Background: an optimization exercise with open tools, aiming at small area and a short achievable clock period. Do not read the settings as production practice. At most, simulation tests tie the RTL to the original design; equivalence was not proved. Some runs may be left out. An edit can pass the tests and still lose a function that they never use. No functional check of the RTL was part of runs 5 to 7.

## flow/design.v

```verilog
module check_node_comp (
   input wire [6:0] n1,
   input wire [1:0] n1_index,
   input wire [6:0] n2,
   input wire [1:0] n2_index,
   output reg [6:0] low,
   output reg [1:0] low_index,
   output reg [6:0] high,
   output reg [1:0] high_index
);
   always @(*) begin
      if (n1[5:0] < n2[5:0]) begin
         low = n1;
         low_index = n1_index;
         high = n2;
         high_index = n2_index;
      end
      else begin
         low = n2;
         low_index = n2_index;
         high = n1;
         high_index = n1_index;
      end
   end
endmodule
module check_node (
   input wire [5:0] beta1,   
   input wire [5:0] beta2,   
   input wire [5:0] beta3,   
   input wire [5:0] beta4,   
   output reg [5:0] alpha1,  
   output reg [5:0] alpha2,  
   output reg [5:0] alpha3,  
   output reg [5:0] alpha4   
);
   reg [6:0] beta1_sm;
   reg [6:0] beta2_sm;
   reg [6:0] beta3_sm;
   reg [6:0] beta4_sm;
   reg [6:0] alpha1_sm;
   reg [6:0] alpha2_sm;
   reg [6:0] alpha3_sm;
   reg [6:0] alpha4_sm;
   wire [6:0] comp_0_0_low;
   wire [1:0] comp_0_0_low_index;
   wire [6:0] comp_0_0_high;
   wire [1:0] comp_0_0_high_index;
   wire [6:0] comp_0_1_low;
   wire [1:0] comp_0_1_low_index;
   wire [6:0] comp_0_1_high;
   wire [1:0] comp_0_1_high_index;
   wire [6:0] comp_1_0_low;
   wire [1:0] comp_1_0_low_index;
   wire [6:0] comp_1_1_high;
   wire [1:0] comp_1_1_high_index;
   wire [6:0] min1;
   wire [1:0] min1_index;
   wire [6:0] min2;
   reg overall_sign;
   reg [3:0] signs;
   always @(*) begin
      if (beta1[5] == 1'b0)
         beta1_sm = {beta1[5], beta1};
      else
         beta1_sm = {1'b1, ~beta1[5:0] + 1};
      if (beta2[5] == 1'b0)
         beta2_sm = {beta2[5], beta2};
      else
         beta2_sm = {1'b1, ~beta2[5:0] + 1};
      if (beta3[5] == 1'b0)
         beta3_sm = {beta3[5], beta3};
      else
         beta3_sm = {1'b1, ~beta3[5:0] + 1};
      if (beta4[5] == 1'b0)
         beta4_sm = {beta4[5], beta4};
      else
         beta4_sm = {1'b1, ~beta4[5:0] + 1};
   end
   check_node_comp comp_0_0 (
      .n1 (beta1_sm),
      .n1_index (2'd0),
      .n2 (beta2_sm),
      .n2_index (2'd1),
      .low (comp_0_0_low),
      .low_index (comp_0_0_low_index),
      .high (comp_0_0_high),
      .high_index (comp_0_0_high_index)
   );
   check_node_comp comp_0_1 (
      .n1 (beta3_sm),
      .n1_index (2'd2),
      .n2 (beta4_sm),
      .n2_index (2'd3),
      .low (comp_0_1_low),
      .low_index (comp_0_1_low_index),
      .high (comp_0_1_high),
      .high_index (comp_0_1_high_index)
   );
   check_node_comp comp_1_0 (
      .n1 (comp_0_0_high),
      .n1_index (comp_0_0_high_index),
      .n2 (comp_0_1_high),
      .n2_index (comp_0_1_high_index),
      .low (comp_1_0_low),
      .low_index (comp_1_0_low_index),
      .high (),
      .high_index ()
   );
   check_node_comp comp_1_1 (
      .n1 (comp_0_0_low),
      .n1_index (comp_0_0_low_index),
      .n2 (comp_0_1_low),
      .n2_index (comp_0_1_low_index),
      .low (min1),
      .low_index (min1_index),
      .high (comp_1_1_high),
      .high_index (comp_1_1_high_index)
   );
   check_node_comp comp_2_0 (
      .n1 (comp_1_0_low),
      .n1_index (comp_1_0_low_index),
      .n2 (comp_1_1_high),
      .n2_index (comp_1_1_high_index),
      .low (min2)
   );
   always @(*) begin
      overall_sign = beta1[5] ^ beta2[5] ^ beta3[5] ^ beta4[5];
      signs[0] = overall_sign ^ beta1[5];
      signs[1] = overall_sign ^ beta2[5];
      signs[2] = overall_sign ^ beta3[5];
      signs[3] = overall_sign ^ beta4[5];
   end
   always @(*) begin
      if (min1_index != 0)
         alpha1_sm = {signs[0], min1[5:0]};
      else
         alpha1_sm = {signs[0], min2[5:0]};
      if (min1_index != 1)
         alpha2_sm = {signs[1], min1[5:0]};
      else
         alpha2_sm = {signs[1], min2[5:0]};
      if (min1_index != 2)
         alpha3_sm = {signs[2], min1[5:0]};
      else
         alpha3_sm = {signs[2], min2[5:0]};
      if (min1_index != 3)
         alpha4_sm = {signs[3], min1[5:0]};
      else
         alpha4_sm = {signs[3], min2[5:0]};
   end
   always @(*) begin
      if (alpha1_sm[6] == 1'b0)
         alpha1 = alpha1_sm;
      else
         alpha1 = ~alpha1_sm + 1;
      if (alpha2_sm[6] == 1'b0)
         alpha2 = alpha2_sm;
      else
         alpha2 = ~alpha2_sm + 1;
      if (alpha3_sm[6] == 1'b0)
         alpha3 = alpha3_sm;
      else
         alpha3 = ~alpha3_sm + 1;
      if (alpha4_sm[6] == 1'b0)
         alpha4 = alpha4_sm;
      else
         alpha4 = ~alpha4_sm + 1;
   end
endmodule
module variable_node (
   input wire [5:0] lambda,  
   input wire [5:0] alpha1,  
   input wire [5:0] alpha2,  
   output reg [5:0] beta1,   
   output reg [5:0] beta2,   
   output reg [7:0] z        
);
   reg [6:0] sum_alpha;  
   reg [8:0] beta1_int;  
   reg [8:0] beta2_int;  
   always @(*) begin
      sum_alpha = {alpha1[5], alpha1} + {alpha2[5], alpha2};
      z = {sum_alpha[6], sum_alpha} + {{2{lambda[5]}}, lambda};
      beta1_int = {z[7], z} - {{3{alpha1[5]}}, alpha1};
      beta2_int = {z[7], z} - {{3{alpha2[5]}}, alpha2};
      if ($signed(beta1_int) > $signed(8'b00011111))
         beta1 = 6'b011111;
      else if ($signed(beta1_int) < $signed(8'b11100000))
         beta1 = 6'b100000;
      else
         beta1 = beta1_int[5:0];
      if ($signed(beta2_int) > $signed(8'b00011111))
         beta2 = 6'b011111;
      else if ($signed(beta2_int) < $signed(8'b11100000))
         beta2 = 6'b100000;
      else
         beta2 = beta2_int[5:0];
   end
endmodule
module code_estimator #(
   parameter BPS = 12,
   parameter Z_IBITS = 4,
   parameter Z_FBITS = 4,
   parameter Z_NBITS = Z_IBITS + Z_FBITS
)(
   input wire [(BPS*Z_NBITS)-1:0] z,
   output reg [BPS-1:0] v_hat
);
   integer i;
   always @(*) begin
      for (i = 0; i < BPS; i = i+1) begin
         v_hat[i] = z[(Z_NBITS * (i+1)) - 1];
      end
   end
endmodule
module syndrome_check (
   input wire [11:0] v_hat,
   output reg [5:0] syndrome,
   output reg done
);
   reg [0:11] v_hat_rev;
   always @(*) begin
      v_hat_rev = v_hat;
      syndrome[0] = v_hat_rev[2] ^ v_hat_rev[3] ^ v_hat_rev[7] ^ v_hat_rev[9];
      syndrome[1] = v_hat_rev[0] ^ v_hat_rev[4] ^ v_hat_rev[8] ^ v_hat_rev[10];
      syndrome[2] = v_hat_rev[1] ^ v_hat_rev[5] ^ v_hat_rev[6] ^ v_hat_rev[10];
      syndrome[3] = v_hat_rev[2] ^ v_hat_rev[4] ^ v_hat_rev[6] ^ v_hat_rev[11];
      syndrome[4] = v_hat_rev[0] ^ v_hat_rev[5] ^ v_hat_rev[7] ^ v_hat_rev[11];
      syndrome[5] = v_hat_rev[1] ^ v_hat_rev[3] ^ v_hat_rev[8] ^ v_hat_rev[9];
      done = ~|syndrome;
   end
endmodule
module ldpc_decoder #(
   parameter BPS = 12,
   parameter LAMBDA_IBITS = 3,
   parameter LAMBDA_FBITS = 3,
   parameter LAMBDA_NBITS = LAMBDA_IBITS + LAMBDA_FBITS
)(
   input wire clk,
   input wire lambda_valid,
   input wire [(BPS*LAMBDA_NBITS)-1:0] lambda,
   output wire [BPS-1:0] v_hat,
   output wire done
);
   localparam Z_NBITS = 8;
   reg [(BPS*LAMBDA_NBITS)-1:0] lambda_F;
   wire [5:0] c1_alpha1;
   wire [5:0] c1_alpha2;
   wire [5:0] c1_alpha3;
   wire [5:0] c1_alpha4;
   wire [5:0] c2_alpha1;
   wire [5:0] c2_alpha2;
   wire [5:0] c2_alpha3;
   wire [5:0] c2_alpha4;
   wire [5:0] c3_alpha1;
   wire [5:0] c3_alpha2;
   wire [5:0] c3_alpha3;
   wire [5:0] c3_alpha4;
   wire [5:0] c4_alpha1;
   wire [5:0] c4_alpha2;
   wire [5:0] c4_alpha3;
   wire [5:0] c4_alpha4;
   wire [5:0] c5_alpha1;
   wire [5:0] c5_alpha2;
   wire [5:0] c5_alpha3;
   wire [5:0] c5_alpha4;
   wire [5:0] c6_alpha1;
   wire [5:0] c6_alpha2;
   wire [5:0] c6_alpha3;
   wire [5:0] c6_alpha4;
   wire [5:0] v1_beta1;
   wire [5:0] v1_beta2;
   wire [5:0] v2_beta1;
   wire [5:0] v2_beta2;
   wire [5:0] v3_beta1;
   wire [5:0] v3_beta2;
   wire [5:0] v4_beta1;
   wire [5:0] v4_beta2;
   wire [5:0] v5_beta1;
   wire [5:0] v5_beta2;
   wire [5:0] v6_beta1;
   wire [5:0] v6_beta2;
   wire [5:0] v7_beta1;
   wire [5:0] v7_beta2;
   wire [5:0] v8_beta1;
   wire [5:0] v8_beta2;
   wire [5:0] v9_beta1;
   wire [5:0] v9_beta2;
   wire [5:0] v10_beta1;
   wire [5:0] v10_beta2;
   wire [5:0] v11_beta1;
   wire [5:0] v11_beta2;
   wire [5:0] v12_beta1;
   wire [5:0] v12_beta2;
   reg [5:0] v1_beta1_F;
   reg [5:0] v1_beta2_F;
   reg [5:0] v2_beta1_F;
   reg [5:0] v2_beta2_F;
   reg [5:0] v3_beta1_F;
   reg [5:0] v3_beta2_F;
   reg [5:0] v4_beta1_F;
   reg [5:0] v4_beta2_F;
   reg [5:0] v5_beta1_F;
   reg [5:0] v5_beta2_F;
   reg [5:0] v6_beta1_F;
   reg [5:0] v6_beta2_F;
   reg [5:0] v7_beta1_F;
   reg [5:0] v7_beta2_F;
   reg [5:0] v8_beta1_F;
   reg [5:0] v8_beta2_F;
   reg [5:0] v9_beta1_F;
   reg [5:0] v9_beta2_F;
   reg [5:0] v10_beta1_F;
   reg [5:0] v10_beta2_F;
   reg [5:0] v11_beta1_F;
   reg [5:0] v11_beta2_F;
   reg [5:0] v12_beta1_F;
   reg [5:0] v12_beta2_F;
   wire [(BPS*Z_NBITS)-1:0] z;
   wire [5:0] syndrome;
   always @(posedge clk) begin
      if (lambda_valid == 1'b1) begin
         lambda_F <= lambda;
         v1_beta1_F <= lambda[(LAMBDA_NBITS*12)-1:(LAMBDA_NBITS*11)];
         v1_beta2_F <= lambda[(LAMBDA_NBITS*12)-1:(LAMBDA_NBITS*11)];
         v2_beta1_F <= lambda[(LAMBDA_NBITS*11)-1:(LAMBDA_NBITS*10)];
         v2_beta2_F <= lambda[(LAMBDA_NBITS*11)-1:(LAMBDA_NBITS*10)];
         v3_beta1_F <= lambda[(LAMBDA_NBITS*10)-1:(LAMBDA_NBITS*9)];
         v3_beta2_F <= lambda[(LAMBDA_NBITS*10)-1:(LAMBDA_NBITS*9)];
         v4_beta1_F <= lambda[(LAMBDA_NBITS*9)-1:(LAMBDA_NBITS*8)];
         v4_beta2_F <= lambda[(LAMBDA_NBITS*9)-1:(LAMBDA_NBITS*8)];
         v5_beta1_F <= lambda[(LAMBDA_NBITS*8)-1:(LAMBDA_NBITS*7)];
         v5_beta2_F <= lambda[(LAMBDA_NBITS*8)-1:(LAMBDA_NBITS*7)];
         v6_beta1_F <= lambda[(LAMBDA_NBITS*7)-1:(LAMBDA_NBITS*6)];
         v6_beta2_F <= lambda[(LAMBDA_NBITS*7)-1:(LAMBDA_NBITS*6)];
         v7_beta1_F <= lambda[(LAMBDA_NBITS*6)-1:(LAMBDA_NBITS*5)];
         v7_beta2_F <= lambda[(LAMBDA_NBITS*6)-1:(LAMBDA_NBITS*5)];
         v8_beta1_F <= lambda[(LAMBDA_NBITS*5)-1:(LAMBDA_NBITS*4)];
         v8_beta2_F <= lambda[(LAMBDA_NBITS*5)-1:(LAMBDA_NBITS*4)];
         v9_beta1_F <= lambda[(LAMBDA_NBITS*4)-1:(LAMBDA_NBITS*3)];
         v9_beta2_F <= lambda[(LAMBDA_NBITS*4)-1:(LAMBDA_NBITS*3)];
         v10_beta1_F <= lambda[(LAMBDA_NBITS*3)-1:(LAMBDA_NBITS*2)];
         v10_beta2_F <= lambda[(LAMBDA_NBITS*3)-1:(LAMBDA_NBITS*2)];
         v11_beta1_F <= lambda[(LAMBDA_NBITS*2)-1:(LAMBDA_NBITS*1)];
         v11_beta2_F <= lambda[(LAMBDA_NBITS*2)-1:(LAMBDA_NBITS*1)];
         v12_beta1_F <= lambda[(LAMBDA_NBITS*1)-1:(LAMBDA_NBITS*0)];
         v12_beta2_F <= lambda[(LAMBDA_NBITS*1)-1:(LAMBDA_NBITS*0)];
      end
      else begin
         v1_beta1_F <= v1_beta1;
         v1_beta2_F <= v1_beta2;
         v2_beta1_F <= v2_beta1;
         v2_beta2_F <= v2_beta2;
         v3_beta1_F <= v3_beta1;
         v3_beta2_F <= v3_beta2;
         v4_beta1_F <= v4_beta1;
         v4_beta2_F <= v4_beta2;
         v5_beta1_F <= v5_beta1;
         v5_beta2_F <= v5_beta2;
         v6_beta1_F <= v6_beta1;
         v6_beta2_F <= v6_beta2;
         v7_beta1_F <= v7_beta1;
         v7_beta2_F <= v7_beta2;
         v8_beta1_F <= v8_beta1;
         v8_beta2_F <= v8_beta2;
         v9_beta1_F <= v9_beta1;
         v9_beta2_F <= v9_beta2;
         v10_beta1_F <= v10_beta1;
         v10_beta2_F <= v10_beta2;
         v11_beta1_F <= v11_beta1;
         v11_beta2_F <= v11_beta2;
         v12_beta1_F <= v12_beta1;
         v12_beta2_F <= v12_beta2;
      end
   end
   variable_node v12 (
      .lambda (lambda_F[(LAMBDA_NBITS*1)-1:(LAMBDA_NBITS*0)]),
      .alpha1 (c4_alpha4),
      .alpha2 (c5_alpha4),
      .beta1  (v12_beta1),
      .beta2  (v12_beta2),
      .z      (z[(Z_NBITS*1)-1:(Z_NBITS*0)])
   );
   variable_node v11 (
      .lambda (lambda_F[(LAMBDA_NBITS*2)-1:(LAMBDA_NBITS*1)]),
      .alpha1 (c2_alpha4),
      .alpha2 (c3_alpha4),
      .beta1  (v11_beta1),
      .beta2  (v11_beta2),
      .z      (z[(Z_NBITS*2)-1:(Z_NBITS*1)])
   );
   variable_node v10 (
      .lambda (lambda_F[(LAMBDA_NBITS*3)-1:(LAMBDA_NBITS*2)]),
      .alpha1 (c1_alpha4),
      .alpha2 (c6_alpha4),
      .beta1  (v10_beta1),
      .beta2  (v10_beta2),
      .z      (z[(Z_NBITS*3)-1:(Z_NBITS*2)])
   );
   variable_node v9 (
      .lambda (lambda_F[(LAMBDA_NBITS*4)-1:(LAMBDA_NBITS*3)]),
      .alpha1 (c2_alpha3),
      .alpha2 (c6_alpha3),
      .beta1  (v9_beta1),
      .beta2  (v9_beta2),
      .z      (z[(Z_NBITS*4)-1:(Z_NBITS*3)])
   );
   variable_node v8 (
      .lambda (lambda_F[(LAMBDA_NBITS*5)-1:(LAMBDA_NBITS*4)]),
      .alpha1 (c1_alpha3),
      .alpha2 (c5_alpha3),
      .beta1  (v8_beta1),
      .beta2  (v8_beta2),
      .z      (z[(Z_NBITS*5)-1:(Z_NBITS*4)])
   );
   variable_node v7 (
      .lambda (lambda_F[(LAMBDA_NBITS*6)-1:(LAMBDA_NBITS*5)]),
      .alpha1 (c3_alpha3),
      .alpha2 (c4_alpha3),
      .beta1  (v7_beta1),
      .beta2  (v7_beta2),
      .z      (z[(Z_NBITS*6)-1:(Z_NBITS*5)])
   );
   variable_node v6 (
      .lambda (lambda_F[(LAMBDA_NBITS*7)-1:(LAMBDA_NBITS*6)]),
      .alpha1 (c3_alpha2),
      .alpha2 (c5_alpha2),
      .beta1  (v6_beta1),
      .beta2  (v6_beta2),
      .z      (z[(Z_NBITS*7)-1:(Z_NBITS*6)])
   );
   variable_node v5 (
      .lambda (lambda_F[(LAMBDA_NBITS*8)-1:(LAMBDA_NBITS*7)]),
      .alpha1 (c2_alpha2),
      .alpha2 (c4_alpha2),
      .beta1  (v5_beta1),
      .beta2  (v5_beta2),
      .z      (z[(Z_NBITS*8)-1:(Z_NBITS*7)])
   );
   variable_node v4 (
      .lambda (lambda_F[(LAMBDA_NBITS*9)-1:(LAMBDA_NBITS*8)]),
      .alpha1 (c1_alpha2),
      .alpha2 (c6_alpha2),
      .beta1  (v4_beta1),
      .beta2  (v4_beta2),
      .z      (z[(Z_NBITS*9)-1:(Z_NBITS*8)])
   );
   variable_node v3 (
      .lambda (lambda_F[(LAMBDA_NBITS*10)-1:(LAMBDA_NBITS*9)]),
      .alpha1 (c1_alpha1),
      .alpha2 (c4_alpha1),
      .beta1  (v3_beta1),
      .beta2  (v3_beta2),
      .z      (z[(Z_NBITS*10)-1:(Z_NBITS*9)])
   );
   variable_node v2 (
      .lambda (lambda_F[(LAMBDA_NBITS*11)-1:(LAMBDA_NBITS*10)]),
      .alpha1 (c3_alpha1),
      .alpha2 (c6_alpha1),
      .beta1  (v2_beta1),
      .beta2  (v2_beta2),
      .z      (z[(Z_NBITS*11)-1:(Z_NBITS*10)])
   );
   variable_node v1 (
      .lambda (lambda_F[(LAMBDA_NBITS*12)-1:(LAMBDA_NBITS*11)]),
      .alpha1 (c2_alpha1),
      .alpha2 (c5_alpha1),
      .beta1  (v1_beta1),
      .beta2  (v1_beta2),
      .z      (z[(Z_NBITS*12)-1:(Z_NBITS*11)])
   );
   check_node c6 (
      .beta1  (v2_beta2_F),
      .beta2  (v4_beta2_F),
      .beta3  (v9_beta2_F),
      .beta4  (v10_beta2_F),
      .alpha1 (c6_alpha1),
      .alpha2 (c6_alpha2),
      .alpha3 (c6_alpha3),
      .alpha4 (c6_alpha4)
   );
   check_node c5 (
      .beta1  (v1_beta2_F),
      .beta2  (v6_beta2_F),
      .beta3  (v8_beta2_F),
      .beta4  (v12_beta2_F),
      .alpha1 (c5_alpha1),
      .alpha2 (c5_alpha2),
      .alpha3 (c5_alpha3),
      .alpha4 (c5_alpha4)
   );
   check_node c4 (
      .beta1  (v3_beta2_F),
      .beta2  (v5_beta2_F),
      .beta3  (v7_beta2_F),
      .beta4  (v12_beta1_F),
      .alpha1 (c4_alpha1),
      .alpha2 (c4_alpha2),
      .alpha3 (c4_alpha3),
      .alpha4 (c4_alpha4)
   );
   check_node c3 (
      .beta1  (v2_beta1_F),
      .beta2  (v6_beta1_F),
      .beta3  (v7_beta1_F),
      .beta4  (v11_beta2_F),
      .alpha1 (c3_alpha1),
      .alpha2 (c3_alpha2),
      .alpha3 (c3_alpha3),
      .alpha4 (c3_alpha4)
   );
   check_node c2 (
      .beta1  (v1_beta1_F),
      .beta2  (v5_beta1_F),
      .beta3  (v9_beta1_F),
      .beta4  (v11_beta1_F),
      .alpha1 (c2_alpha1),
      .alpha2 (c2_alpha2),
      .alpha3 (c2_alpha3),
      .alpha4 (c2_alpha4)
   );
   check_node c1 (
      .beta1  (v3_beta1_F),
      .beta2  (v4_beta1_F),
      .beta3  (v8_beta1_F),
      .beta4  (v10_beta1_F),
      .alpha1 (c1_alpha1),
      .alpha2 (c1_alpha2),
      .alpha3 (c1_alpha3),
      .alpha4 (c1_alpha4)
   );
   code_estimator e (
      .z (z),
      .v_hat (v_hat)
   );
   syndrome_check s (
      .v_hat (v_hat),
      .syndrome (syndrome),
      .done (done)
   );
endmodule
```

## flow/run.sh

```bash
#!/bin/bash
# synth_recipe.tcl (not shown) runs the flow's synth.tcl, then flattens the netlist and writes it again
# the make line also repeats each setting of config.mk as NAME=value (left out here)
make -C /OpenROAD-flow-scripts/flow DESIGN_CONFIG=/design/flow/config.mk WORK_HOME=/design/flow/orfs CLKGATE_MAP_FILE= SYNTH_SCRIPT=/design/flow/synth_recipe.tcl finish
```

## flow/config.mk

```make
export PLATFORM = sky130hd
export DESIGN_NAME = ldpc_decoder
export DESIGN_NICKNAME = ldpc_decoder
export VERILOG_FILES = /design/flow/design.v
export SDC_FILE = /design/flow/constraint.sdc
export NUM_CORES = 4
export LEC_CHECK = 0
export CAP_MARGIN = 20
export CORE_MARGIN = 2
export CORE_UTILIZATION = 40
export SLEW_MARGIN = 20
```

## flow/constraint.sdc

```tcl
create_clock -name core_clock -period 13.0 [get_ports {clk}]
set_input_delay 2.6000 -clock core_clock [delete_from_list [all_inputs] [get_ports {clk}]]
set_output_delay 2.6000 -clock core_clock [all_outputs]
set_load 0.01 [all_outputs]
```

==> impl_metrics.ini, run 1 <==
[final_layout]
fin_area_sq_mm = 0.04117
layout_common_cells = ha_1 (457), inv_1 (451), buf_4 (309)
multi_input_area_share_pct = 69.61
final-nonclk-buf-share_pct = 8.188
areaGrowthSynthToFinish_pct = 19.29
inverters = 455
design.seq.count = 216
multi_input_area_sq_mm = 0.02866
clock_buffers = 44
clk_share_pct = 2.273
regMostFlops = lambda_F
final_cell_count_no_fill = 5738
largest_reg_flops = 72

[timing]
whs_ns = 0.8008
relSlewSlack_pct = 41.89
fmax_mhz = 79.91
min_period_ns = 12.51
worst_slack_ns = 0.4865
hold_viol_final = 0
drv_slew = 0
tns_ns = 0

[detailed_routing]
drc = 0
met2_length_mm = 48.44
route.met3.wl_mm = 4.656
first_pass_iters = 6
first_iter_violations = 2204
dr.max_layer_used = met5
post_drt_via_cell_ratio = 5.521
postRouteAntennaNets = 0

[synthesis]
ys_ff_latch = 216
yosys.area_share.simple_pct = 14.12
synth_nets = 4875
synth.area.mux_share_pct = 4.750
synth-edff-count = 72
ys_async_sr_fraction_pct = 0
synth_fa_ha_area_share_pct = 23.39
syn_avg_cell_area_sq_um = 8.164
synth_top_cell_by_area = ha_1
synth_top_family_by_area = compound AO/OA/AOI/OAI gates
yosys.area_share.xor_xnor_pct = 11.22
synth_compound_area_share_pct = 25.82
synthTopCellsByArea = ha_1 (17%), dfxtp_1 (8.4%), edfxtp_1 (6.3%)
synth_flop_cell = dfxtp_1
yosysWarnings = 6
ys_seq_area_share_pct = 14.62
netlist_area_sq_mm = 0.03451
yosysUniqueCellTypes = 108

[placed_design]
portBuffers = 86
place_area_sq_mm = 0.03815
dp_cells = 5587
gp_congestion = 0.9540
hpwl_mm = 86.72

[setup_path]
critPathKind = flip-flop to output pin
critical_path.top_delay_family = compound AO/OA/AOI/OAI gates
worstSetupStartpointType = flip-flop
path_buf_inv = 9
cp_max_fo = 7
critPathMaxStageDelay_ns = 0.54
cp.required_ns = 10.40
end_kind = output pin
slowest_stage = or4_1
cp.arrival_ns = 9.91
rrSetupSlack_ns = 2.85

[flow_run]
maxCapViolCount = 0

[grt]
first_global_vias = 30450
use_met3_pct = 2.122
grt.overflow.total = 0
use_met2_pct = 38.26
grt_max_degree = 74
grt.busiest_layer = met2
grtUsageMet1_pct = 31.46
antenna_found_initial = 6

[clocking]
cts-root-buf = clkbuf_16
tritoncts = done
cts_resized = 136
cts_sinks = 216
clock_path_buffers = 3
htree_levels = 1
numCtsBuffers = 29

[floorplan]
io_pins = 87
die_h_microns = 297.7
die-width_microns = 297.7

[outcome]
outcome = no timing/DRC/antenna violations
run 1: cells in the mapped netlist, types with 10 or more instances:
master	n
nand2_1	272
ha_1	466
nor2_1	307
o21ai_0	210
o22ai_1	17
edfxtp_1	72
inv_1	454
a21o_1	203
nor2b_1	78
a21oi_1	275
a221o_1	78
or2_2	22
o21ai_1	10
nor4_1	15
nand3_1	50
a31oi_1	76
a2111oi_0	11
dfxtp_1	144
or3_1	11
xor2_1	243
a211oi_1	27
nand3b_1	17
nor3_1	53
mux2_2	23
nand2b_1	99
nand4_1	10
o21a_1	28
clkbuf_1	81
mux2i_1	134
o21bai_1	29
xnor2_1	199
and2_1	13
fa_1	108
o211ai_1	25
a221oi_1	11
a22o_1	51
nor3b_1	11
o31ai_1	52
run 1: worst paths after layout:
path                          startpoint                      to  cells past startpoint
setup / recovery   v7_beta2_F[2]$_DFF_P_                    done                     42
hold / removal    lambda_F[12]$_DFFE_PP_  v10_beta1_F[0]$_DFF_P_                      3
setup reg to reg   v2_beta2_F[3]$_DFF_P_  v10_beta2_F[4]$_DFF_P_                     41
hold reg to reg   lambda_F[12]$_DFFE_PP_  v10_beta1_F[0]$_DFF_P_                      3
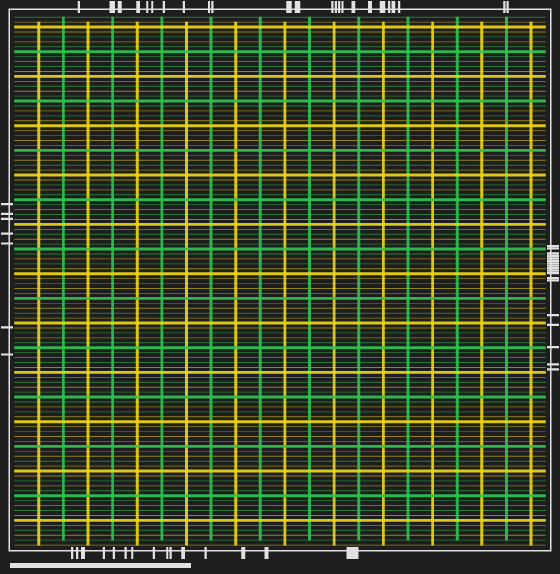
Figure 1: run 1, power grid.
Bar = 100 microns. Pins as bars on the die edge.
legend:
  green:
    net: VDD
  yellow:
    net: VSS
met4 straps: 21
met5 straps: 21
rows: 107

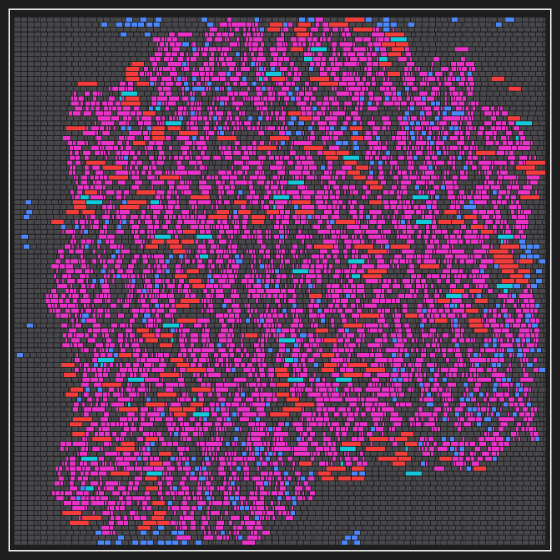
Figure 2: run 1, cell classes on the final placement.
Fill, decap, tap and diode cells in gray.
legend:
  red:
    class: sequential cells
    cells: 216
    share_of_their_area: 13%
  magenta:
    class: remaining logic cells
    cells: 3914
    share_of_their_area: 76%
  cyan:
    class: clock drivers and dummy loads
    cells: 53
    share_of_their_area: 2.4%
  blue:
    class: remaining buffers and delay cells
    cells: 409
    share_of_their_area: 8.5%
Core Util, Final: 48.27%
core area: 0.08528 sq mm
FP Rows: 107
sequential cell area share: 12.29%

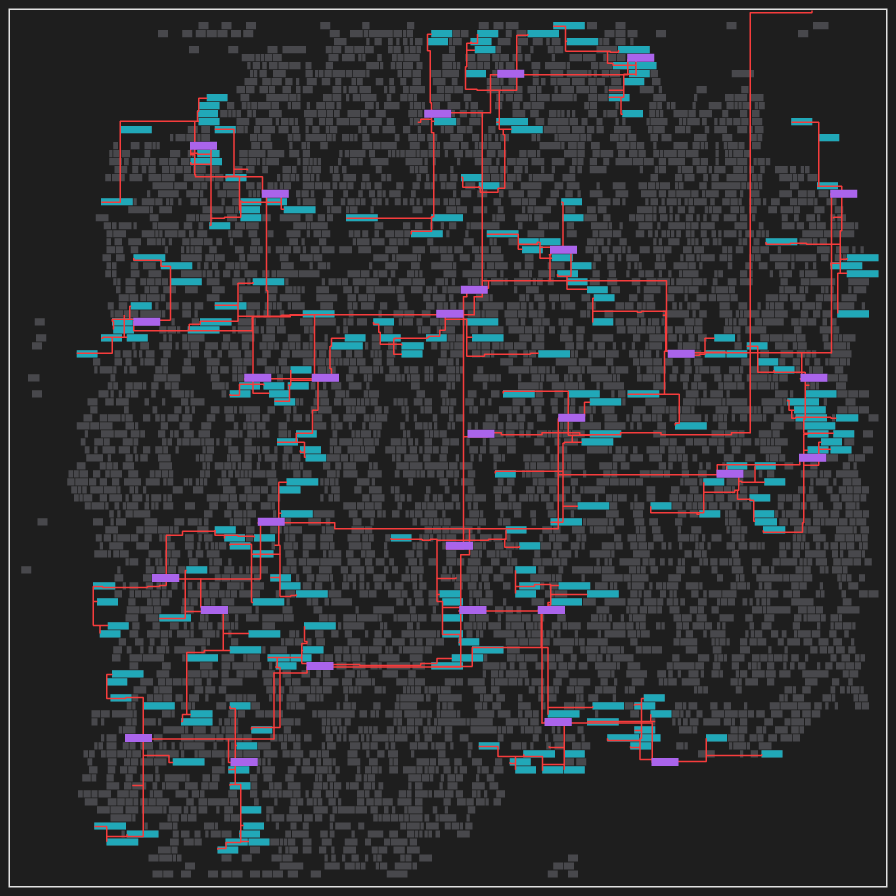
Figure 3: run 1, routed clock nets over the placement.
legend:
  red:
    item: clock wires
    length: 4310 microns
  cyan:
    item: flip-flops
    count: 216
  purple:
    item: clock-net drivers
    count: 29
flops lie: spread over the die
worst skew pair latency: 0.60 ns
Clock Skews: 0.02269 ns

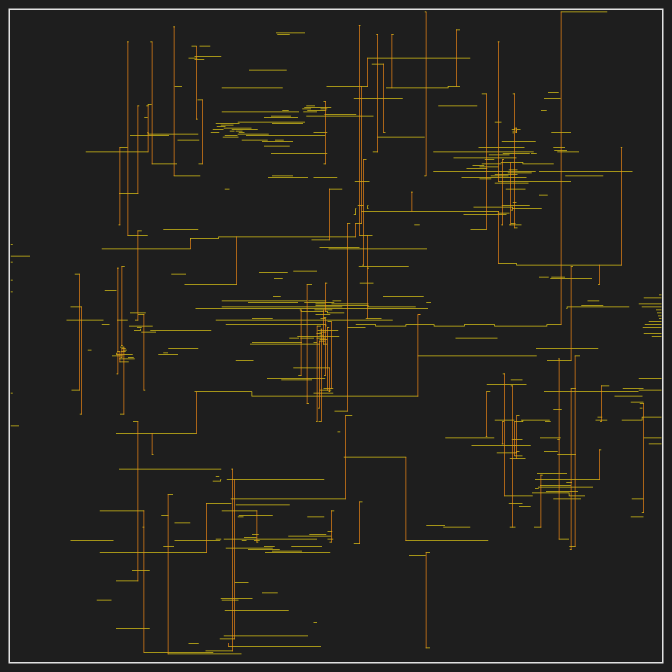
Figure 4: run 1, wiring by layer.
Two of the layers only.
legend:
  yellow:
    layer: M3
    wire_length: 4660 microns
  orange:
    layer: M4
    wire_length: 3320 microns
Total GRT Usage: 23.00%
wire per inst: 18.37 microns
WL final: 105.4 mm
total number of vias: 31680

Figure 5. Routing congestion (run 1).
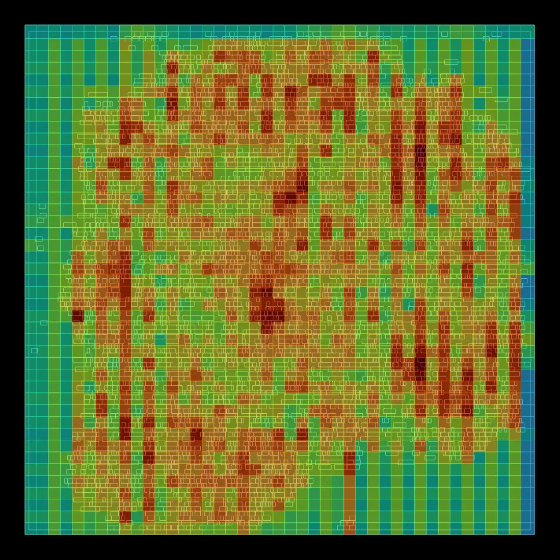

--- run 2 (changed files replaced; the others as in run 1) ---
==> flow/design.v <==
module ldpc_expand (
   input wire [5:0] k1,
   input wire [5:0] k2,
   input wire [1:0] idx,
   input wire [3:0] sgn,
   output wire [6:0] x0, x1, x2, x3,
   output wire c0, c1, c2, c3
);
   wire [5:0] s0 = (idx == 2'd0) ? k2 : k1;
   wire [5:0] s1 = (idx == 2'd1) ? k2 : k1;
   wire [5:0] s2 = (idx == 2'd2) ? k2 : k1;
   wire [5:0] s3 = (idx == 2'd3) ? k2 : k1;
   assign x0 = {2'b11, s0[5:1]} ^ {7{~sgn[0]}};
   assign x1 = {2'b11, s1[5:1]} ^ {7{~sgn[1]}};
   assign x2 = {2'b11, s2[5:1]} ^ {7{~sgn[2]}};
   assign x3 = {2'b11, s3[5:1]} ^ {7{~sgn[3]}};
   assign c0 = s0[0] ^ ~sgn[0];
   assign c1 = s1[0] ^ ~sgn[1];
   assign c2 = s2[0] ^ ~sgn[2];
   assign c3 = s3[0] ^ ~sgn[3];
endmodule
module ldpc_cnode (
   input wire [5:0] k0,
   input wire [5:0] k1_in,
   input wire [5:0] k2_in,
   input wire [5:0] k3,
   output reg [5:0] k1,
   output reg [5:0] k2,
   output reg [1:0] idx,
   output wire [3:0] sgn
);
   wire [5:0] m0 = k0;
   wire [5:0] m1 = k1_in;
   wire [5:0] m2 = k2_in;
   wire [5:0] m3 = k3;
   wire all = m0[0] ^ m1[0] ^ m2[0] ^ m3[0];
   assign sgn = ~{all ^ m3[0], all ^ m2[0], all ^ m1[0], all ^ m0[0]};
   function ge;
      input [5:0] a, b;
      integer i; reg c;
      begin
         c = 1'b1;
         for (i = 0; i < 6; i = i + 1)
            c = (a[i] & ~b[i]) | (a[i] & c) | (~b[i] & c);
         ge = c;
      end
   endfunction
   wire g01 = ge(m0, m1);
   wire g02 = ge(m0, m2);
   wire g03 = ge(m0, m3);
   wire g12 = ge(m1, m2);
   wire g13 = ge(m1, m3);
   wire g23 = ge(m2, m3);
   wire w0 = g01 & g02 & g03;
   wire w1 = ~g01 & g12 & g13;
   wire w2 = ~g02 & ~g12 & g23;
   wire w3 = ~w0 & ~w1 & ~w2;
   always @(*) begin
      idx = {w2 | w3, w1 | w3};
      k1 = ({6{w0}} & m0) | ({6{w1}} & m1) | ({6{w2}} & m2) | ({6{w3}} & m3);
      case (1'b1)
         w0: k2 = (g12 & g13) ? m1 : (g23 ? m2 : m3);
         w1: k2 = (g02 & g03) ? m0 : (g23 ? m2 : m3);
         w2: k2 = (g01 & g03) ? m0 : (g13 ? m1 : m3);
         default: k2 = (g01 & g02) ? m0 : (g12 ? m1 : m2);
      endcase
   end
endmodule
module ldpc_vnode (
   input wire lambda_valid,
   input wire [5:0] lambda_in,
   input wire [5:0] lambda,
   input wire [6:0] x1,
   input wire c1,
   input wire [6:0] x2,
   input wire c2,
   output wire [5:0] key1,
   output wire [5:0] key2,
   output wire v_hat
);
   function [7:0] radd;   
      input [6:0] a, b; input ci;
      integer i; reg c;
      begin
         c = ci;
         for (i = 0; i < 7; i = i + 1) begin
            radd[i] = a[i] ^ b[i] ^ c;
            c = (a[i] & b[i]) | (a[i] & c) | (b[i] & c);
         end
         radd[7] = c;
      end
   endfunction
   wire [6:0] l7 = {lambda[5], lambda};
   wire [7:0] r1 = radd(l7, x2, c2);
   wire [7:0] r2 = radd(l7, x1, c1);
   wire [6:0] t1 = r1[6:0];
   wire [6:0] t2 = r2[6:0];
   wire [7:0] l8 = {l7[6], l7};
   wire [7:0] a8 = {x1[6], x1};
   wire [7:0] b8 = {x2[6], x2};
   wire [7:0] cs = l8 ^ a8 ^ b8;
   wire [7:0] cc = (l8 & a8) | (l8 & b8) | (a8 & b8);
   wire [7:0] z = cs + {cc[6:0], c1} + c2;
   wire zs = z[7];
   wire [5:0] kt1 = {{5{t1[6] == t1[5]}} & (t1[4:0] ^ {5{~t1[6]}}), ~t1[6]};
   wire [5:0] kt2 = {{5{t2[6] == t2[5]}} & (t2[4:0] ^ {5{~t2[6]}}), ~t2[6]};
   wire [5:0] kl = {lambda_in[4:0] ^ {5{~lambda_in[5]}}, ~lambda_in[5]};
   assign key1 = lambda_valid ? kl : kt1;
   assign key2 = lambda_valid ? kl : kt2;
   assign v_hat = zs;
endmodule
module syndrome_check (
   input wire [11:0] v_hat,
   output wire done
);
   wire [1:12] v = v_hat;
   wire [5:0] syndrome = {v[2] ^ v[4] ^ v[9] ^ v[10],
                          v[1] ^ v[6] ^ v[8] ^ v[12],
                          v[3] ^ v[5] ^ v[7] ^ v[12],
                          v[2] ^ v[6] ^ v[7] ^ v[11],
                          v[1] ^ v[5] ^ v[9] ^ v[11],
                          v[3] ^ v[4] ^ v[8] ^ v[10]};
   assign done = ~|syndrome;
endmodule
module ldpc_decoder #(
   parameter BPS = 12,
   parameter LAMBDA_IBITS = 3,
   parameter LAMBDA_FBITS = 3,
   parameter LAMBDA_NBITS = LAMBDA_IBITS + LAMBDA_FBITS
)(
   input wire clk,
   input wire lambda_valid,
   input wire [(BPS*LAMBDA_NBITS)-1:0] lambda,
   output wire [BPS-1:0] v_hat,
   output wire done
);
   reg [71:0] lambda_F;
   reg [5:0] c1_k1_F, c1_k2_F;
   reg [1:0] c1_idx_F;
   reg [3:0] c1_sgn_F;
   reg [5:0] c2_k1_F, c2_k2_F;
   reg [1:0] c2_idx_F;
   reg [3:0] c2_sgn_F;
   reg [5:0] c3_k1_F, c3_k2_F;
   reg [1:0] c3_idx_F;
   reg [3:0] c3_sgn_F;
   reg [5:0] c4_k1_F, c4_k2_F;
   reg [1:0] c4_idx_F;
   reg [3:0] c4_sgn_F;
   reg [5:0] c5_k1_F, c5_k2_F;
   reg [1:0] c5_idx_F;
   reg [3:0] c5_sgn_F;
   reg [5:0] c6_k1_F, c6_k2_F;
   reg [1:0] c6_idx_F;
   reg [3:0] c6_sgn_F;
   wire [5:0] c1_k1, c1_k2;
   wire [1:0] c1_idx;
   wire [3:0] c1_sgn;
   wire [6:0] c1_x0, c1_x1, c1_x2, c1_x3;
   wire c1_c0, c1_c1, c1_c2, c1_c3;
   wire [5:0] c1_b0, c1_b1, c1_b2, c1_b3;
   wire [5:0] c2_k1, c2_k2;
   wire [1:0] c2_idx;
   wire [3:0] c2_sgn;
   wire [6:0] c2_x0, c2_x1, c2_x2, c2_x3;
   wire c2_c0, c2_c1, c2_c2, c2_c3;
   wire [5:0] c2_b0, c2_b1, c2_b2, c2_b3;
   wire [5:0] c3_k1, c3_k2;
   wire [1:0] c3_idx;
   wire [3:0] c3_sgn;
   wire [6:0] c3_x0, c3_x1, c3_x2, c3_x3;
   wire c3_c0, c3_c1, c3_c2, c3_c3;
   wire [5:0] c3_b0, c3_b1, c3_b2, c3_b3;
   wire [5:0] c4_k1, c4_k2;
   wire [1:0] c4_idx;
   wire [3:0] c4_sgn;
   wire [6:0] c4_x0, c4_x1, c4_x2, c4_x3;
   wire c4_c0, c4_c1, c4_c2, c4_c3;
   wire [5:0] c4_b0, c4_b1, c4_b2, c4_b3;
   wire [5:0] c5_k1, c5_k2;
   wire [1:0] c5_idx;
   wire [3:0] c5_sgn;
   wire [6:0] c5_x0, c5_x1, c5_x2, c5_x3;
   wire c5_c0, c5_c1, c5_c2, c5_c3;
   wire [5:0] c5_b0, c5_b1, c5_b2, c5_b3;
   wire [5:0] c6_k1, c6_k2;
   wire [1:0] c6_idx;
   wire [3:0] c6_sgn;
   wire [6:0] c6_x0, c6_x1, c6_x2, c6_x3;
   wire c6_c0, c6_c1, c6_c2, c6_c3;
   wire [5:0] c6_b0, c6_b1, c6_b2, c6_b3;
   always @(posedge clk) begin
      if (lambda_valid) lambda_F <= lambda;
      c1_k1_F <= c1_k1;
      c1_k2_F <= c1_k2;
      c1_idx_F <= c1_idx;
      c1_sgn_F <= c1_sgn;
      c2_k1_F <= c2_k1;
      c2_k2_F <= c2_k2;
      c2_idx_F <= c2_idx;
      c2_sgn_F <= c2_sgn;
      c3_k1_F <= c3_k1;
      c3_k2_F <= c3_k2;
      c3_idx_F <= c3_idx;
      c3_sgn_F <= c3_sgn;
      c4_k1_F <= c4_k1;
      c4_k2_F <= c4_k2;
      c4_idx_F <= c4_idx;
      c4_sgn_F <= c4_sgn;
      c5_k1_F <= c5_k1;
      c5_k2_F <= c5_k2;
      c5_idx_F <= c5_idx;
      c5_sgn_F <= c5_sgn;
      c6_k1_F <= c6_k1;
      c6_k2_F <= c6_k2;
      c6_idx_F <= c6_idx;
      c6_sgn_F <= c6_sgn;
   end
   ldpc_expand x1 (.k1(c1_k1_F), .k2(c1_k2_F), .idx(c1_idx_F), .sgn(c1_sgn_F),
      .x0(c1_x0), .x1(c1_x1), .x2(c1_x2), .x3(c1_x3), .c0(c1_c0), .c1(c1_c1), .c2(c1_c2), .c3(c1_c3));
   ldpc_expand x2 (.k1(c2_k1_F), .k2(c2_k2_F), .idx(c2_idx_F), .sgn(c2_sgn_F),
      .x0(c2_x0), .x1(c2_x1), .x2(c2_x2), .x3(c2_x3), .c0(c2_c0), .c1(c2_c1), .c2(c2_c2), .c3(c2_c3));
   ldpc_expand x3 (.k1(c3_k1_F), .k2(c3_k2_F), .idx(c3_idx_F), .sgn(c3_sgn_F),
      .x0(c3_x0), .x1(c3_x1), .x2(c3_x2), .x3(c3_x3), .c0(c3_c0), .c1(c3_c1), .c2(c3_c2), .c3(c3_c3));
   ldpc_expand x4 (.k1(c4_k1_F), .k2(c4_k2_F), .idx(c4_idx_F), .sgn(c4_sgn_F),
      .x0(c4_x0), .x1(c4_x1), .x2(c4_x2), .x3(c4_x3), .c0(c4_c0), .c1(c4_c1), .c2(c4_c2), .c3(c4_c3));
   ldpc_expand x5 (.k1(c5_k1_F), .k2(c5_k2_F), .idx(c5_idx_F), .sgn(c5_sgn_F),
      .x0(c5_x0), .x1(c5_x1), .x2(c5_x2), .x3(c5_x3), .c0(c5_c0), .c1(c5_c1), .c2(c5_c2), .c3(c5_c3));
   ldpc_expand x6 (.k1(c6_k1_F), .k2(c6_k2_F), .idx(c6_idx_F), .sgn(c6_sgn_F),
      .x0(c6_x0), .x1(c6_x1), .x2(c6_x2), .x3(c6_x3), .c0(c6_c0), .c1(c6_c1), .c2(c6_c2), .c3(c6_c3));
   ldpc_vnode v1 (.lambda_valid(lambda_valid), .lambda_in(lambda[71:66]), .lambda(lambda_F[71:66]),
      .x1(c2_x0), .c1(c2_c0), .x2(c5_x0), .c2(c5_c0), .key1(c2_b0), .key2(c5_b0), .v_hat(v_hat[11]));
   ldpc_vnode v2 (.lambda_valid(lambda_valid), .lambda_in(lambda[65:60]), .lambda(lambda_F[65:60]),
      .x1(c3_x0), .c1(c3_c0), .x2(c6_x0), .c2(c6_c0), .key1(c3_b0), .key2(c6_b0), .v_hat(v_hat[10]));
   ldpc_vnode v3 (.lambda_valid(lambda_valid), .lambda_in(lambda[59:54]), .lambda(lambda_F[59:54]),
      .x1(c1_x0), .c1(c1_c0), .x2(c4_x0), .c2(c4_c0), .key1(c1_b0), .key2(c4_b0), .v_hat(v_hat[9]));
   ldpc_vnode v4 (.lambda_valid(lambda_valid), .lambda_in(lambda[53:48]), .lambda(lambda_F[53:48]),
      .x1(c1_x1), .c1(c1_c1), .x2(c6_x1), .c2(c6_c1), .key1(c1_b1), .key2(c6_b1), .v_hat(v_hat[8]));
   ldpc_vnode v5 (.lambda_valid(lambda_valid), .lambda_in(lambda[47:42]), .lambda(lambda_F[47:42]),
      .x1(c2_x1), .c1(c2_c1), .x2(c4_x1), .c2(c4_c1), .key1(c2_b1), .key2(c4_b1), .v_hat(v_hat[7]));
   ldpc_vnode v6 (.lambda_valid(lambda_valid), .lambda_in(lambda[41:36]), .lambda(lambda_F[41:36]),
      .x1(c3_x1), .c1(c3_c1), .x2(c5_x1), .c2(c5_c1), .key1(c3_b1), .key2(c5_b1), .v_hat(v_hat[6]));
   ldpc_vnode v7 (.lambda_valid(lambda_valid), .lambda_in(lambda[35:30]), .lambda(lambda_F[35:30]),
      .x1(c3_x2), .c1(c3_c2), .x2(c4_x2), .c2(c4_c2), .key1(c3_b2), .key2(c4_b2), .v_hat(v_hat[5]));
   ldpc_vnode v8 (.lambda_valid(lambda_valid), .lambda_in(lambda[29:24]), .lambda(lambda_F[29:24]),
      .x1(c1_x2), .c1(c1_c2), .x2(c5_x2), .c2(c5_c2), .key1(c1_b2), .key2(c5_b2), .v_hat(v_hat[4]));
   ldpc_vnode v9 (.lambda_valid(lambda_valid), .lambda_in(lambda[23:18]), .lambda(lambda_F[23:18]),
      .x1(c2_x2), .c1(c2_c2), .x2(c6_x2), .c2(c6_c2), .key1(c2_b2), .key2(c6_b2), .v_hat(v_hat[3]));
   ldpc_vnode v10 (.lambda_valid(lambda_valid), .lambda_in(lambda[17:12]), .lambda(lambda_F[17:12]),
      .x1(c1_x3), .c1(c1_c3), .x2(c6_x3), .c2(c6_c3), .key1(c1_b3), .key2(c6_b3), .v_hat(v_hat[2]));
   ldpc_vnode v11 (.lambda_valid(lambda_valid), .lambda_in(lambda[11:6]), .lambda(lambda_F[11:6]),
      .x1(c2_x3), .c1(c2_c3), .x2(c3_x3), .c2(c3_c3), .key1(c2_b3), .key2(c3_b3), .v_hat(v_hat[1]));
   ldpc_vnode v12 (.lambda_valid(lambda_valid), .lambda_in(lambda[5:0]), .lambda(lambda_F[5:0]),
      .x1(c4_x3), .c1(c4_c3), .x2(c5_x3), .c2(c5_c3), .key1(c4_b3), .key2(c5_b3), .v_hat(v_hat[0]));
   ldpc_cnode k1 (.k0(c1_b0), .k1_in(c1_b1), .k2_in(c1_b2), .k3(c1_b3),
      .k1(c1_k1), .k2(c1_k2), .idx(c1_idx), .sgn(c1_sgn));
   ldpc_cnode k2 (.k0(c2_b0), .k1_in(c2_b1), .k2_in(c2_b2), .k3(c2_b3),
      .k1(c2_k1), .k2(c2_k2), .idx(c2_idx), .sgn(c2_sgn));
   ldpc_cnode k3 (.k0(c3_b0), .k1_in(c3_b1), .k2_in(c3_b2), .k3(c3_b3),
      .k1(c3_k1), .k2(c3_k2), .idx(c3_idx), .sgn(c3_sgn));
   ldpc_cnode k4 (.k0(c4_b0), .k1_in(c4_b1), .k2_in(c4_b2), .k3(c4_b3),
      .k1(c4_k1), .k2(c4_k2), .idx(c4_idx), .sgn(c4_sgn));
   ldpc_cnode k5 (.k0(c5_b0), .k1_in(c5_b1), .k2_in(c5_b2), .k3(c5_b3),
      .k1(c5_k1), .k2(c5_k2), .idx(c5_idx), .sgn(c5_sgn));
   ldpc_cnode k6 (.k0(c6_b0), .k1_in(c6_b1), .k2_in(c6_b2), .k3(c6_b3),
      .k1(c6_k1), .k2(c6_k2), .idx(c6_idx), .sgn(c6_sgn));
   syndrome_check s (.v_hat(v_hat), .done(done));
endmodule
==> flow/config.mk <==
export PLATFORM = sky130hd
export DESIGN_NAME = ldpc_decoder
export DESIGN_NICKNAME = ldpc_decoder
export VERILOG_FILES = /design/flow/design.v
export SDC_FILE = /design/flow/constraint.sdc
export NUM_CORES = 4
export LEC_CHECK = 0
export CAP_MARGIN = 20
export CORE_MARGIN = 2
export CORE_UTILIZATION = 40
export SETUP_SLACK_MARGIN = 3
export SLEW_MARGIN = 20
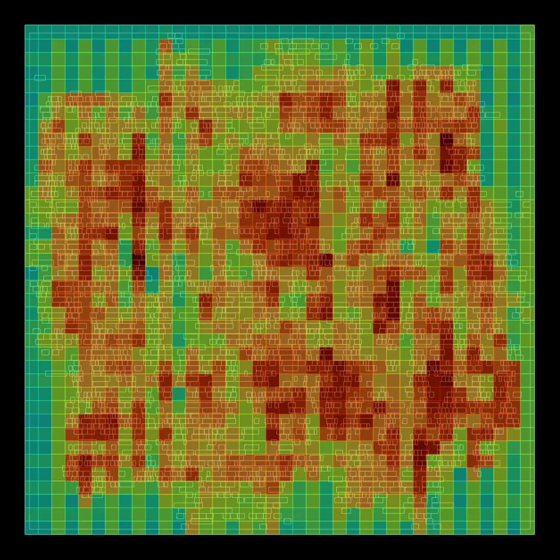
Figure 6: run 2, routing congestion.
Core Util, Final: 43.39%
M2 GR Usage: 45.01%
Total GRT Usage: 28.30%
met1 Resource Use GR: 37.15%

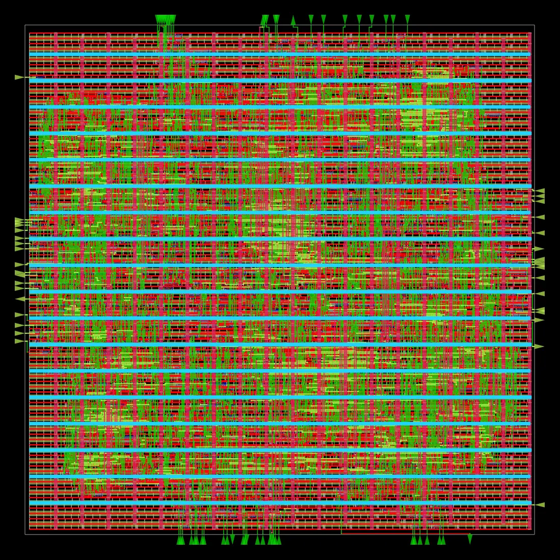
Figure 7: run 2, the whole layout, all layers.
chip height: 262.6 microns
FP Rows: 94

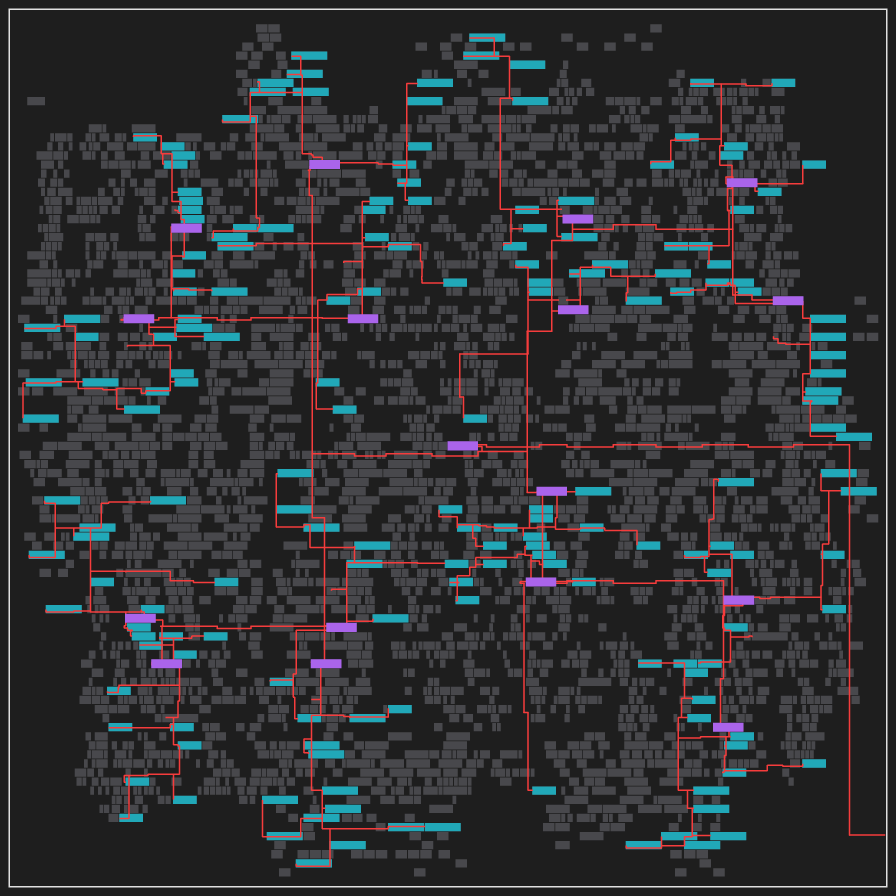
Figure 8: run 2, routed clock nets over the placement.
legend:
  red:
    item: clock wires
    length: 3490 microns
  purple:
    item: clock-net drivers
    count: 17
  cyan:
    item: flip-flops
    count: 180
routed clock nets: 18
Clock Skews: 0.01566 ns
worst skew pair latency: 0.51 ns

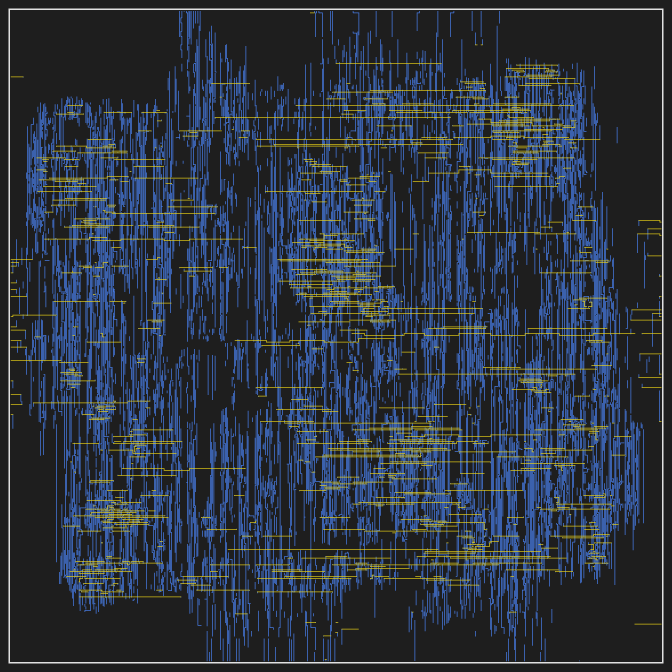
Figure 9: run 2, wiring by layer.
Two of the layers only.
legend:
  blue:
    layer: M2
    wire_length: 45.1 mm
  yellow:
    layer: M3
    wire_length: 7640 microns
WL final: 99.55 mm
total number of vias: 24930
wire per inst: 25.58 microns

==> impl_metrics.ini, run 2 <==
[final_layout]
areaGrowthSynthToFinish_pct = 7.041
fin_area_sq_mm = 0.02863
n_antenna_cell = 0
fillers = 6445
largest_reg_flops = 72
regMostFlops = lambda_F
layout-drive-gt1-share_pct = 6.541
final_cell_count_no_fill = 3891
layout_common_cells = nand2_1 (266), nor2_1 (214), fa_1 (210)

[detailed_routing]
route.met3.wl_mm = 7.637
post_drt_via_cell_ratio = 6.407
drc = 0
postRouteAntennaNets = 0
wl_met1_mm = 41.60
dr.max_layer_used = met4
met2_length_mm = 45.11
first_iter_violations = 2928
first_pass_iters = 8

[placed_design]
portBuffers = 86
place_area_sq_mm = 0.02802
hpwl_mm = 79.30
gp_congestion = 1.018
place_ws_ns = 4.800
dp_cells = 3858

[setup_path]
r2r-start = c6_idx_F[0]$_DFF_P_
worst-path-stages = 14
worstSetupStartpointType = flip-flop
end_kind = output pin
rrSetupSlack_ns = 4.90
r2r-end = c1_k1_F[1]$_DFF_P_
startpoint = c5_idx_F[0]$_DFF_P_
path_buf_inv = 1
slowest_stage = clkdlybuf4s50_1
reg2regPathDepth = 21
critical_path.top_delay_family = compound AO/OA/AOI/OAI gates
cp.required_ns = 10.40
cp.arrival_ns = 6.17
endpoint = done
critPathMaxStageDelay_ns = 0.67
critPathKind = flip-flop to output pin
cp_max_fo = 8

[timing]
tns_ns = 0
worst_slack_ns = 4.235
whs_ns = 1.120
fmax_mhz = 114.1
relSlewSlack_pct = 27.21
finalSetupViolations = 0
drv_slew = 0
worst_pin_slew_ns = 1.081
hold_viol_final = 0
min_period_ns = 8.765
rsz0062_at_grt = false

[clocking]
postCtsSetupBuffers = 0
cts_resized = 0
cts-root-buf = clkbuf_16
tritoncts = done
numCtsBuffers = 17
hold_buffers = 0
cts_sinks = 180
clkSlewWorstSetupHoldPaths_ns = 0.08
clock_path_buffers = 2
htree_levels = 4

[grt]
grt.busiest_layer = met2
use_met3_pct = 4.873
antenna_found_initial = 0
grt_pass1_wl_mm = 150.4
grt.overflow.total = 0
grt_max_degree = 126
first_global_vias = 24330

[synthesis]
yosys.area_share.simple_pct = 17.00
yosysUniqueCellTypes = 118
synth_top_cell_by_area = fa_1
netlist_area_sq_mm = 0.02674
yosys.area_share.xor_xnor_pct = 8.211
yosysWarnings = 3
synth.most_common_cell = nand2_1
synth_nets = 3404
synthTopCellsByArea = fa_1 (16%), dfxtp_1 (8.1%), edfxtp_1 (8.1%)
synth_compound_area_share_pct = 23.67
syn_avg_cell_area_sq_um = 8.820
ys_async_sr_fraction_pct = 0
yosysTopAreaCellShare_pct = 15.72
synth-edff-count = 72
synth_flop_cell = dfxtp_1
ys_ff_latch = 180
synth_common_cells = nand2_1 (266), nor2_1 (214), fa_1 (210), mux2i_1 (199), xnor2_1 (150)
synthCells = 3032
ys_seq_area_share_pct = 16.17
synth_top_family_by_area = compound AO/OA/AOI/OAI gates
synth_fa_ha_area_share_pct = 21.33
synth.area.mux_share_pct = 8.566

[worst_hold_path]
min_path_cells = 3
hp-class = flip-flop to flip-flop

[flow_run]
maxCapViolCount = 0

[outcome]
outcome = no timing/DRC/antenna violations

[floorplan]
io_pins = 87
die-width_microns = 262.6
core_sq_mm = 0.06598
start_util_pct = 40.53
[run 2: how the worst min path moves through the flow]
stage	to	slack, ns	start
2_1_floorplan	c1_sgn_F[0]$_DFF_P_	0.88	c5_sgn_F[2]$_DFF_P_
3_3_place_gp	c1_sgn_F[0]$_DFF_P_	1.09	lambda_F[29]$_DFFE_PP_
3_5_place_dp	c1_sgn_F[0]$_DFF_P_	1.11	lambda_F[29]$_DFFE_PP_
4_1_cts	c1_sgn_F[0]$_DFF_P_	1.13	lambda_F[29]$_DFFE_PP_
5_1_grt	c1_sgn_F[0]$_DFF_P_	1.21	lambda_F[29]$_DFFE_PP_
6_report	c1_sgn_F[0]$_DFF_P_	1.12	lambda_F[29]$_DFFE_PP_
[run 2: cell type report]
type | count | area, sq um | area share [%]
well taps | 864 | 1081 | 3.776
clock buffers | 20 | 446.7 | 1.560
repair buffers | 115 | 1094 | 3.820
inverters | 119 | 446.7 | 1.560
clock inverters | 12 | 155.1 | 0.5420
multi-input cells | 2581 | 21080 | 73.64
flip-flops and latches | 180 | 4324 | 15.11
[run 2: tightest hold or removal path: stages (launching register included)]
cell and delay, ns:
edfxtp_1 0.48, fa_1 0.27, mux2_2 0.24, xnor2_1 0.08
Figure 10. Cell classes on the final placement (run 2).
Fill, decap, tap and diode cells in gray.
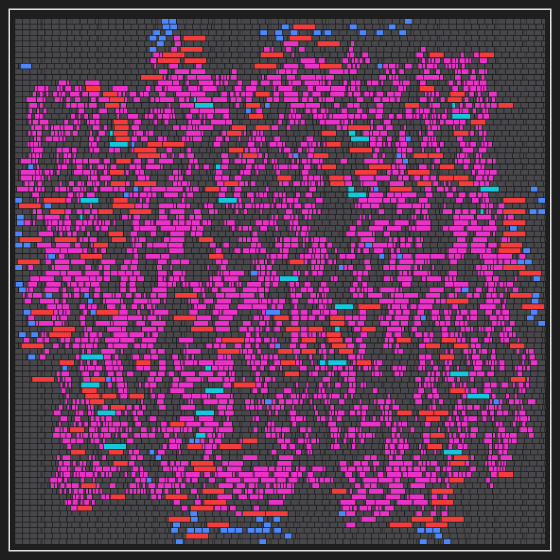

==> run 2 -> run 3 <==
--- a/flow/config.mk
+++ b/flow/config.mk
@@ -8,5 +8,5 @@
 export CAP_MARGIN = 20
 export CORE_MARGIN = 2
 export CORE_UTILIZATION = 40
-export SETUP_SLACK_MARGIN = 3
+export SETUP_SLACK_MARGIN = 5
 export SLEW_MARGIN = 20
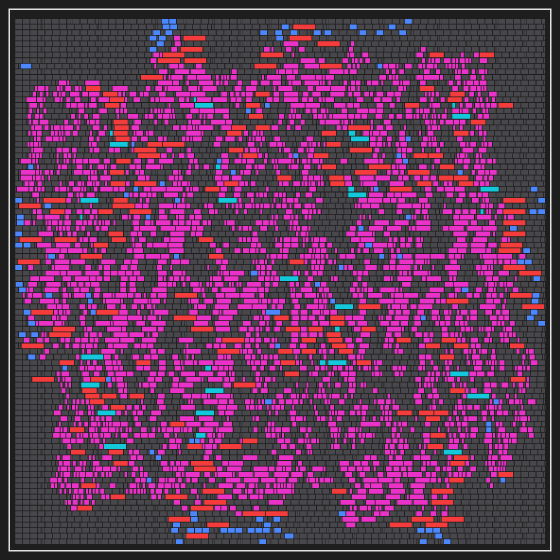
Figure 11: run 3, cell classes on the final placement.
Fill, decap, tap and diode cells in gray.
legend:
  red:
    class: sequential cells
    cells: 180
    share_of_their_area: 15%
  cyan:
    class: clock drivers and dummy loads
    cells: 32
    share_of_their_area: 2.2%
  magenta:
    class: remaining logic cells
    cells: 2700
    share_of_their_area: 78%
  blue:
    class: remaining buffers and delay cells
    cells: 129
    share_of_their_area: 4.3%
sequential cell area share: 14.90%
core area: 0.06598 sq mm
Core Util, Final: 44.01%
fin area: 0.02904 sq mm

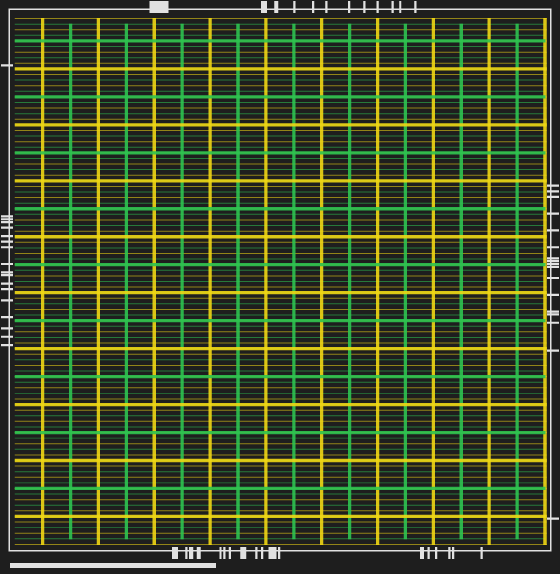
Figure 12: run 3, power grid.
Bar = 100 microns. Pins as bars on the die edge.
legend:
  yellow:
    net: VSS
  green:
    net: VDD
met4 straps: 19
met1 rails: 95
signal pins: 87
rows: 94
met5 straps: 18

==> impl_metrics.ini, run 3 <==
[outcome]
outcome = no timing/DRC/antenna violations

[synthesis]
synth_common_cells = nand2_1 (266), nor2_1 (214), fa_1 (210), mux2i_1 (199), xnor2_1 (150)
synthCells = 3032
synthTopCellsByArea = fa_1 (16%), dfxtp_1 (8.1%), edfxtp_1 (8.1%)
synth_top_cell_by_area = fa_1
syn_avg_cell_area_sq_um = 8.820
synth_flop_cell = dfxtp_1
synth_nets = 3404
yosysTopAreaCellShare_pct = 15.72
yosysWarnings = 3
ys_seq_area_share_pct = 16.17
netlist_area_sq_mm = 0.02674
synth.most_common_cell = nand2_1
ys_ff_latch = 180
synth-edff-count = 72

[detailed_routing]
wl_met1_mm = 41.33
first_pass_iters = 9
met2_length_mm = 45.48
via_count = 25010
postRouteAntennaNets = 0
drc = 0

[placed_design]
dp_cells = 3858
place_ws_ns = 4.800
gp_congestion = 1.018
hpwl_mm = 79.30

[timing]
drv_slew = 0
clock_skew_ns = 0.01575
tns_ns = 0
worst_pin_slew_ns = 1.084
finalSetupViolations = 0
worst_slack_ns = 5.276
hold_viol_final = 0
rsz0062_at_grt = false

[setup_path]
worstSetupStartpointType = flip-flop
slowest_stage = nor2_2
cp.arrival_ns = 8.08
cp.required_ns = 13.36
critPathMaxStageDelay_ns = 0.65
critPathKind = flip-flop to flip-flop
rrSetupSlack_ns = 5.28
end_kind = flip-flop
reg2regPathDepth = 21
critical_path.top_delay_family = simple AND/OR/NAND/NOR gates
cp_max_fo = 11

[final_layout]
nNonClkBuffers = 129
clock_buffers = 20
multi_input_comb_cells = 2581
multi_input_area_sq_mm = 0.02138
design.seq.count = 180
fillers = 6410
final-nonclk-buf-share_pct = 4.136
areaGrowthSynthToFinish_pct = 8.585
multi_input_area_share_pct = 73.63
n_antenna_cell = 0
regMostFlops = lambda_F
layout_common_cells = nand2_1 (262), fa_1 (210), nor2_1 (207)
regArea_sq_mm = 0.004327

[grt]
grt_pass1_wl_mm = 150.6
grt.overflow.total = 0
grt.busiest_layer = met2
antenna_found_initial = 0
grt_max_degree = 126
use_met3_pct = 4.648

[clocking]
cts-root-buf = clkbuf_16
numCtsBuffers = 17
tritoncts = done
cts_sinks = 180
clock_path_buffers = 2
htree_levels = 4
clkSlewWorstSetupHoldPaths_ns = 0.08

[flow_run]
maxCapViolCount = 0

[floorplan]
die-width_microns = 262.6
start_util_pct = 40.53
die_h_microns = 262.6
rows = 94
nWellTaps = 864

[worst_hold_path]
hp-class = flip-flop to flip-flop
min_path_cells = 3
min_from = lambda_F[29]$_DFFE_PP_
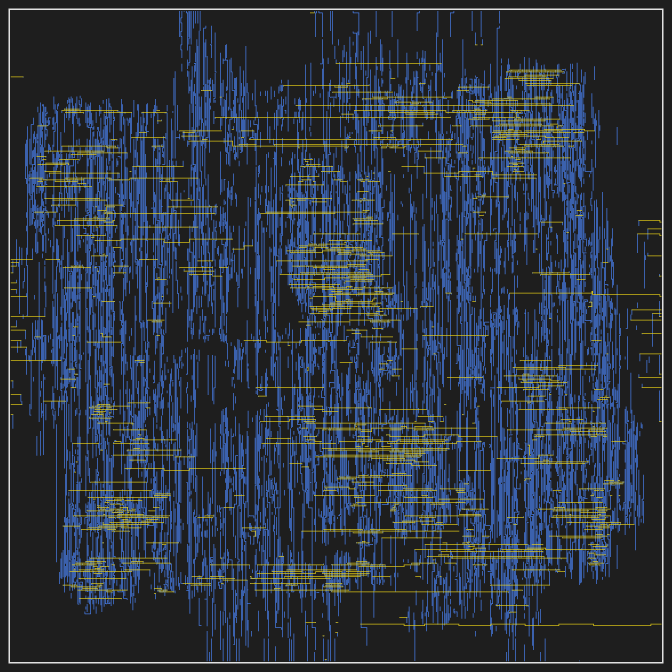
Figure 13: run 3, wiring by layer.
Two of the layers only.
legend:
  blue:
    layer: M2
    wire_length: 45.5 mm
  yellow:
    layer: M3
    wire_length: 8020 microns
Total GRT Usage: 28.35%
WL final: 99.82 mm

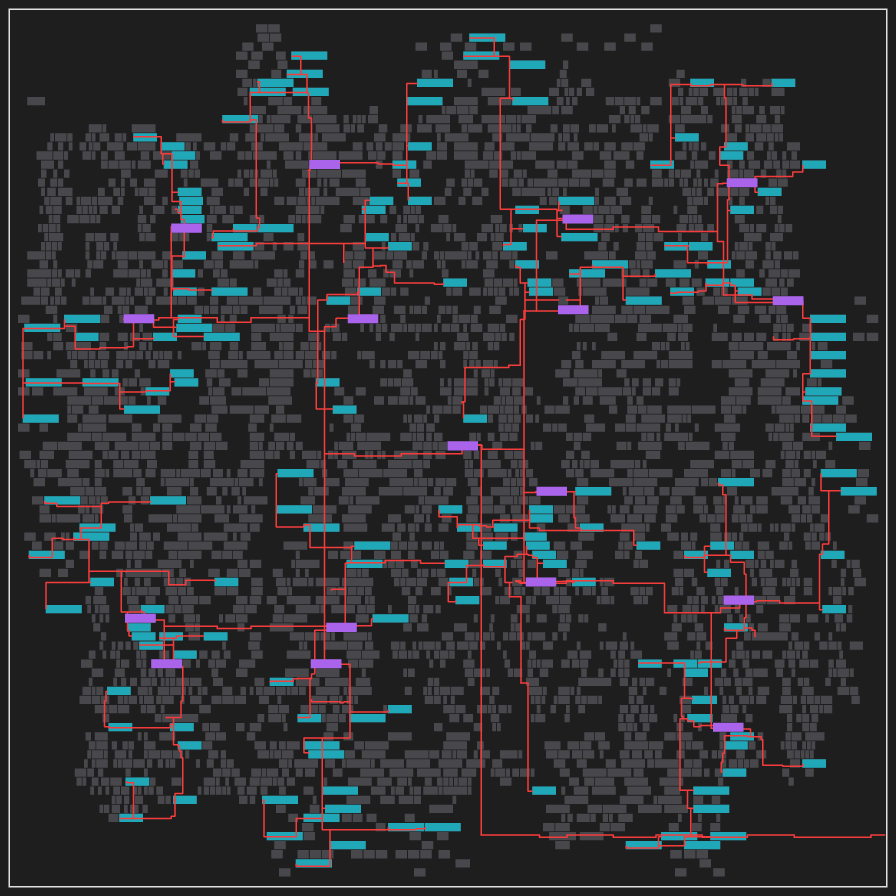
Figure 14: run 3, routed clock nets over the placement.
legend:
  purple:
    item: clock-net drivers
    count: 17
  red:
    item: clock wires
    length: 3550 microns
  cyan:
    item: flip-flops
    count: 180
routed clock nets: 18
flops lie: spread over the die

run 3: worst max path at each step:
stage / from / to / cells after the start
6_report: c2_idx_F[1]$_DFF_P_ / c5_k1_F[5]$_DFF_P_ / 21
5_1_grt: c6_idx_F[0]$_DFF_P_ / c1_k1_F[1]$_DFF_P_ / 21
4_1_cts: c4_idx_F[1]$_DFF_P_ / done / 15
3_5_place_dp: c5_idx_F[0]$_DFF_P_ / done / 14
3_3_place_gp: c5_idx_F[0]$_DFF_P_ / done / 14
2_1_floorplan: c4_idx_F[1]$_DFF_P_ / c2_k2_F[2]$_DFF_P_ / 23
run 3: repair_timing:
item                                    in CTS  in global routing
hold buffers                                 0                  0
resized for setup                           38                 34
setup buffers                                3                 11
pin swaps                                    2                  3
endpoints found under the setup margin       1                 28
run 3: kinds of logic (layout without fill, tap and decap cells):
group                    Yosys count  count (layout)  synth area share [%]
AO/OA/AOI/OAI                    866             866                 23.67
XOR/XNOR                         246             246                 8.211
adder cells (fa/ha/maj)          337             337                 21.33
buffers and inverters            271             280                 5.048
flip-flops                       180             180                 16.17
multiplexers                     225             225                 8.566
AND/OR/NAND/NOR                  907             907                 17.00
==> run 3 -> run 4 <==
--- a/flow/config.mk
+++ b/flow/config.mk
@@ -8,5 +8,4 @@
 export CAP_MARGIN = 20
 export CORE_MARGIN = 2
 export CORE_UTILIZATION = 40
-export SETUP_SLACK_MARGIN = 5
 export SLEW_MARGIN = 20
==> impl_metrics.ini, run 4 <==
[outcome]
outcome = no timing/DRC/antenna violations

[synthesis]
yosysWarnings = 3
yosysUniqueCellTypes = 118
synth_nets = 3404
ys_seq_area_share_pct = 16.17
synth_top_cell_by_area = fa_1
synth.most_common_cell = nand2_1
synth-edff-count = 72
ys_ff_latch = 180
ys_async_sr_fraction_pct = 0
synth_common_cells = nand2_1 (266), nor2_1 (214), fa_1 (210), mux2i_1 (199), xnor2_1 (150)
yosysTopAreaCellShare_pct = 15.72
synth_flop_cell = dfxtp_1
synthTopCellsByArea = fa_1 (16%), dfxtp_1 (8.1%), edfxtp_1 (8.1%)
syn_avg_cell_area_sq_um = 8.820
netlist_area_sq_mm = 0.02674
synthCells = 3032

[placed_design]
place_area_sq_mm = 0.02802
portBuffers = 86
dp_cells = 3858
place_ws_ns = 4.800
hpwl_mm = 79.30
gp_congestion = 1.018

[final_layout]
n_antenna_cell = 0
regArea_sq_mm = 0.004324
regMostFlops = lambda_F
layout_common_cells = nand2_1 (266), nor2_1 (214), fa_1 (210)
multi_input_area_sq_mm = 0.02108
final_cell_count_no_fill = 3891
fillers = 6445
postLayoutCoreUtil_pct = 43.39
fin_area_sq_mm = 0.02863
layout-drive-gt1-share_pct = 6.541
nNetsFinal = 3386
final_common_cell = nand2_1
areaGrowthSynthToFinish_pct = 7.041
largest_reg_flops = 72

[detailed_routing]
first_pass_iters = 8
via_count = 24930
post_drt_via_cell_ratio = 6.407
postRouteAntennaNets = 0
first_iter_violations = 2928
drc = 0
wl_per_cell_microns = 25.58
wirelength_mm = 99.55

[setup_path]
reg2regPathDepth = 21
worst-path-stages = 14
critPathKind = flip-flop to output pin
endpoint = done
rrSetupSlack_ns = 4.90
end_kind = output pin
critical_path.top_delay_family = compound AO/OA/AOI/OAI gates
path_cells = nor2b_1 > mux2i_1 > xnor2_1 > fa_1 > ha_1 > a31o_2 > a221o_1 > a31oi_1 > xnor2_1 > or4bb_1 > nand4_1 > mux2i_1 > a21oi_1 > clkdlybuf4s50_1
startpoint = c5_idx_F[0]$_DFF_P_
cp_max_fo = 8
slowest_stage = clkdlybuf4s50_1
r2r-end = c1_k1_F[1]$_DFF_P_
critPathMaxStageDelay_ns = 0.67
worstSetupStartpointType = flip-flop
r2r-start = c6_idx_F[0]$_DFF_P_
cp.required_ns = 10.40
cp.arrival_ns = 6.17
path_buf_inv = 1

[worst_hold_path]
min_from = lambda_F[29]$_DFFE_PP_
min_path_cells = 3
hp-class = flip-flop to flip-flop
min_to = c1_sgn_F[0]$_DFF_P_

[floorplan]
core_sq_mm = 0.06598
dieArea_sq_mm = 0.06894
die-width_microns = 262.6
start_util_pct = 40.53
die_h_microns = 262.6
rows = 94
io_pins = 87

[clocking]
cts_resized = 0
hold_buffers = 0
clock_path_buffers = 2
clkSlewWorstSetupHoldPaths_ns = 0.08
numCtsBuffers = 17
tritoncts = done
cts_sinks = 180
htree_levels = 4
postCtsSetupBuffers = 0
cts-root-buf = clkbuf_16
clkLatencyLatePin_ns = 0.51

[grt]
grt_pass1_wl_mm = 150.4
first_global_vias = 24330
antenna_found_initial = 0
grt.overflow.total = 0
grtUsageTotal_pct = 28.30
grt_max_degree = 126

[timing]
worst_pin_slew_ns = 1.081
tns_ns = 0
clock_skew_ns = 0.01566
finalSetupViolations = 0
hold_viol_final = 0
relSlewSlack_pct = 27.21
worst_slack_ns = 4.235
rsz0062_at_grt = false
drv_slew = 0
min_period_ns = 8.765
fmax_mhz = 114.1
whs_ns = 1.120
period_share_pct = 67.43

[flow_run]
maxCapViolCount = 0
[run 4: cell counts after synthesis]
No cell type changed its count.
[run 4: kinds of logic after synthesis]
family / after synthesis / share of synthesized area (%)
simple gates: 907 / 17.00
compound gates: 866 / 23.67
fa+ha+maj: 337 / 21.33
buf+inv: 271 / 5.048
xor+xnor: 246 / 8.211
mux: 225 / 8.566
flops: 180 / 16.17
[run 4: layout make-up]
type / count / area share [%]
Multi-Input combinational cell: 2581 / 73.64
Timing Repair Buffer: 115 / 3.820
Tap cell: 864 / 3.776
Clock buffer: 20 / 1.560
Sequential cell: 180 / 15.11
Inverter: 119 / 1.560
Clock inverter: 12 / 0.5420
[run 4: layer usage]
metal | vias up | global-route usage [%] | share of wire (%)
li1 | 11170 | - | -
met1 | 12210 | 37.15 | 42
met2 | 1291 | 45.01 | 45
met3 | 261 | 4.873 | 7.7
met4 | 0 | 13.98 | 5.2
met5 | - | 0 | 0
--- run 5 (changed files replaced; the others as in run 4) ---
removed: flow/run.sh
==> flow/design.v <==
module ldpc_cnode (
   input wire [5:0] k0,
   input wire [5:0] k1,
   input wire [5:0] k2,
   input wire [5:0] k3,
   output wire [6:0] m0,
   output wire [6:0] m1,
   output wire [6:0] m2,
   output wire [6:0] m3
);
   function ge;
      input [5:0] a, b;
      reg [5:0] g, l;
      reg g10, l10, g32, l32, g54, l54, g30, l30;
      begin
         g = a & ~b;
         l = ~a & b;
         g10 = g[1] | (~l[1] & g[0]);  l10 = l[1] | (~g[1] & l[0]);
         g32 = g[3] | (~l[3] & g[2]);  l32 = l[3] | (~g[3] & l[2]);
         g54 = g[5] | (~l[5] & g[4]);  l54 = l[5] | (~g[5] & l[4]);
         g30 = g32 | (~l32 & g10);     l30 = l32 | (~g32 & l10);
         ge = g54 | (~l54 & ~l30);
      end
   endfunction
   function [6:0] msg;
      input [5:0] k;
      input s;
      msg = {s, k[5:1] ^ {5{~s}}, k[0] ^ ~s};
   endfunction
   wire g01 = ge(k0, k1);
   wire g02 = ge(k0, k2);
   wire g03 = ge(k0, k3);
   wire g12 = ge(k1, k2);
   wire g13 = ge(k1, k3);
   wire g23 = ge(k2, k3);
   wire s0 = ~(k1[0] ^ k2[0] ^ k3[0]);
   wire s1 = ~(k0[0] ^ k2[0] ^ k3[0]);
   wire s2 = ~(k0[0] ^ k1[0] ^ k3[0]);
   wire s3 = ~(k0[0] ^ k1[0] ^ k2[0]);
   wire [5:0] o0 = ({6{g12 & g13}} & k1) | ({6{~g12 & g23}} & k2) | ({6{~g13 & ~g23}} & k3);
   wire [5:0] o1 = ({6{g02 & g03}} & k0) | ({6{~g02 & g23}} & k2) | ({6{~g03 & ~g23}} & k3);
   wire [5:0] o2 = ({6{g01 & g03}} & k0) | ({6{~g01 & g13}} & k1) | ({6{~g03 & ~g13}} & k3);
   wire [5:0] o3 = ({6{g01 & g02}} & k0) | ({6{~g01 & g12}} & k1) | ({6{~g02 & ~g12}} & k2);
   assign m0 = msg(o0, s0);
   assign m1 = msg(o1, s1);
   assign m2 = msg(o2, s2);
   assign m3 = msg(o3, s3);
endmodule
module ldpc_vnode (
   input wire lambda_valid,
   input wire [5:0] lambda_in,
   input wire [5:0] lambda,
   input wire [6:0] m1,    
   input wire [6:0] m2,
   output wire [5:0] key1,
   output wire [5:0] key2,
   output wire v_hat
);
   function [7:0] radd;
      input [6:0] a, b; input ci;
      integer i; reg c;
      begin
         c = ci;
         for (i = 0; i < 7; i = i + 1) begin
            radd[i] = a[i] ^ b[i] ^ c;
            c = (a[i] & b[i]) | (a[i] & c) | (b[i] & c);
         end
         radd[7] = c;
      end
   endfunction
   wire [6:0] l7 = {lambda[5], lambda};
   wire [6:0] x1 = {m1[6], m1[6:1]};
   wire [6:0] x2 = {m2[6], m2[6:1]};
   wire c1 = m1[0];
   wire c2 = m2[0];
   wire [7:0] r1 = radd(l7, x2, c2);
   wire [7:0] r2 = radd(l7, x1, c1);
   wire [6:0] t1 = r1[6:0];
   wire [6:0] t2 = r2[6:0];
   wire [7:0] l8 = {l7[6], l7};
   wire [7:0] a8 = {x1[6], x1};
   wire [7:0] b8 = {x2[6], x2};
   wire [7:0] cs = l8 ^ a8 ^ b8;
   wire [7:0] cc = (l8 & a8) | (l8 & b8) | (a8 & b8);
   wire [7:0] z = cs + {cc[6:0], c1} + c2;
   wire [5:0] kt1 = {{5{t1[6] == t1[5]}} & (t1[4:0] ^ {5{~t1[6]}}), ~t1[6]};
   wire [5:0] kt2 = {{5{t2[6] == t2[5]}} & (t2[4:0] ^ {5{~t2[6]}}), ~t2[6]};
   wire [5:0] kl = {lambda_in[4:0] ^ {5{~lambda_in[5]}}, ~lambda_in[5]};
   assign key1 = lambda_valid ? kl : kt1;
   assign key2 = lambda_valid ? kl : kt2;
   assign v_hat = z[7];
endmodule
module syndrome_check (
   input wire [11:0] v_hat,
   output wire done
);
   wire [1:12] v = v_hat;
   wire [5:0] syndrome = {v[2] ^ v[4] ^ v[9] ^ v[10],
                          v[1] ^ v[6] ^ v[8] ^ v[12],
                          v[3] ^ v[5] ^ v[7] ^ v[12],
                          v[2] ^ v[6] ^ v[7] ^ v[11],
                          v[1] ^ v[5] ^ v[9] ^ v[11],
                          v[3] ^ v[4] ^ v[8] ^ v[10]};
   assign done = ~|syndrome;
endmodule
module ldpc_decoder #(
   parameter BPS = 12,
   parameter LAMBDA_IBITS = 3,
   parameter LAMBDA_FBITS = 3,
   parameter LAMBDA_NBITS = LAMBDA_IBITS + LAMBDA_FBITS
)(
   input wire clk,
   input wire lambda_valid,
   input wire [(BPS*LAMBDA_NBITS)-1:0] lambda,
   output wire [BPS-1:0] v_hat,
   output wire done
);
   reg [71:0] lambda_F;
   reg [6:0] c1_m0_F, c1_m1_F, c1_m2_F, c1_m3_F;
   reg [6:0] c2_m0_F, c2_m1_F, c2_m2_F, c2_m3_F;
   reg [6:0] c3_m0_F, c3_m1_F, c3_m2_F, c3_m3_F;
   reg [6:0] c4_m0_F, c4_m1_F, c4_m2_F, c4_m3_F;
   reg [6:0] c5_m0_F, c5_m1_F, c5_m2_F, c5_m3_F;
   reg [6:0] c6_m0_F, c6_m1_F, c6_m2_F, c6_m3_F;
   wire [6:0] c1_m0, c1_m1, c1_m2, c1_m3;
   wire [5:0] c1_k0, c1_k1, c1_k2, c1_k3;
   wire [6:0] c2_m0, c2_m1, c2_m2, c2_m3;
   wire [5:0] c2_k0, c2_k1, c2_k2, c2_k3;
   wire [6:0] c3_m0, c3_m1, c3_m2, c3_m3;
   wire [5:0] c3_k0, c3_k1, c3_k2, c3_k3;
   wire [6:0] c4_m0, c4_m1, c4_m2, c4_m3;
   wire [5:0] c4_k0, c4_k1, c4_k2, c4_k3;
   wire [6:0] c5_m0, c5_m1, c5_m2, c5_m3;
   wire [5:0] c5_k0, c5_k1, c5_k2, c5_k3;
   wire [6:0] c6_m0, c6_m1, c6_m2, c6_m3;
   wire [5:0] c6_k0, c6_k1, c6_k2, c6_k3;
   always @(posedge clk) begin
      if (lambda_valid) lambda_F <= lambda;
      c1_m0_F <= c1_m0;
      c1_m1_F <= c1_m1;
      c1_m2_F <= c1_m2;
      c1_m3_F <= c1_m3;
      c2_m0_F <= c2_m0;
      c2_m1_F <= c2_m1;
      c2_m2_F <= c2_m2;
      c2_m3_F <= c2_m3;
      c3_m0_F <= c3_m0;
      c3_m1_F <= c3_m1;
      c3_m2_F <= c3_m2;
      c3_m3_F <= c3_m3;
      c4_m0_F <= c4_m0;
      c4_m1_F <= c4_m1;
      c4_m2_F <= c4_m2;
      c4_m3_F <= c4_m3;
      c5_m0_F <= c5_m0;
      c5_m1_F <= c5_m1;
      c5_m2_F <= c5_m2;
      c5_m3_F <= c5_m3;
      c6_m0_F <= c6_m0;
      c6_m1_F <= c6_m1;
      c6_m2_F <= c6_m2;
      c6_m3_F <= c6_m3;
   end
   ldpc_vnode v1 (.lambda_valid(lambda_valid), .lambda_in(lambda[71:66]), .lambda(lambda_F[71:66]),
      .m1(c2_m0_F), .m2(c5_m0_F), .key1(c2_k0), .key2(c5_k0), .v_hat(v_hat[11]));
   ldpc_vnode v2 (.lambda_valid(lambda_valid), .lambda_in(lambda[65:60]), .lambda(lambda_F[65:60]),
      .m1(c3_m0_F), .m2(c6_m0_F), .key1(c3_k0), .key2(c6_k0), .v_hat(v_hat[10]));
   ldpc_vnode v3 (.lambda_valid(lambda_valid), .lambda_in(lambda[59:54]), .lambda(lambda_F[59:54]),
      .m1(c1_m0_F), .m2(c4_m0_F), .key1(c1_k0), .key2(c4_k0), .v_hat(v_hat[9]));
   ldpc_vnode v4 (.lambda_valid(lambda_valid), .lambda_in(lambda[53:48]), .lambda(lambda_F[53:48]),
      .m1(c1_m1_F), .m2(c6_m1_F), .key1(c1_k1), .key2(c6_k1), .v_hat(v_hat[8]));
   ldpc_vnode v5 (.lambda_valid(lambda_valid), .lambda_in(lambda[47:42]), .lambda(lambda_F[47:42]),
      .m1(c2_m1_F), .m2(c4_m1_F), .key1(c2_k1), .key2(c4_k1), .v_hat(v_hat[7]));
   ldpc_vnode v6 (.lambda_valid(lambda_valid), .lambda_in(lambda[41:36]), .lambda(lambda_F[41:36]),
      .m1(c3_m1_F), .m2(c5_m1_F), .key1(c3_k1), .key2(c5_k1), .v_hat(v_hat[6]));
   ldpc_vnode v7 (.lambda_valid(lambda_valid), .lambda_in(lambda[35:30]), .lambda(lambda_F[35:30]),
      .m1(c3_m2_F), .m2(c4_m2_F), .key1(c3_k2), .key2(c4_k2), .v_hat(v_hat[5]));
   ldpc_vnode v8 (.lambda_valid(lambda_valid), .lambda_in(lambda[29:24]), .lambda(lambda_F[29:24]),
      .m1(c1_m2_F), .m2(c5_m2_F), .key1(c1_k2), .key2(c5_k2), .v_hat(v_hat[4]));
   ldpc_vnode v9 (.lambda_valid(lambda_valid), .lambda_in(lambda[23:18]), .lambda(lambda_F[23:18]),
      .m1(c2_m2_F), .m2(c6_m2_F), .key1(c2_k2), .key2(c6_k2), .v_hat(v_hat[3]));
   ldpc_vnode v10 (.lambda_valid(lambda_valid), .lambda_in(lambda[17:12]), .lambda(lambda_F[17:12]),
      .m1(c1_m3_F), .m2(c6_m3_F), .key1(c1_k3), .key2(c6_k3), .v_hat(v_hat[2]));
   ldpc_vnode v11 (.lambda_valid(lambda_valid), .lambda_in(lambda[11:6]), .lambda(lambda_F[11:6]),
      .m1(c2_m3_F), .m2(c3_m3_F), .key1(c2_k3), .key2(c3_k3), .v_hat(v_hat[1]));
   ldpc_vnode v12 (.lambda_valid(lambda_valid), .lambda_in(lambda[5:0]), .lambda(lambda_F[5:0]),
      .m1(c4_m3_F), .m2(c5_m3_F), .key1(c4_k3), .key2(c5_k3), .v_hat(v_hat[0]));
   ldpc_cnode k1 (.k0(c1_k0), .k1(c1_k1), .k2(c1_k2), .k3(c1_k3),
      .m0(c1_m0), .m1(c1_m1), .m2(c1_m2), .m3(c1_m3));
   ldpc_cnode k2 (.k0(c2_k0), .k1(c2_k1), .k2(c2_k2), .k3(c2_k3),
      .m0(c2_m0), .m1(c2_m1), .m2(c2_m2), .m3(c2_m3));
   ldpc_cnode k3 (.k0(c3_k0), .k1(c3_k1), .k2(c3_k2), .k3(c3_k3),
      .m0(c3_m0), .m1(c3_m1), .m2(c3_m2), .m3(c3_m3));
   ldpc_cnode k4 (.k0(c4_k0), .k1(c4_k1), .k2(c4_k2), .k3(c4_k3),
      .m0(c4_m0), .m1(c4_m1), .m2(c4_m2), .m3(c4_m3));
   ldpc_cnode k5 (.k0(c5_k0), .k1(c5_k1), .k2(c5_k2), .k3(c5_k3),
      .m0(c5_m0), .m1(c5_m1), .m2(c5_m2), .m3(c5_m3));
   ldpc_cnode k6 (.k0(c6_k0), .k1(c6_k1), .k2(c6_k2), .k3(c6_k3),
      .m0(c6_m0), .m1(c6_m1), .m2(c6_m2), .m3(c6_m3));
   syndrome_check s (.v_hat(v_hat), .done(done));
endmodule
==> flow/flow/run.sh <==
#!/bin/bash
set -o pipefail
bash standard.sh "BUFFER_PORTS_ARGS=-buffer_cell sky130_fd_sc_hd__buf_2" SETUP_SLACK_MARGIN=7.5 finish 2>&1 | tee standard.log
==> flow/standard.sh <==
#!/bin/bash
# synth_recipe.tcl (not shown) runs the flow's synth.tcl, then flattens the netlist and writes it again
# the make line also repeats each setting of config.mk as NAME=value (left out here)
make -C /OpenROAD-flow-scripts/flow DESIGN_CONFIG=/design/flow/config.mk WORK_HOME=/design/flow/orfs CLKGATE_MAP_FILE= SYNTH_SCRIPT=/design/flow/synth_recipe.tcl "${@:-finish}"
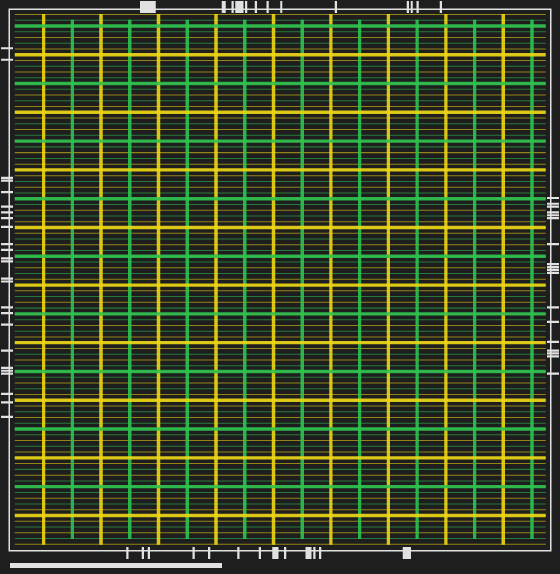
Figure 15: run 5, power grid.
Bar = 100 microns. Pins as bars on the die edge.
legend:
  green:
    net: VDD
  yellow:
    net: VSS
met4 straps: 18
rows: 92
met5 straps: 18
signal pins: 87
core area: 0.06274 sq mm
chip height: 255.0 microns
Die X: 255.0 microns

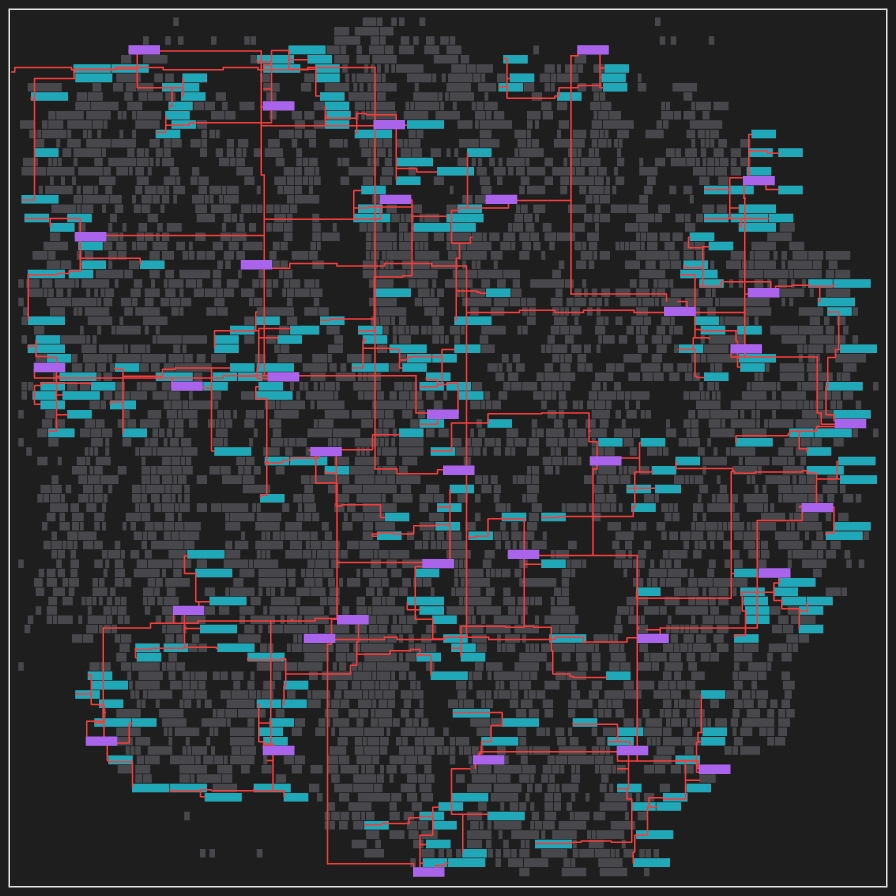
Figure 16: run 5, routed clock nets over the placement.
legend:
  purple:
    item: clock-net drivers
    count: 34
  cyan:
    item: flip-flops
    count: 240
  red:
    item: clock wires
    length: 4510 microns
flops lie: spread over the die

==> impl_metrics.ini, run 5 <==
[outcome]
outcome = no timing/DRC/antenna violations

[setup_path]
rrSetupSlack_ns = 7.49
critical_path.top_delay_family = compound AO/OA/AOI/OAI gates
r2r-start = lambda_F[42]$_DFFE_PP_
path_cells = fa_1 > ha_1 > a21o_1 > a21o_1 > a21oi_1 > nor2b_1 > o31ai_4 > buf_12 > xnor2_1 > xnor2_1 > buf_4 > nor3b_2 > o221a_4 > buf_6
worst-path-stages = 14
cp_max_fo = 3
worstSetupStartpointType = flip-flop
cp.required_ns = 10.40
critPathMaxStageDelay_ns = 0.47
endpoint = done
reg2regPathDepth = 20
cp.arrival_ns = 3.74
startpoint = lambda_F[42]$_DFFE_PP_
r2r-end = c4_m3_F[4]$_DFF_P_

[synthesis]
synth.most_common_cell = inv_1
synth_nets = 3219
synth_compound_area_share_pct = 21.99
yosysWarnings = 3
synthTopCellsByArea = fa_1 (17%), dfxtp_1 (13%), edfxtp_1 (8.6%)
ys_seq_area_share_pct = 21.92
synth_top_cell_by_area = fa_1
ys_ff_latch = 240
syn_avg_cell_area_sq_um = 8.917
ys_async_sr_fraction_pct = 0
synthCells = 2827
yosysUniqueCellTypes = 85
synth_common_cells = inv_1 (293), fa_1 (216), nand2_1 (198), nor2_1 (186), dfxtp_1 (168)
synth.area.mux_share_pct = 1.802

[timing]
relSlewSlack_pct = 26.44
rsz0062_at_grt = true
worst_pin_slew_ns = 1.103
drv_slew = 0
fmax_mhz = 157.8
min_period_ns = 6.336
period_share_pct = 48.73
finalSetupViolations = 0
hold_viol_final = 0
clock_skew_ns = 0.02894

[placed_design]
place_ws_ns = 6.000
gp_congestion = 0.9765
hpwl_mm = 70.01

[clocking]
clkSlewWorstSetupHoldPaths_ns = 0.07
cts-root-buf = clkbuf_16
postCtsSetupBuffers = 67
clock_path_buffers = 3
hold_buffers = 0
clkLatencyLatePin_ns = 0.58
tritoncts = done
cts_resized = 136
htree_levels = 2

[grt]
grt.overflow.total = 0
grtUsageMet1_pct = 36.07
grt.busiest_layer = met2
use_met3_pct = 3.905
first_global_vias = 21870
antenna_found_initial = 1
grt_pass1_wl_mm = 133.1
grtUsageTotal_pct = 27.21

[final_layout]
fillers = 5785
nNetsFinal = 3457
n_antenna_cell = 0
layout_common_cells = inv_1 (277), buf_4 (209), nand2_1 (185)
design.seq.count = 240
final-nonclk-buf-share_pct = 8.000
nNonClkBuffers = 325
regArea_sq_mm = 0.005538
layout-drive-gt1-share_pct = 26.59
multi_input_area_share_pct = 63.58
areaGrowthSynthToFinish_pct = 24.77

[detailed_routing]
wl_per_cell_microns = 23.63
postRouteAntennaNets = 0
dr.max_layer_used = met4
route.met3.wl_mm = 6.781
drc = 0
via_count = 23370

[floorplan]
nWellTaps = 846

[worst_hold_path]
min_from = c6_m2_F[6]$_DFF_P_
min_to = c2_m3_F[0]$_DFF_P_
hp-class = flip-flop to flip-flop
min_path_cells = 5
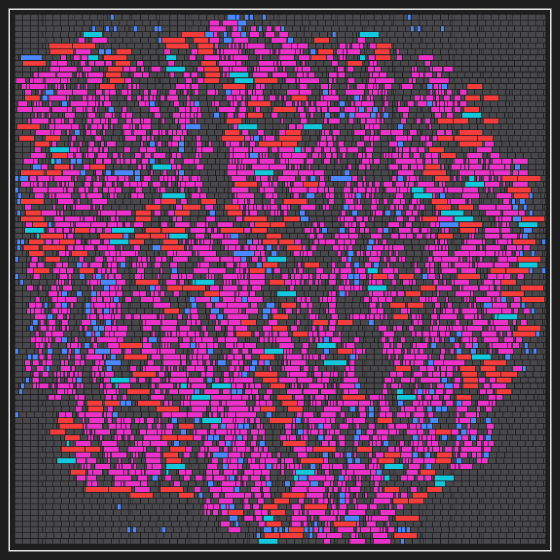
Figure 17: run 5, cell classes on the final placement.
Fill, decap, tap and diode cells in gray.
legend:
  cyan:
    class: clock drivers and dummy loads
    cells: 62
    share_of_their_area: 4.1%
  red:
    class: sequential cells
    cells: 240
    share_of_their_area: 18%
  magenta:
    class: remaining logic cells
    cells: 2464
    share_of_their_area: 69%
  blue:
    class: remaining buffers and delay cells
    cells: 325
    share_of_their_area: 8.3%
Core Util, Final: 50.14%
fin area: 0.03145 sq mm
sequential cell area share: 17.61%

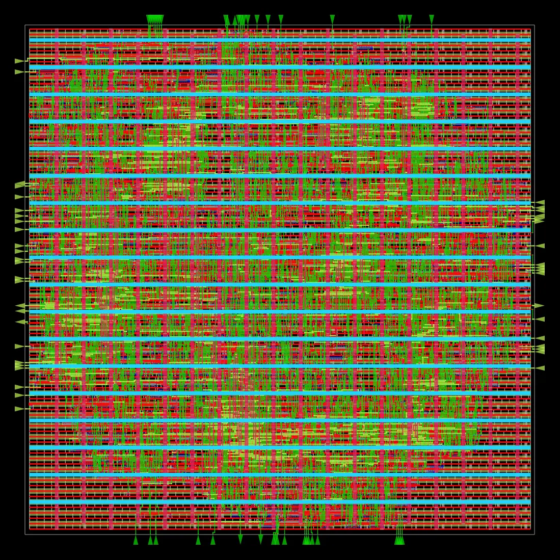
Figure 18: run 5, the whole layout, all layers.
final cell count without fillers: 3937
WL final: 93.04 mm
die area: 0.06505 sq mm
Top Ports: 87
FP Rows: 92

==> run 5: cells by family (layout without fill, tap and decap cells) <==
logic type / after synthesis / in the layout
XOR/XNOR: 239 / 239
flip-flops: 240 / 240
adder cells (fa/ha/maj): 359 / 359
AND/OR/NAND/NOR: 765 / 765
AO/OA/AOI/OAI: 763 / 763
multiplexers: 45 / 45
buffers and inverters: 416 / 680
==> run 5: tightest hold or removal path, cell delays in order (launching register included) <==
cell,delay [ns]
dfxtp_1,0.32
inv_1,0.08
fa_2,0.32
a21boi_4,0.14
mux2i_1,0.17
xor2_1,0.08
==> run 5: through the flow <==
| step | instance area [sq um] | hold WS [ns] |
|---|---|---|
| finish | 31450 | 1.148 |
| global route | 31450 | 1.218 |
| CTS | 29120 | 1.212 |
| detailed placement | 26820 | 1.159 |
| global placement | 26820 | 1.145 |
| floorplan | 25700 | 0.9546 |
Figure 19. Routing congestion (run 5).
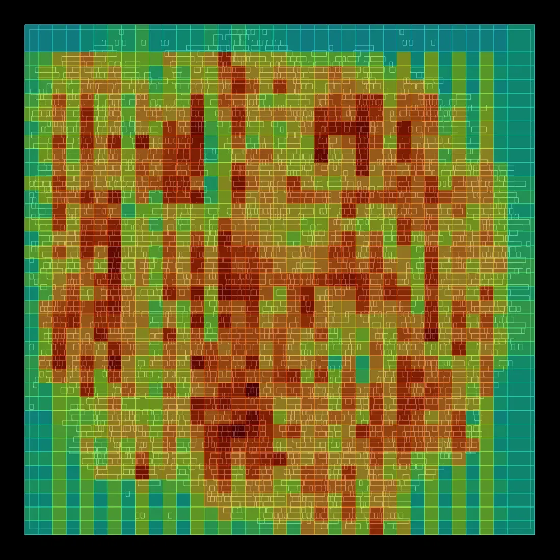

==> run 5 -> run 6 <==
==> flow/flow/run.sh (replaced) <==
#!/bin/bash
set -o pipefail
bash standard.sh "BUFFER_PORTS_ARGS=-buffer_cell sky130_fd_sc_hd__buf_2" SETUP_SLACK_MARGIN=6 finish 2>&1 | tee standard.log
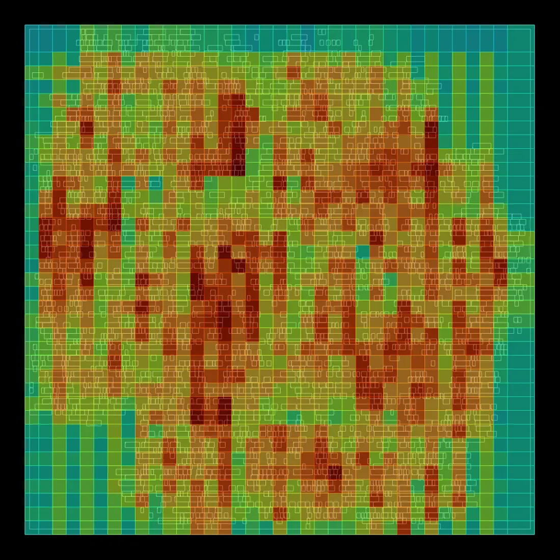
Figure 20: run 6, routing congestion.
wire per inst: 23.59 microns
met1 Resource Use GR: 36.18%
Total GRT Usage: 27.24%

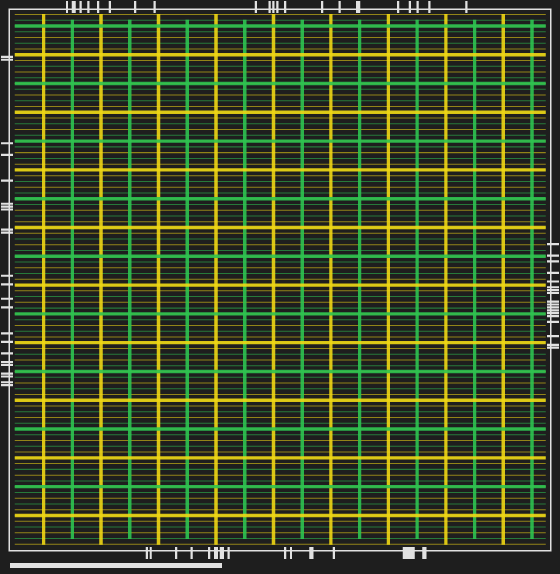
Figure 21: run 6, power grid.
Bar = 100 microns. Pins as bars on the die edge.
legend:
  green:
    net: VDD
  yellow:
    net: VSS
signal pins: 87
met1 rails: 93
rows: 92

==> impl_metrics.ini, run 6 <==
[floorplan]
nWellTaps = 846
dieArea_sq_mm = 0.06505
rows = 92
die_h_microns = 255.0
core_sq_mm = 0.06274
io_pins = 87
die-width_microns = 255.0
start_util_pct = 40.18

[final_layout]
layout-drive-gt1-share_pct = 8.803
final_common_cell = inv_1
n_antenna_cell = 0
inverters = 293
fillers = 6138
design.seq.count = 240
clk_share_pct = 4.043
sh_seq_area_pct = 20.02
fin_area_sq_mm = 0.02760
final_cell_count_no_fill = 3754
nNonClkBuffers = 142
multi_input_area_share_pct = 64.98
layout_common_cells = inv_1 (293), fa_1 (216), nand2_1 (198)
top_area_cell_class = multi-input combinational cells
nNetsFinal = 3274
regMostFlops = lambda_F
clock_buffers = 49
regArea_sq_mm = 0.005525
largest_reg_flops = 72
multi_input_area_sq_mm = 0.01794
final-nonclk-buf-share_pct = 3.141
areaGrowthSynthToFinish_pct = 9.495
multi_input_comb_cells = 2171

[grt]
grt_max_degree = 184
grt_pass1_wl_mm = 134.2
antenna_found_initial = 1
grt.overflow.total = 0
first_global_vias = 21910

[timing]
worst_slack_ns = 6.119
min_period_ns = 6.881
fmax_mhz = 145.3
drv_slew = 0
whs_ns = 1.245
tns_ns = 0
hold_viol_final = 0
clock_skew_ns = 0.02596
relSlewSlack_pct = 19.82
worst_pin_slew_ns = 1.203
finalSetupViolations = 0
rsz0062_at_grt = false
period_share_pct = 52.93

[clocking]
postCtsSetupBuffers = 1
clkSlewWorstSetupHoldPaths_ns = 0.06
cts-root-buf = clkbuf_16
clock_path_buffers = 3
tritoncts = done
hold_buffers = 0
cts_sinks = 240
clkLatencyLatePin_ns = 0.56
numCtsBuffers = 34
htree_levels = 2
cts_resized = 3

[setup_path]
path_buf_inv = 1
critPathKind = flip-flop to output pin
worst-path-stages = 13
cp.arrival_ns = 4.28
rrSetupSlack_ns = 6.74
critPathMaxStageDelay_ns = 0.51
slowest_stage = fa_1
critical_path.top_delay_family = compound AO/OA/AOI/OAI gates
cp.required_ns = 10.40
crit_top_cell = a21o_1
r2r-start = c2_m1_F[0]$_DFF_P_
path_cells = fa_1 > ha_1 > a21o_1 > a21o_1 > a21o_1 > a21o_1 > a21o_1 > a31oi_4 > xnor2_1 > or2_2 > mux2i_2 > o221a_2 > buf_2
reg2regPathDepth = 18
worstSetupStartpointType = flip-flop
end_kind = output pin
cp_max_fo = 3
r2r-end = c4_m3_F[4]$_DFF_P_

[placed_design]
portBuffers = 86
gp_congestion = 0.9844
place_ws_ns = 5.710
hpwl_mm = 70.49
dp_cells = 3691
place_area_sq_mm = 0.02645

[synthesis]
ys_ff_latch = 240
netlist_area_sq_mm = 0.02521
ys_seq_area_share_pct = 21.92
synth_fa_ha_area_share_pct = 23.84
synthCells = 2827
synth.most_common_cell = inv_1
synth-edff-count = 72
ys_async_sr_fraction_pct = 0
synthTopCellsByArea = fa_1 (17%), dfxtp_1 (13%), edfxtp_1 (8.6%)
synth_compound_area_share_pct = 21.99
yosysUniqueCellTypes = 85
syn_avg_cell_area_sq_um = 8.917
synth_top_family_by_area = adder cells
synth_flop_cell = dfxtp_1
yosys.area_share.simple_pct = 15.11
synth.area.mux_share_pct = 1.802
synth_top_cell_by_area = fa_1
synth_common_cells = inv_1 (293), fa_1 (216), nand2_1 (198), nor2_1 (186), dfxtp_1 (168)
synth_nets = 3219
yosysTopAreaCellShare_pct = 17.15
yosysWarnings = 3
yosys.area_share.xor_xnor_pct = 8.304

[detailed_routing]
route.met3.wl_mm = 5.291
first_pass_iters = 7
wl_met1_mm = 38.29
post_drt_via_cell_ratio = 5.876
first_iter_violations = 2263
drc = 0
via_count = 22060
dr.max_layer_used = met4
met2_length_mm = 40.70
postRouteAntennaNets = 0

[worst_hold_path]
min_from = c3_m1_F[0]$_DFF_P_
min_path_cells = 6
hp-class = flip-flop to flip-flop
min_to = c5_m0_F[1]$_DFF_P_

[outcome]
outcome = no timing/DRC/antenna violations

[flow_run]
maxCapViolCount = 0
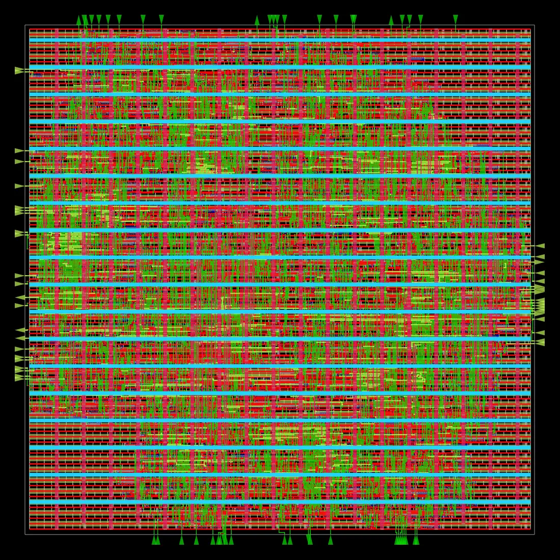
Figure 22: run 6, the whole layout, all layers.
WL final: 88.57 mm
Core Util, Final: 44.00%

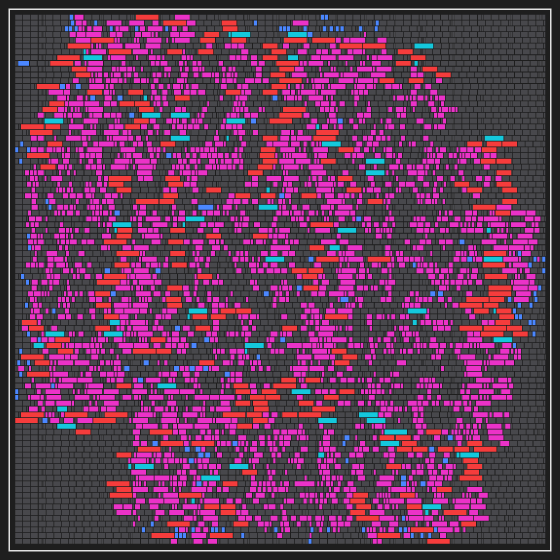
Figure 23: run 6, cell classes on the final placement.
Fill, decap, tap and diode cells in gray.
legend:
  blue:
    class: remaining buffers and delay cells
    cells: 142
    share_of_their_area: 3.3%
  cyan:
    class: clock drivers and dummy loads
    cells: 62
    share_of_their_area: 4.2%
  red:
    class: sequential cells
    cells: 240
    share_of_their_area: 21%
  magenta:
    class: remaining logic cells
    cells: 2464
    share_of_their_area: 72%

[run 6: cell types whose count changed in the layout (fill, tap and decap cells not counted), moves of 18 or more]
cell      before  now
a211oi_1      21   40
a211oi_2      18    0
a21oi_1       79  105
a21oi_2       25    2
a221oi_1      15   38
a221oi_2      21    0
buf_4        209   50
buf_6         25    1
fa_1         167  216
fa_2          49    0
nor2_1       165  186
nor2b_1       92  111
o21ai_0       65  103
o21ai_2       21    0
[run 6: routing by layer]
| layer | GRT usage (%) | vias up |
|---|---|---|
| met3 | 3.590 | 195 |
| met2 | 44.38 | 875 |
| met1 | 36.18 | 10870 |
| li1 | - | 10120 |
| met5 | 0 | - |
| met4 | 12.05 | 0 |
[run 6: how the worst max path moves through the flow]
stage | from | end
after global placement | lambda_valid | c2_m0_F[4]$_DFF_P_
after detailed placement | lambda_valid | c2_m0_F[4]$_DFF_P_
after floorplan | lambda_valid | c4_m0_F[0]$_DFF_P_
final | lambda_F[24]$_DFFE_PP_ | done
after global routing | lambda_F[24]$_DFFE_PP_ | done
after CTS | lambda_F[24]$_DFFE_PP_ | done
Figure 24. Routed clock nets over the placement (run 6).
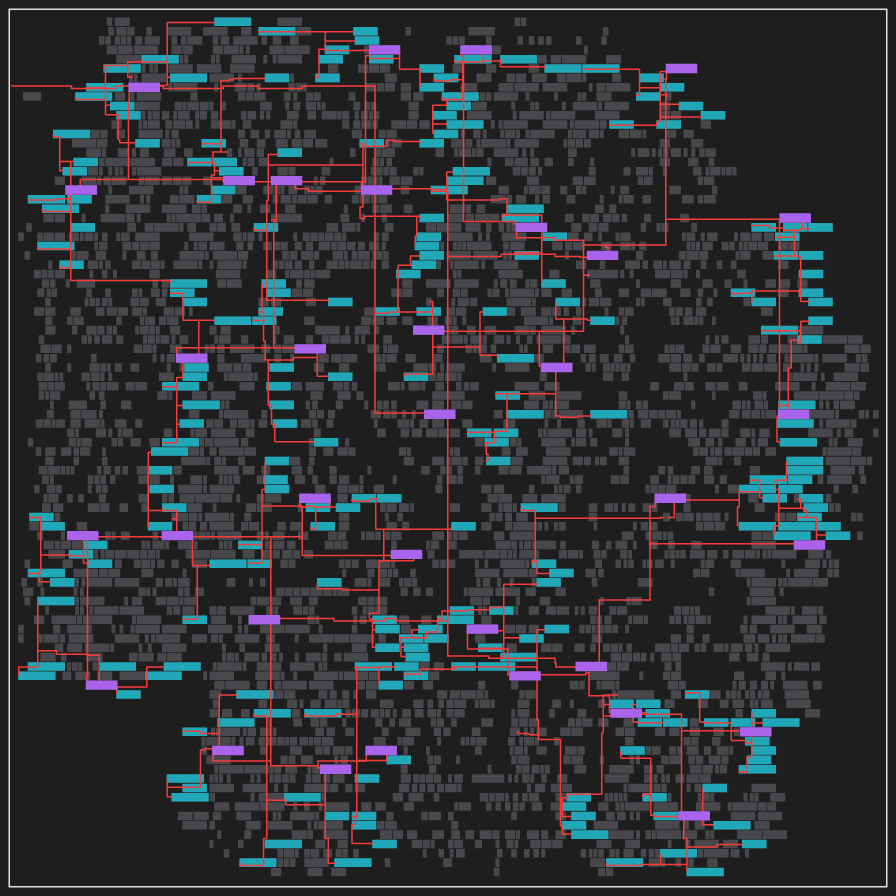

==> run 6 -> run 7 <==
--- a/flow/design.v
+++ b/flow/design.v
@@ -77,18 +77,42 @@
    wire [7:0] r2 = radd(l7, x1, c1);
    wire [6:0] t1 = r1[6:0];
    wire [6:0] t2 = r2[6:0];
+   wire zs;
+   ldpc_zsign zsign (.l7(l7), .x1(x1), .c1(c1), .x2(x2), .c2(c2), .zs(zs));
+   wire [5:0] kt1 = {{5{t1[6] == t1[5]}} & (t1[4:0] ^ {5{~t1[6]}}), ~t1[6]};
+   wire [5:0] kt2 = {{5{t2[6] == t2[5]}} & (t2[4:0] ^ {5{~t2[6]}}), ~t2[6]};
+   wire [5:0] kl = {lambda_in[4:0] ^ {5{~lambda_in[5]}}, ~lambda_in[5]};
+   assign key1 = lambda_valid ? kl : kt1;
+   assign key2 = lambda_valid ? kl : kt2;
+   assign v_hat = zs;
+endmodule
+module ldpc_zsign (
+   input wire [6:0] l7,
+   input wire [6:0] x1,
+   input wire c1,
+   input wire [6:0] x2,
+   input wire c2,
+   output wire zs
+);
    wire [7:0] l8 = {l7[6], l7};
    wire [7:0] a8 = {x1[6], x1};
    wire [7:0] b8 = {x2[6], x2};
    wire [7:0] cs = l8 ^ a8 ^ b8;
    wire [7:0] cc = (l8 & a8) | (l8 & b8) | (a8 & b8);
-   wire [7:0] z = cs + {cc[6:0], c1} + c2;
-   wire [5:0] kt1 = {{5{t1[6] == t1[5]}} & (t1[4:0] ^ {5{~t1[6]}}), ~t1[6]};
-   wire [5:0] kt2 = {{5{t2[6] == t2[5]}} & (t2[4:0] ^ {5{~t2[6]}}), ~t2[6]};
-   wire [5:0] kl = {lambda_in[4:0] ^ {5{~lambda_in[5]}}, ~lambda_in[5]};
-   assign key1 = lambda_valid ? kl : kt1;
-   assign key2 = lambda_valid ? kl : kt2;
-   assign v_hat = z[7];
+   wire [7:0] ea = cs;
+   wire [7:0] eb = {cc[6:0], c1};
+   wire [7:0] g = ea & eb;
+   wire [7:0] p = ea ^ eb;
+   wire [7:0] gg = {g[6:0], c2};
+   wire [7:0] pp = {p[6:0], 1'b0};
+   wire g10 = gg[1] | (pp[1] & gg[0]);
+   wire g32 = gg[3] | (pp[3] & gg[2]);  wire p32 = pp[3] & pp[2];
+   wire g54 = gg[5] | (pp[5] & gg[4]);  wire p54 = pp[5] & pp[4];
+   wire g76 = gg[7] | (pp[7] & gg[6]);  wire p76 = pp[7] & pp[6];
+   wire g30 = g32 | (p32 & g10);
+   wire g74 = g76 | (p76 & g54);        wire p74 = p76 & p54;
+   wire c7 = g74 | (p74 & g30);
+   assign zs = p[7] ^ c7;
 endmodule
 module syndrome_check (
    input wire [11:0] v_hat,
==> flow/flow/run.sh (replaced) <==
#!/bin/bash
set -o pipefail
bash standard.sh "BUFFER_PORTS_ARGS=-buffer_cell sky130_fd_sc_hd__buf_2" SETUP_SLACK_MARGIN=6.5 finish 2>&1 | tee standard.log
--- a/flow/config.mk
+++ b/flow/config.mk
@@ -9,3 +9,5 @@
 export CORE_MARGIN = 2
 export CORE_UTILIZATION = 40
 export SLEW_MARGIN = 20
+export SYNTH_HIERARCHICAL = 1
+export SYNTH_MINIMUM_KEEP_SIZE = 0
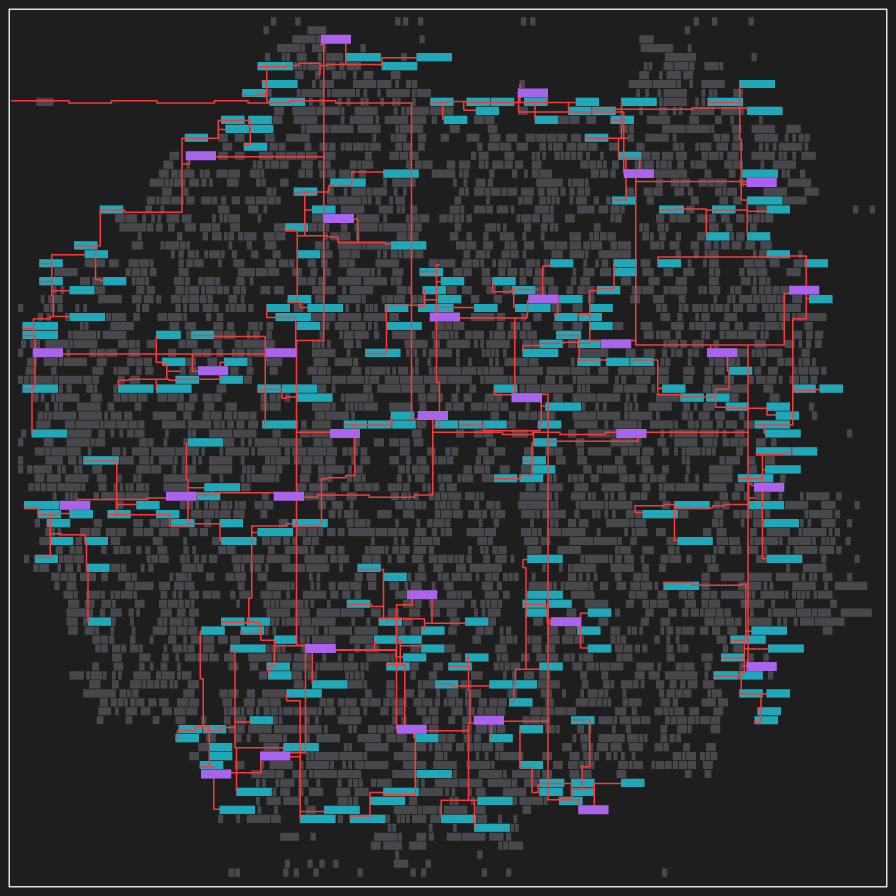
Figure 25: run 7, routed clock nets over the placement.
legend:
  red:
    item: clock wires
    length: 4320 microns
  purple:
    item: clock-net drivers
    count: 31
  cyan:
    item: flip-flops
    count: 240
flops lie: spread over the die

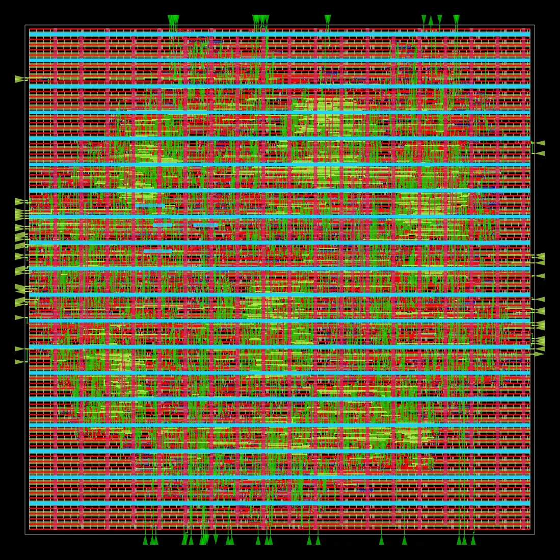
Figure 26: run 7, the whole layout, all layers.
chip height: 265.9 microns
FP Rows: 96
fin area: 0.03012 sq mm
WL final: 79.92 mm

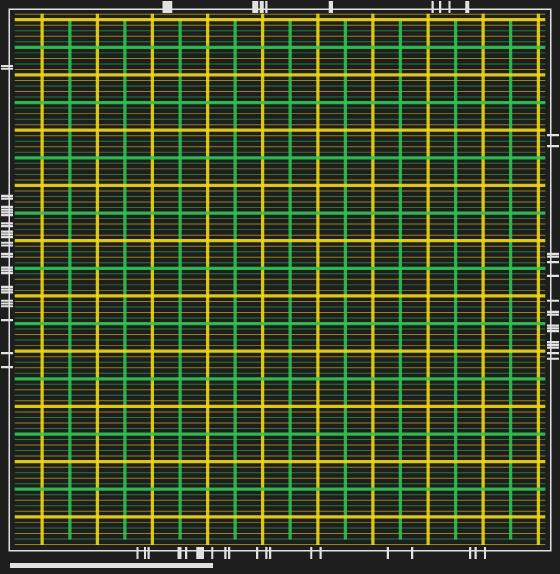
Figure 27: run 7, power grid.
Bar = 100 microns. Pins as bars on the die edge.
legend:
  yellow:
    net: VSS
  green:
    net: VDD
met5 straps: 19
rows: 96
signal pins: 87
Die X: 265.9 microns
core area: 0.06823 sq mm

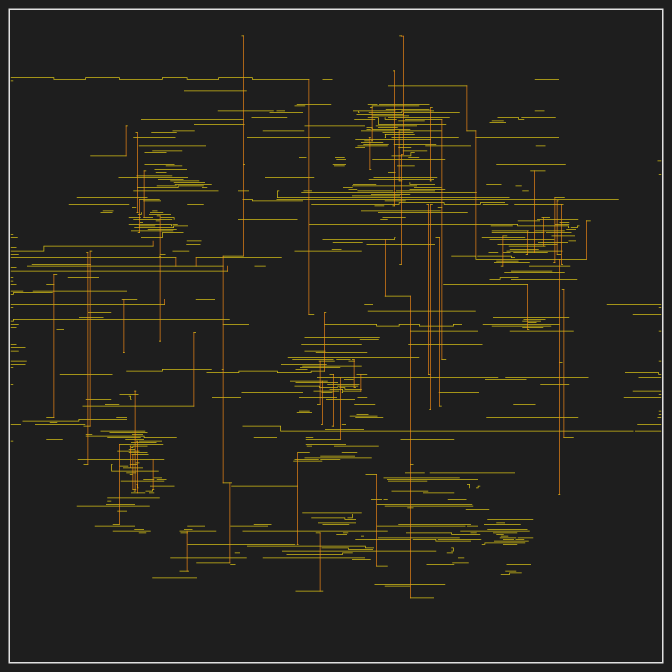
Figure 28: run 7, wiring by layer.
Two of the layers only.
legend:
  orange:
    layer: M4
    wire_length: 2180 microns
  yellow:
    layer: M3
    wire_length: 7240 microns

==> impl_metrics.ini, run 7 <==
[outcome]
outcome = no timing/DRC/antenna violations

[placed_design]
place_area_sq_mm = 0.02861
portBuffers = 86
place_ws_ns = 5.801
dp_cells = 3936
hpwl_mm = 61.20

[final_layout]
n_antenna_cell = 0
clk_share_pct = 3.373
nNonClkBuffers = 229
multi_input_area_share_pct = 63.15
multi_input_area_sq_mm = 0.01902
regArea_sq_mm = 0.005534
regMostFlops = lambda_F
layout_common_cells = inv_1 (492), fa_1 (228), xor2_1 (226)
final_common_cell = inv_1
areaGrowthSynthToFinish_pct = 9.763
top_area_cell_class = multi-input combinational cells
sh_seq_area_pct = 18.37
final-nonclk-buf-share_pct = 5.085
largest_reg_flops = 72
layout-drive-gt1-share_pct = 15.14
final_cell_count_no_fill = 4019

[setup_path]
cp.arrival_ns = 6.85
endpoint = c6_m2_F[5]$_DFF_P_
reg2regPathDepth = 16
end_kind = flip-flop
critPathKind = input port to flip-flop
rrSetupSlack_ns = 6.77
startpoint = lambda_valid

[grt]
grt_pass1_wl_mm = 124.4
use_met3_pct = 4.677
grt.busiest_layer = met2
grt_max_degree = 149
antenna_found_initial = 4
first_global_vias = 21910

[synthesis]
synth-edff-count = 72
synthTopCellsByArea = fa_1 (17%), dfxtp_1 (12%), edfxtp_1 (7.9%)
yosysTopAreaCellShare_pct = 16.63
synth_common_cells = inv_1 (492), fa_1 (228), xor2_1 (226), dfxtp_1 (168), a222oi_1 (162)
netlist_area_sq_mm = 0.02744
synth_nets = 3453
synthCells = 3049
synth_flop_cell = dfxtp_1
synth_top_cell_by_area = fa_1
ys_async_sr_fraction_pct = 0
yosysWarnings = 9

[detailed_routing]
route.met3.wl_mm = 7.244
met2_length_mm = 36.30
postRouteAntennaNets = 0
first_pass_iters = 9
first_iter_violations = 2673
wl_met1_mm = 34.14
via_count = 23080
post_drt_via_cell_ratio = 5.742
dr.max_layer_used = met5
wl_per_cell_microns = 19.89

[timing]
worst_pin_slew_ns = 1.171
whs_ns = 1.331
period_share_pct = 48.78
fmax_mhz = 157.7
drv_slew = 0
tns_ns = 0
relSlewSlack_pct = 21.95
worst_slack_ns = 6.658

[clocking]
cts-root-buf = clkbuf_16
numCtsBuffers = 31
tritoncts = done
cts_sinks = 240
htree_levels = 1
clkSlewWorstSetupHoldPaths_ns = 0.06

[flow_run]
maxCapViolCount = 0

[worst_hold_path]
hp-class = flip-flop to flip-flop
min_from = c1_m0_F[1]$_DFF_P_
min_path_cells = 6
min_to = c4_m1_F[1]$_DFF_P_

[floorplan]
start_util_pct = 40.22
nWellTaps = 882
## run 7: cell types whose count changed after synthesis, sizes merged, moves of 61 or more
cell / delta
buf: +61
a222oi: +109
xor2: +75
nand2: -78
a221oi: +75
inv: +211
## run 7: cells by family (layout without fill, tap and decap cells)
logic type | after synthesis | count (layout) | synth area share [%]
flip-flops | 240 | 240 | 20.14
multiplexers | 18 | 18 | 0.9303
buffers and inverters | 708 | 796 | 11.57
AO/OA/AOI/OAI | 690 | 690 | 20.63
adder cells (fa/ha/maj) | 378 | 378 | 23.06
AND/OR/NAND/NOR | 752 | 752 | 15.24
XOR/XNOR | 263 | 263 | 8.422
## run 7: worst max-delay path: stages
cell and delay [ns]:
buf_8 0.42, buf_12 0.51, and2b_2 0.34, a21oi_1 0.56
ha_1 0.25, inv_1 0.04, maj3_1 0.38, o2111ai_1 0.32
and2_1 0.37, nor2_1 0.16, a222oi_1 0.48, xor2_1 0.21
## run 7: what timing repair did
item	4_1_cts	5_1_grt
setup buffers	0	26
cloned	0	0
hold buffers	0	0
pin swaps	0	17
resized for setup	8	40
setup endpoints to repair	2	40

## re-timing with driven ports
No port has a modelled driver above. Below, the same layouts with a new extraction and two added sets of constraints.
Step 1: set_driving_cell puts a clkbuf_16 on clk and a buf_2 on each other input, an assumption about the parent block.
Step 2 times the ports against the registers' clock, not the clock port: input delays grow and output delays shrink by t, the midpoint of the rising clock arrivals with the driver on.
a / b / c = no drivers / after step 1 / after step 2; a / b = the first two.
run | shift t [ns] | setup WS [ns] | latest minus earliest clock arrival (ns)
run 1 | 0.655 | 0.486 / 0.417 / 1.072 | 0.023 / 0.023
run 2 | 0.562 | 4.235 / 4.169 / 4.731 | 0.017 / 0.017
run 3 | 0.563 | 5.276 / 5.276 / 5.032 | 0.016 / 0.016
run 4 | 0.562 | 4.235 / 4.169 / 4.731 | 0.017 / 0.017
run 5 | 0.629 | 6.664 / 6.600 / 6.804 | 0.029 / 0.029
run 6 | 0.609 | 6.119 / 6.059 / 5.793 | 0.026 / 0.026
run 7 | 0.648 | 6.658 / 6.627 / 6.019 | 0.026 / 0.026
After both steps setup and hold are still met in every run listed. The setup slack of run 7, which loses most, moves by -0.031 ns with the drivers and by -0.639 ns with both steps.
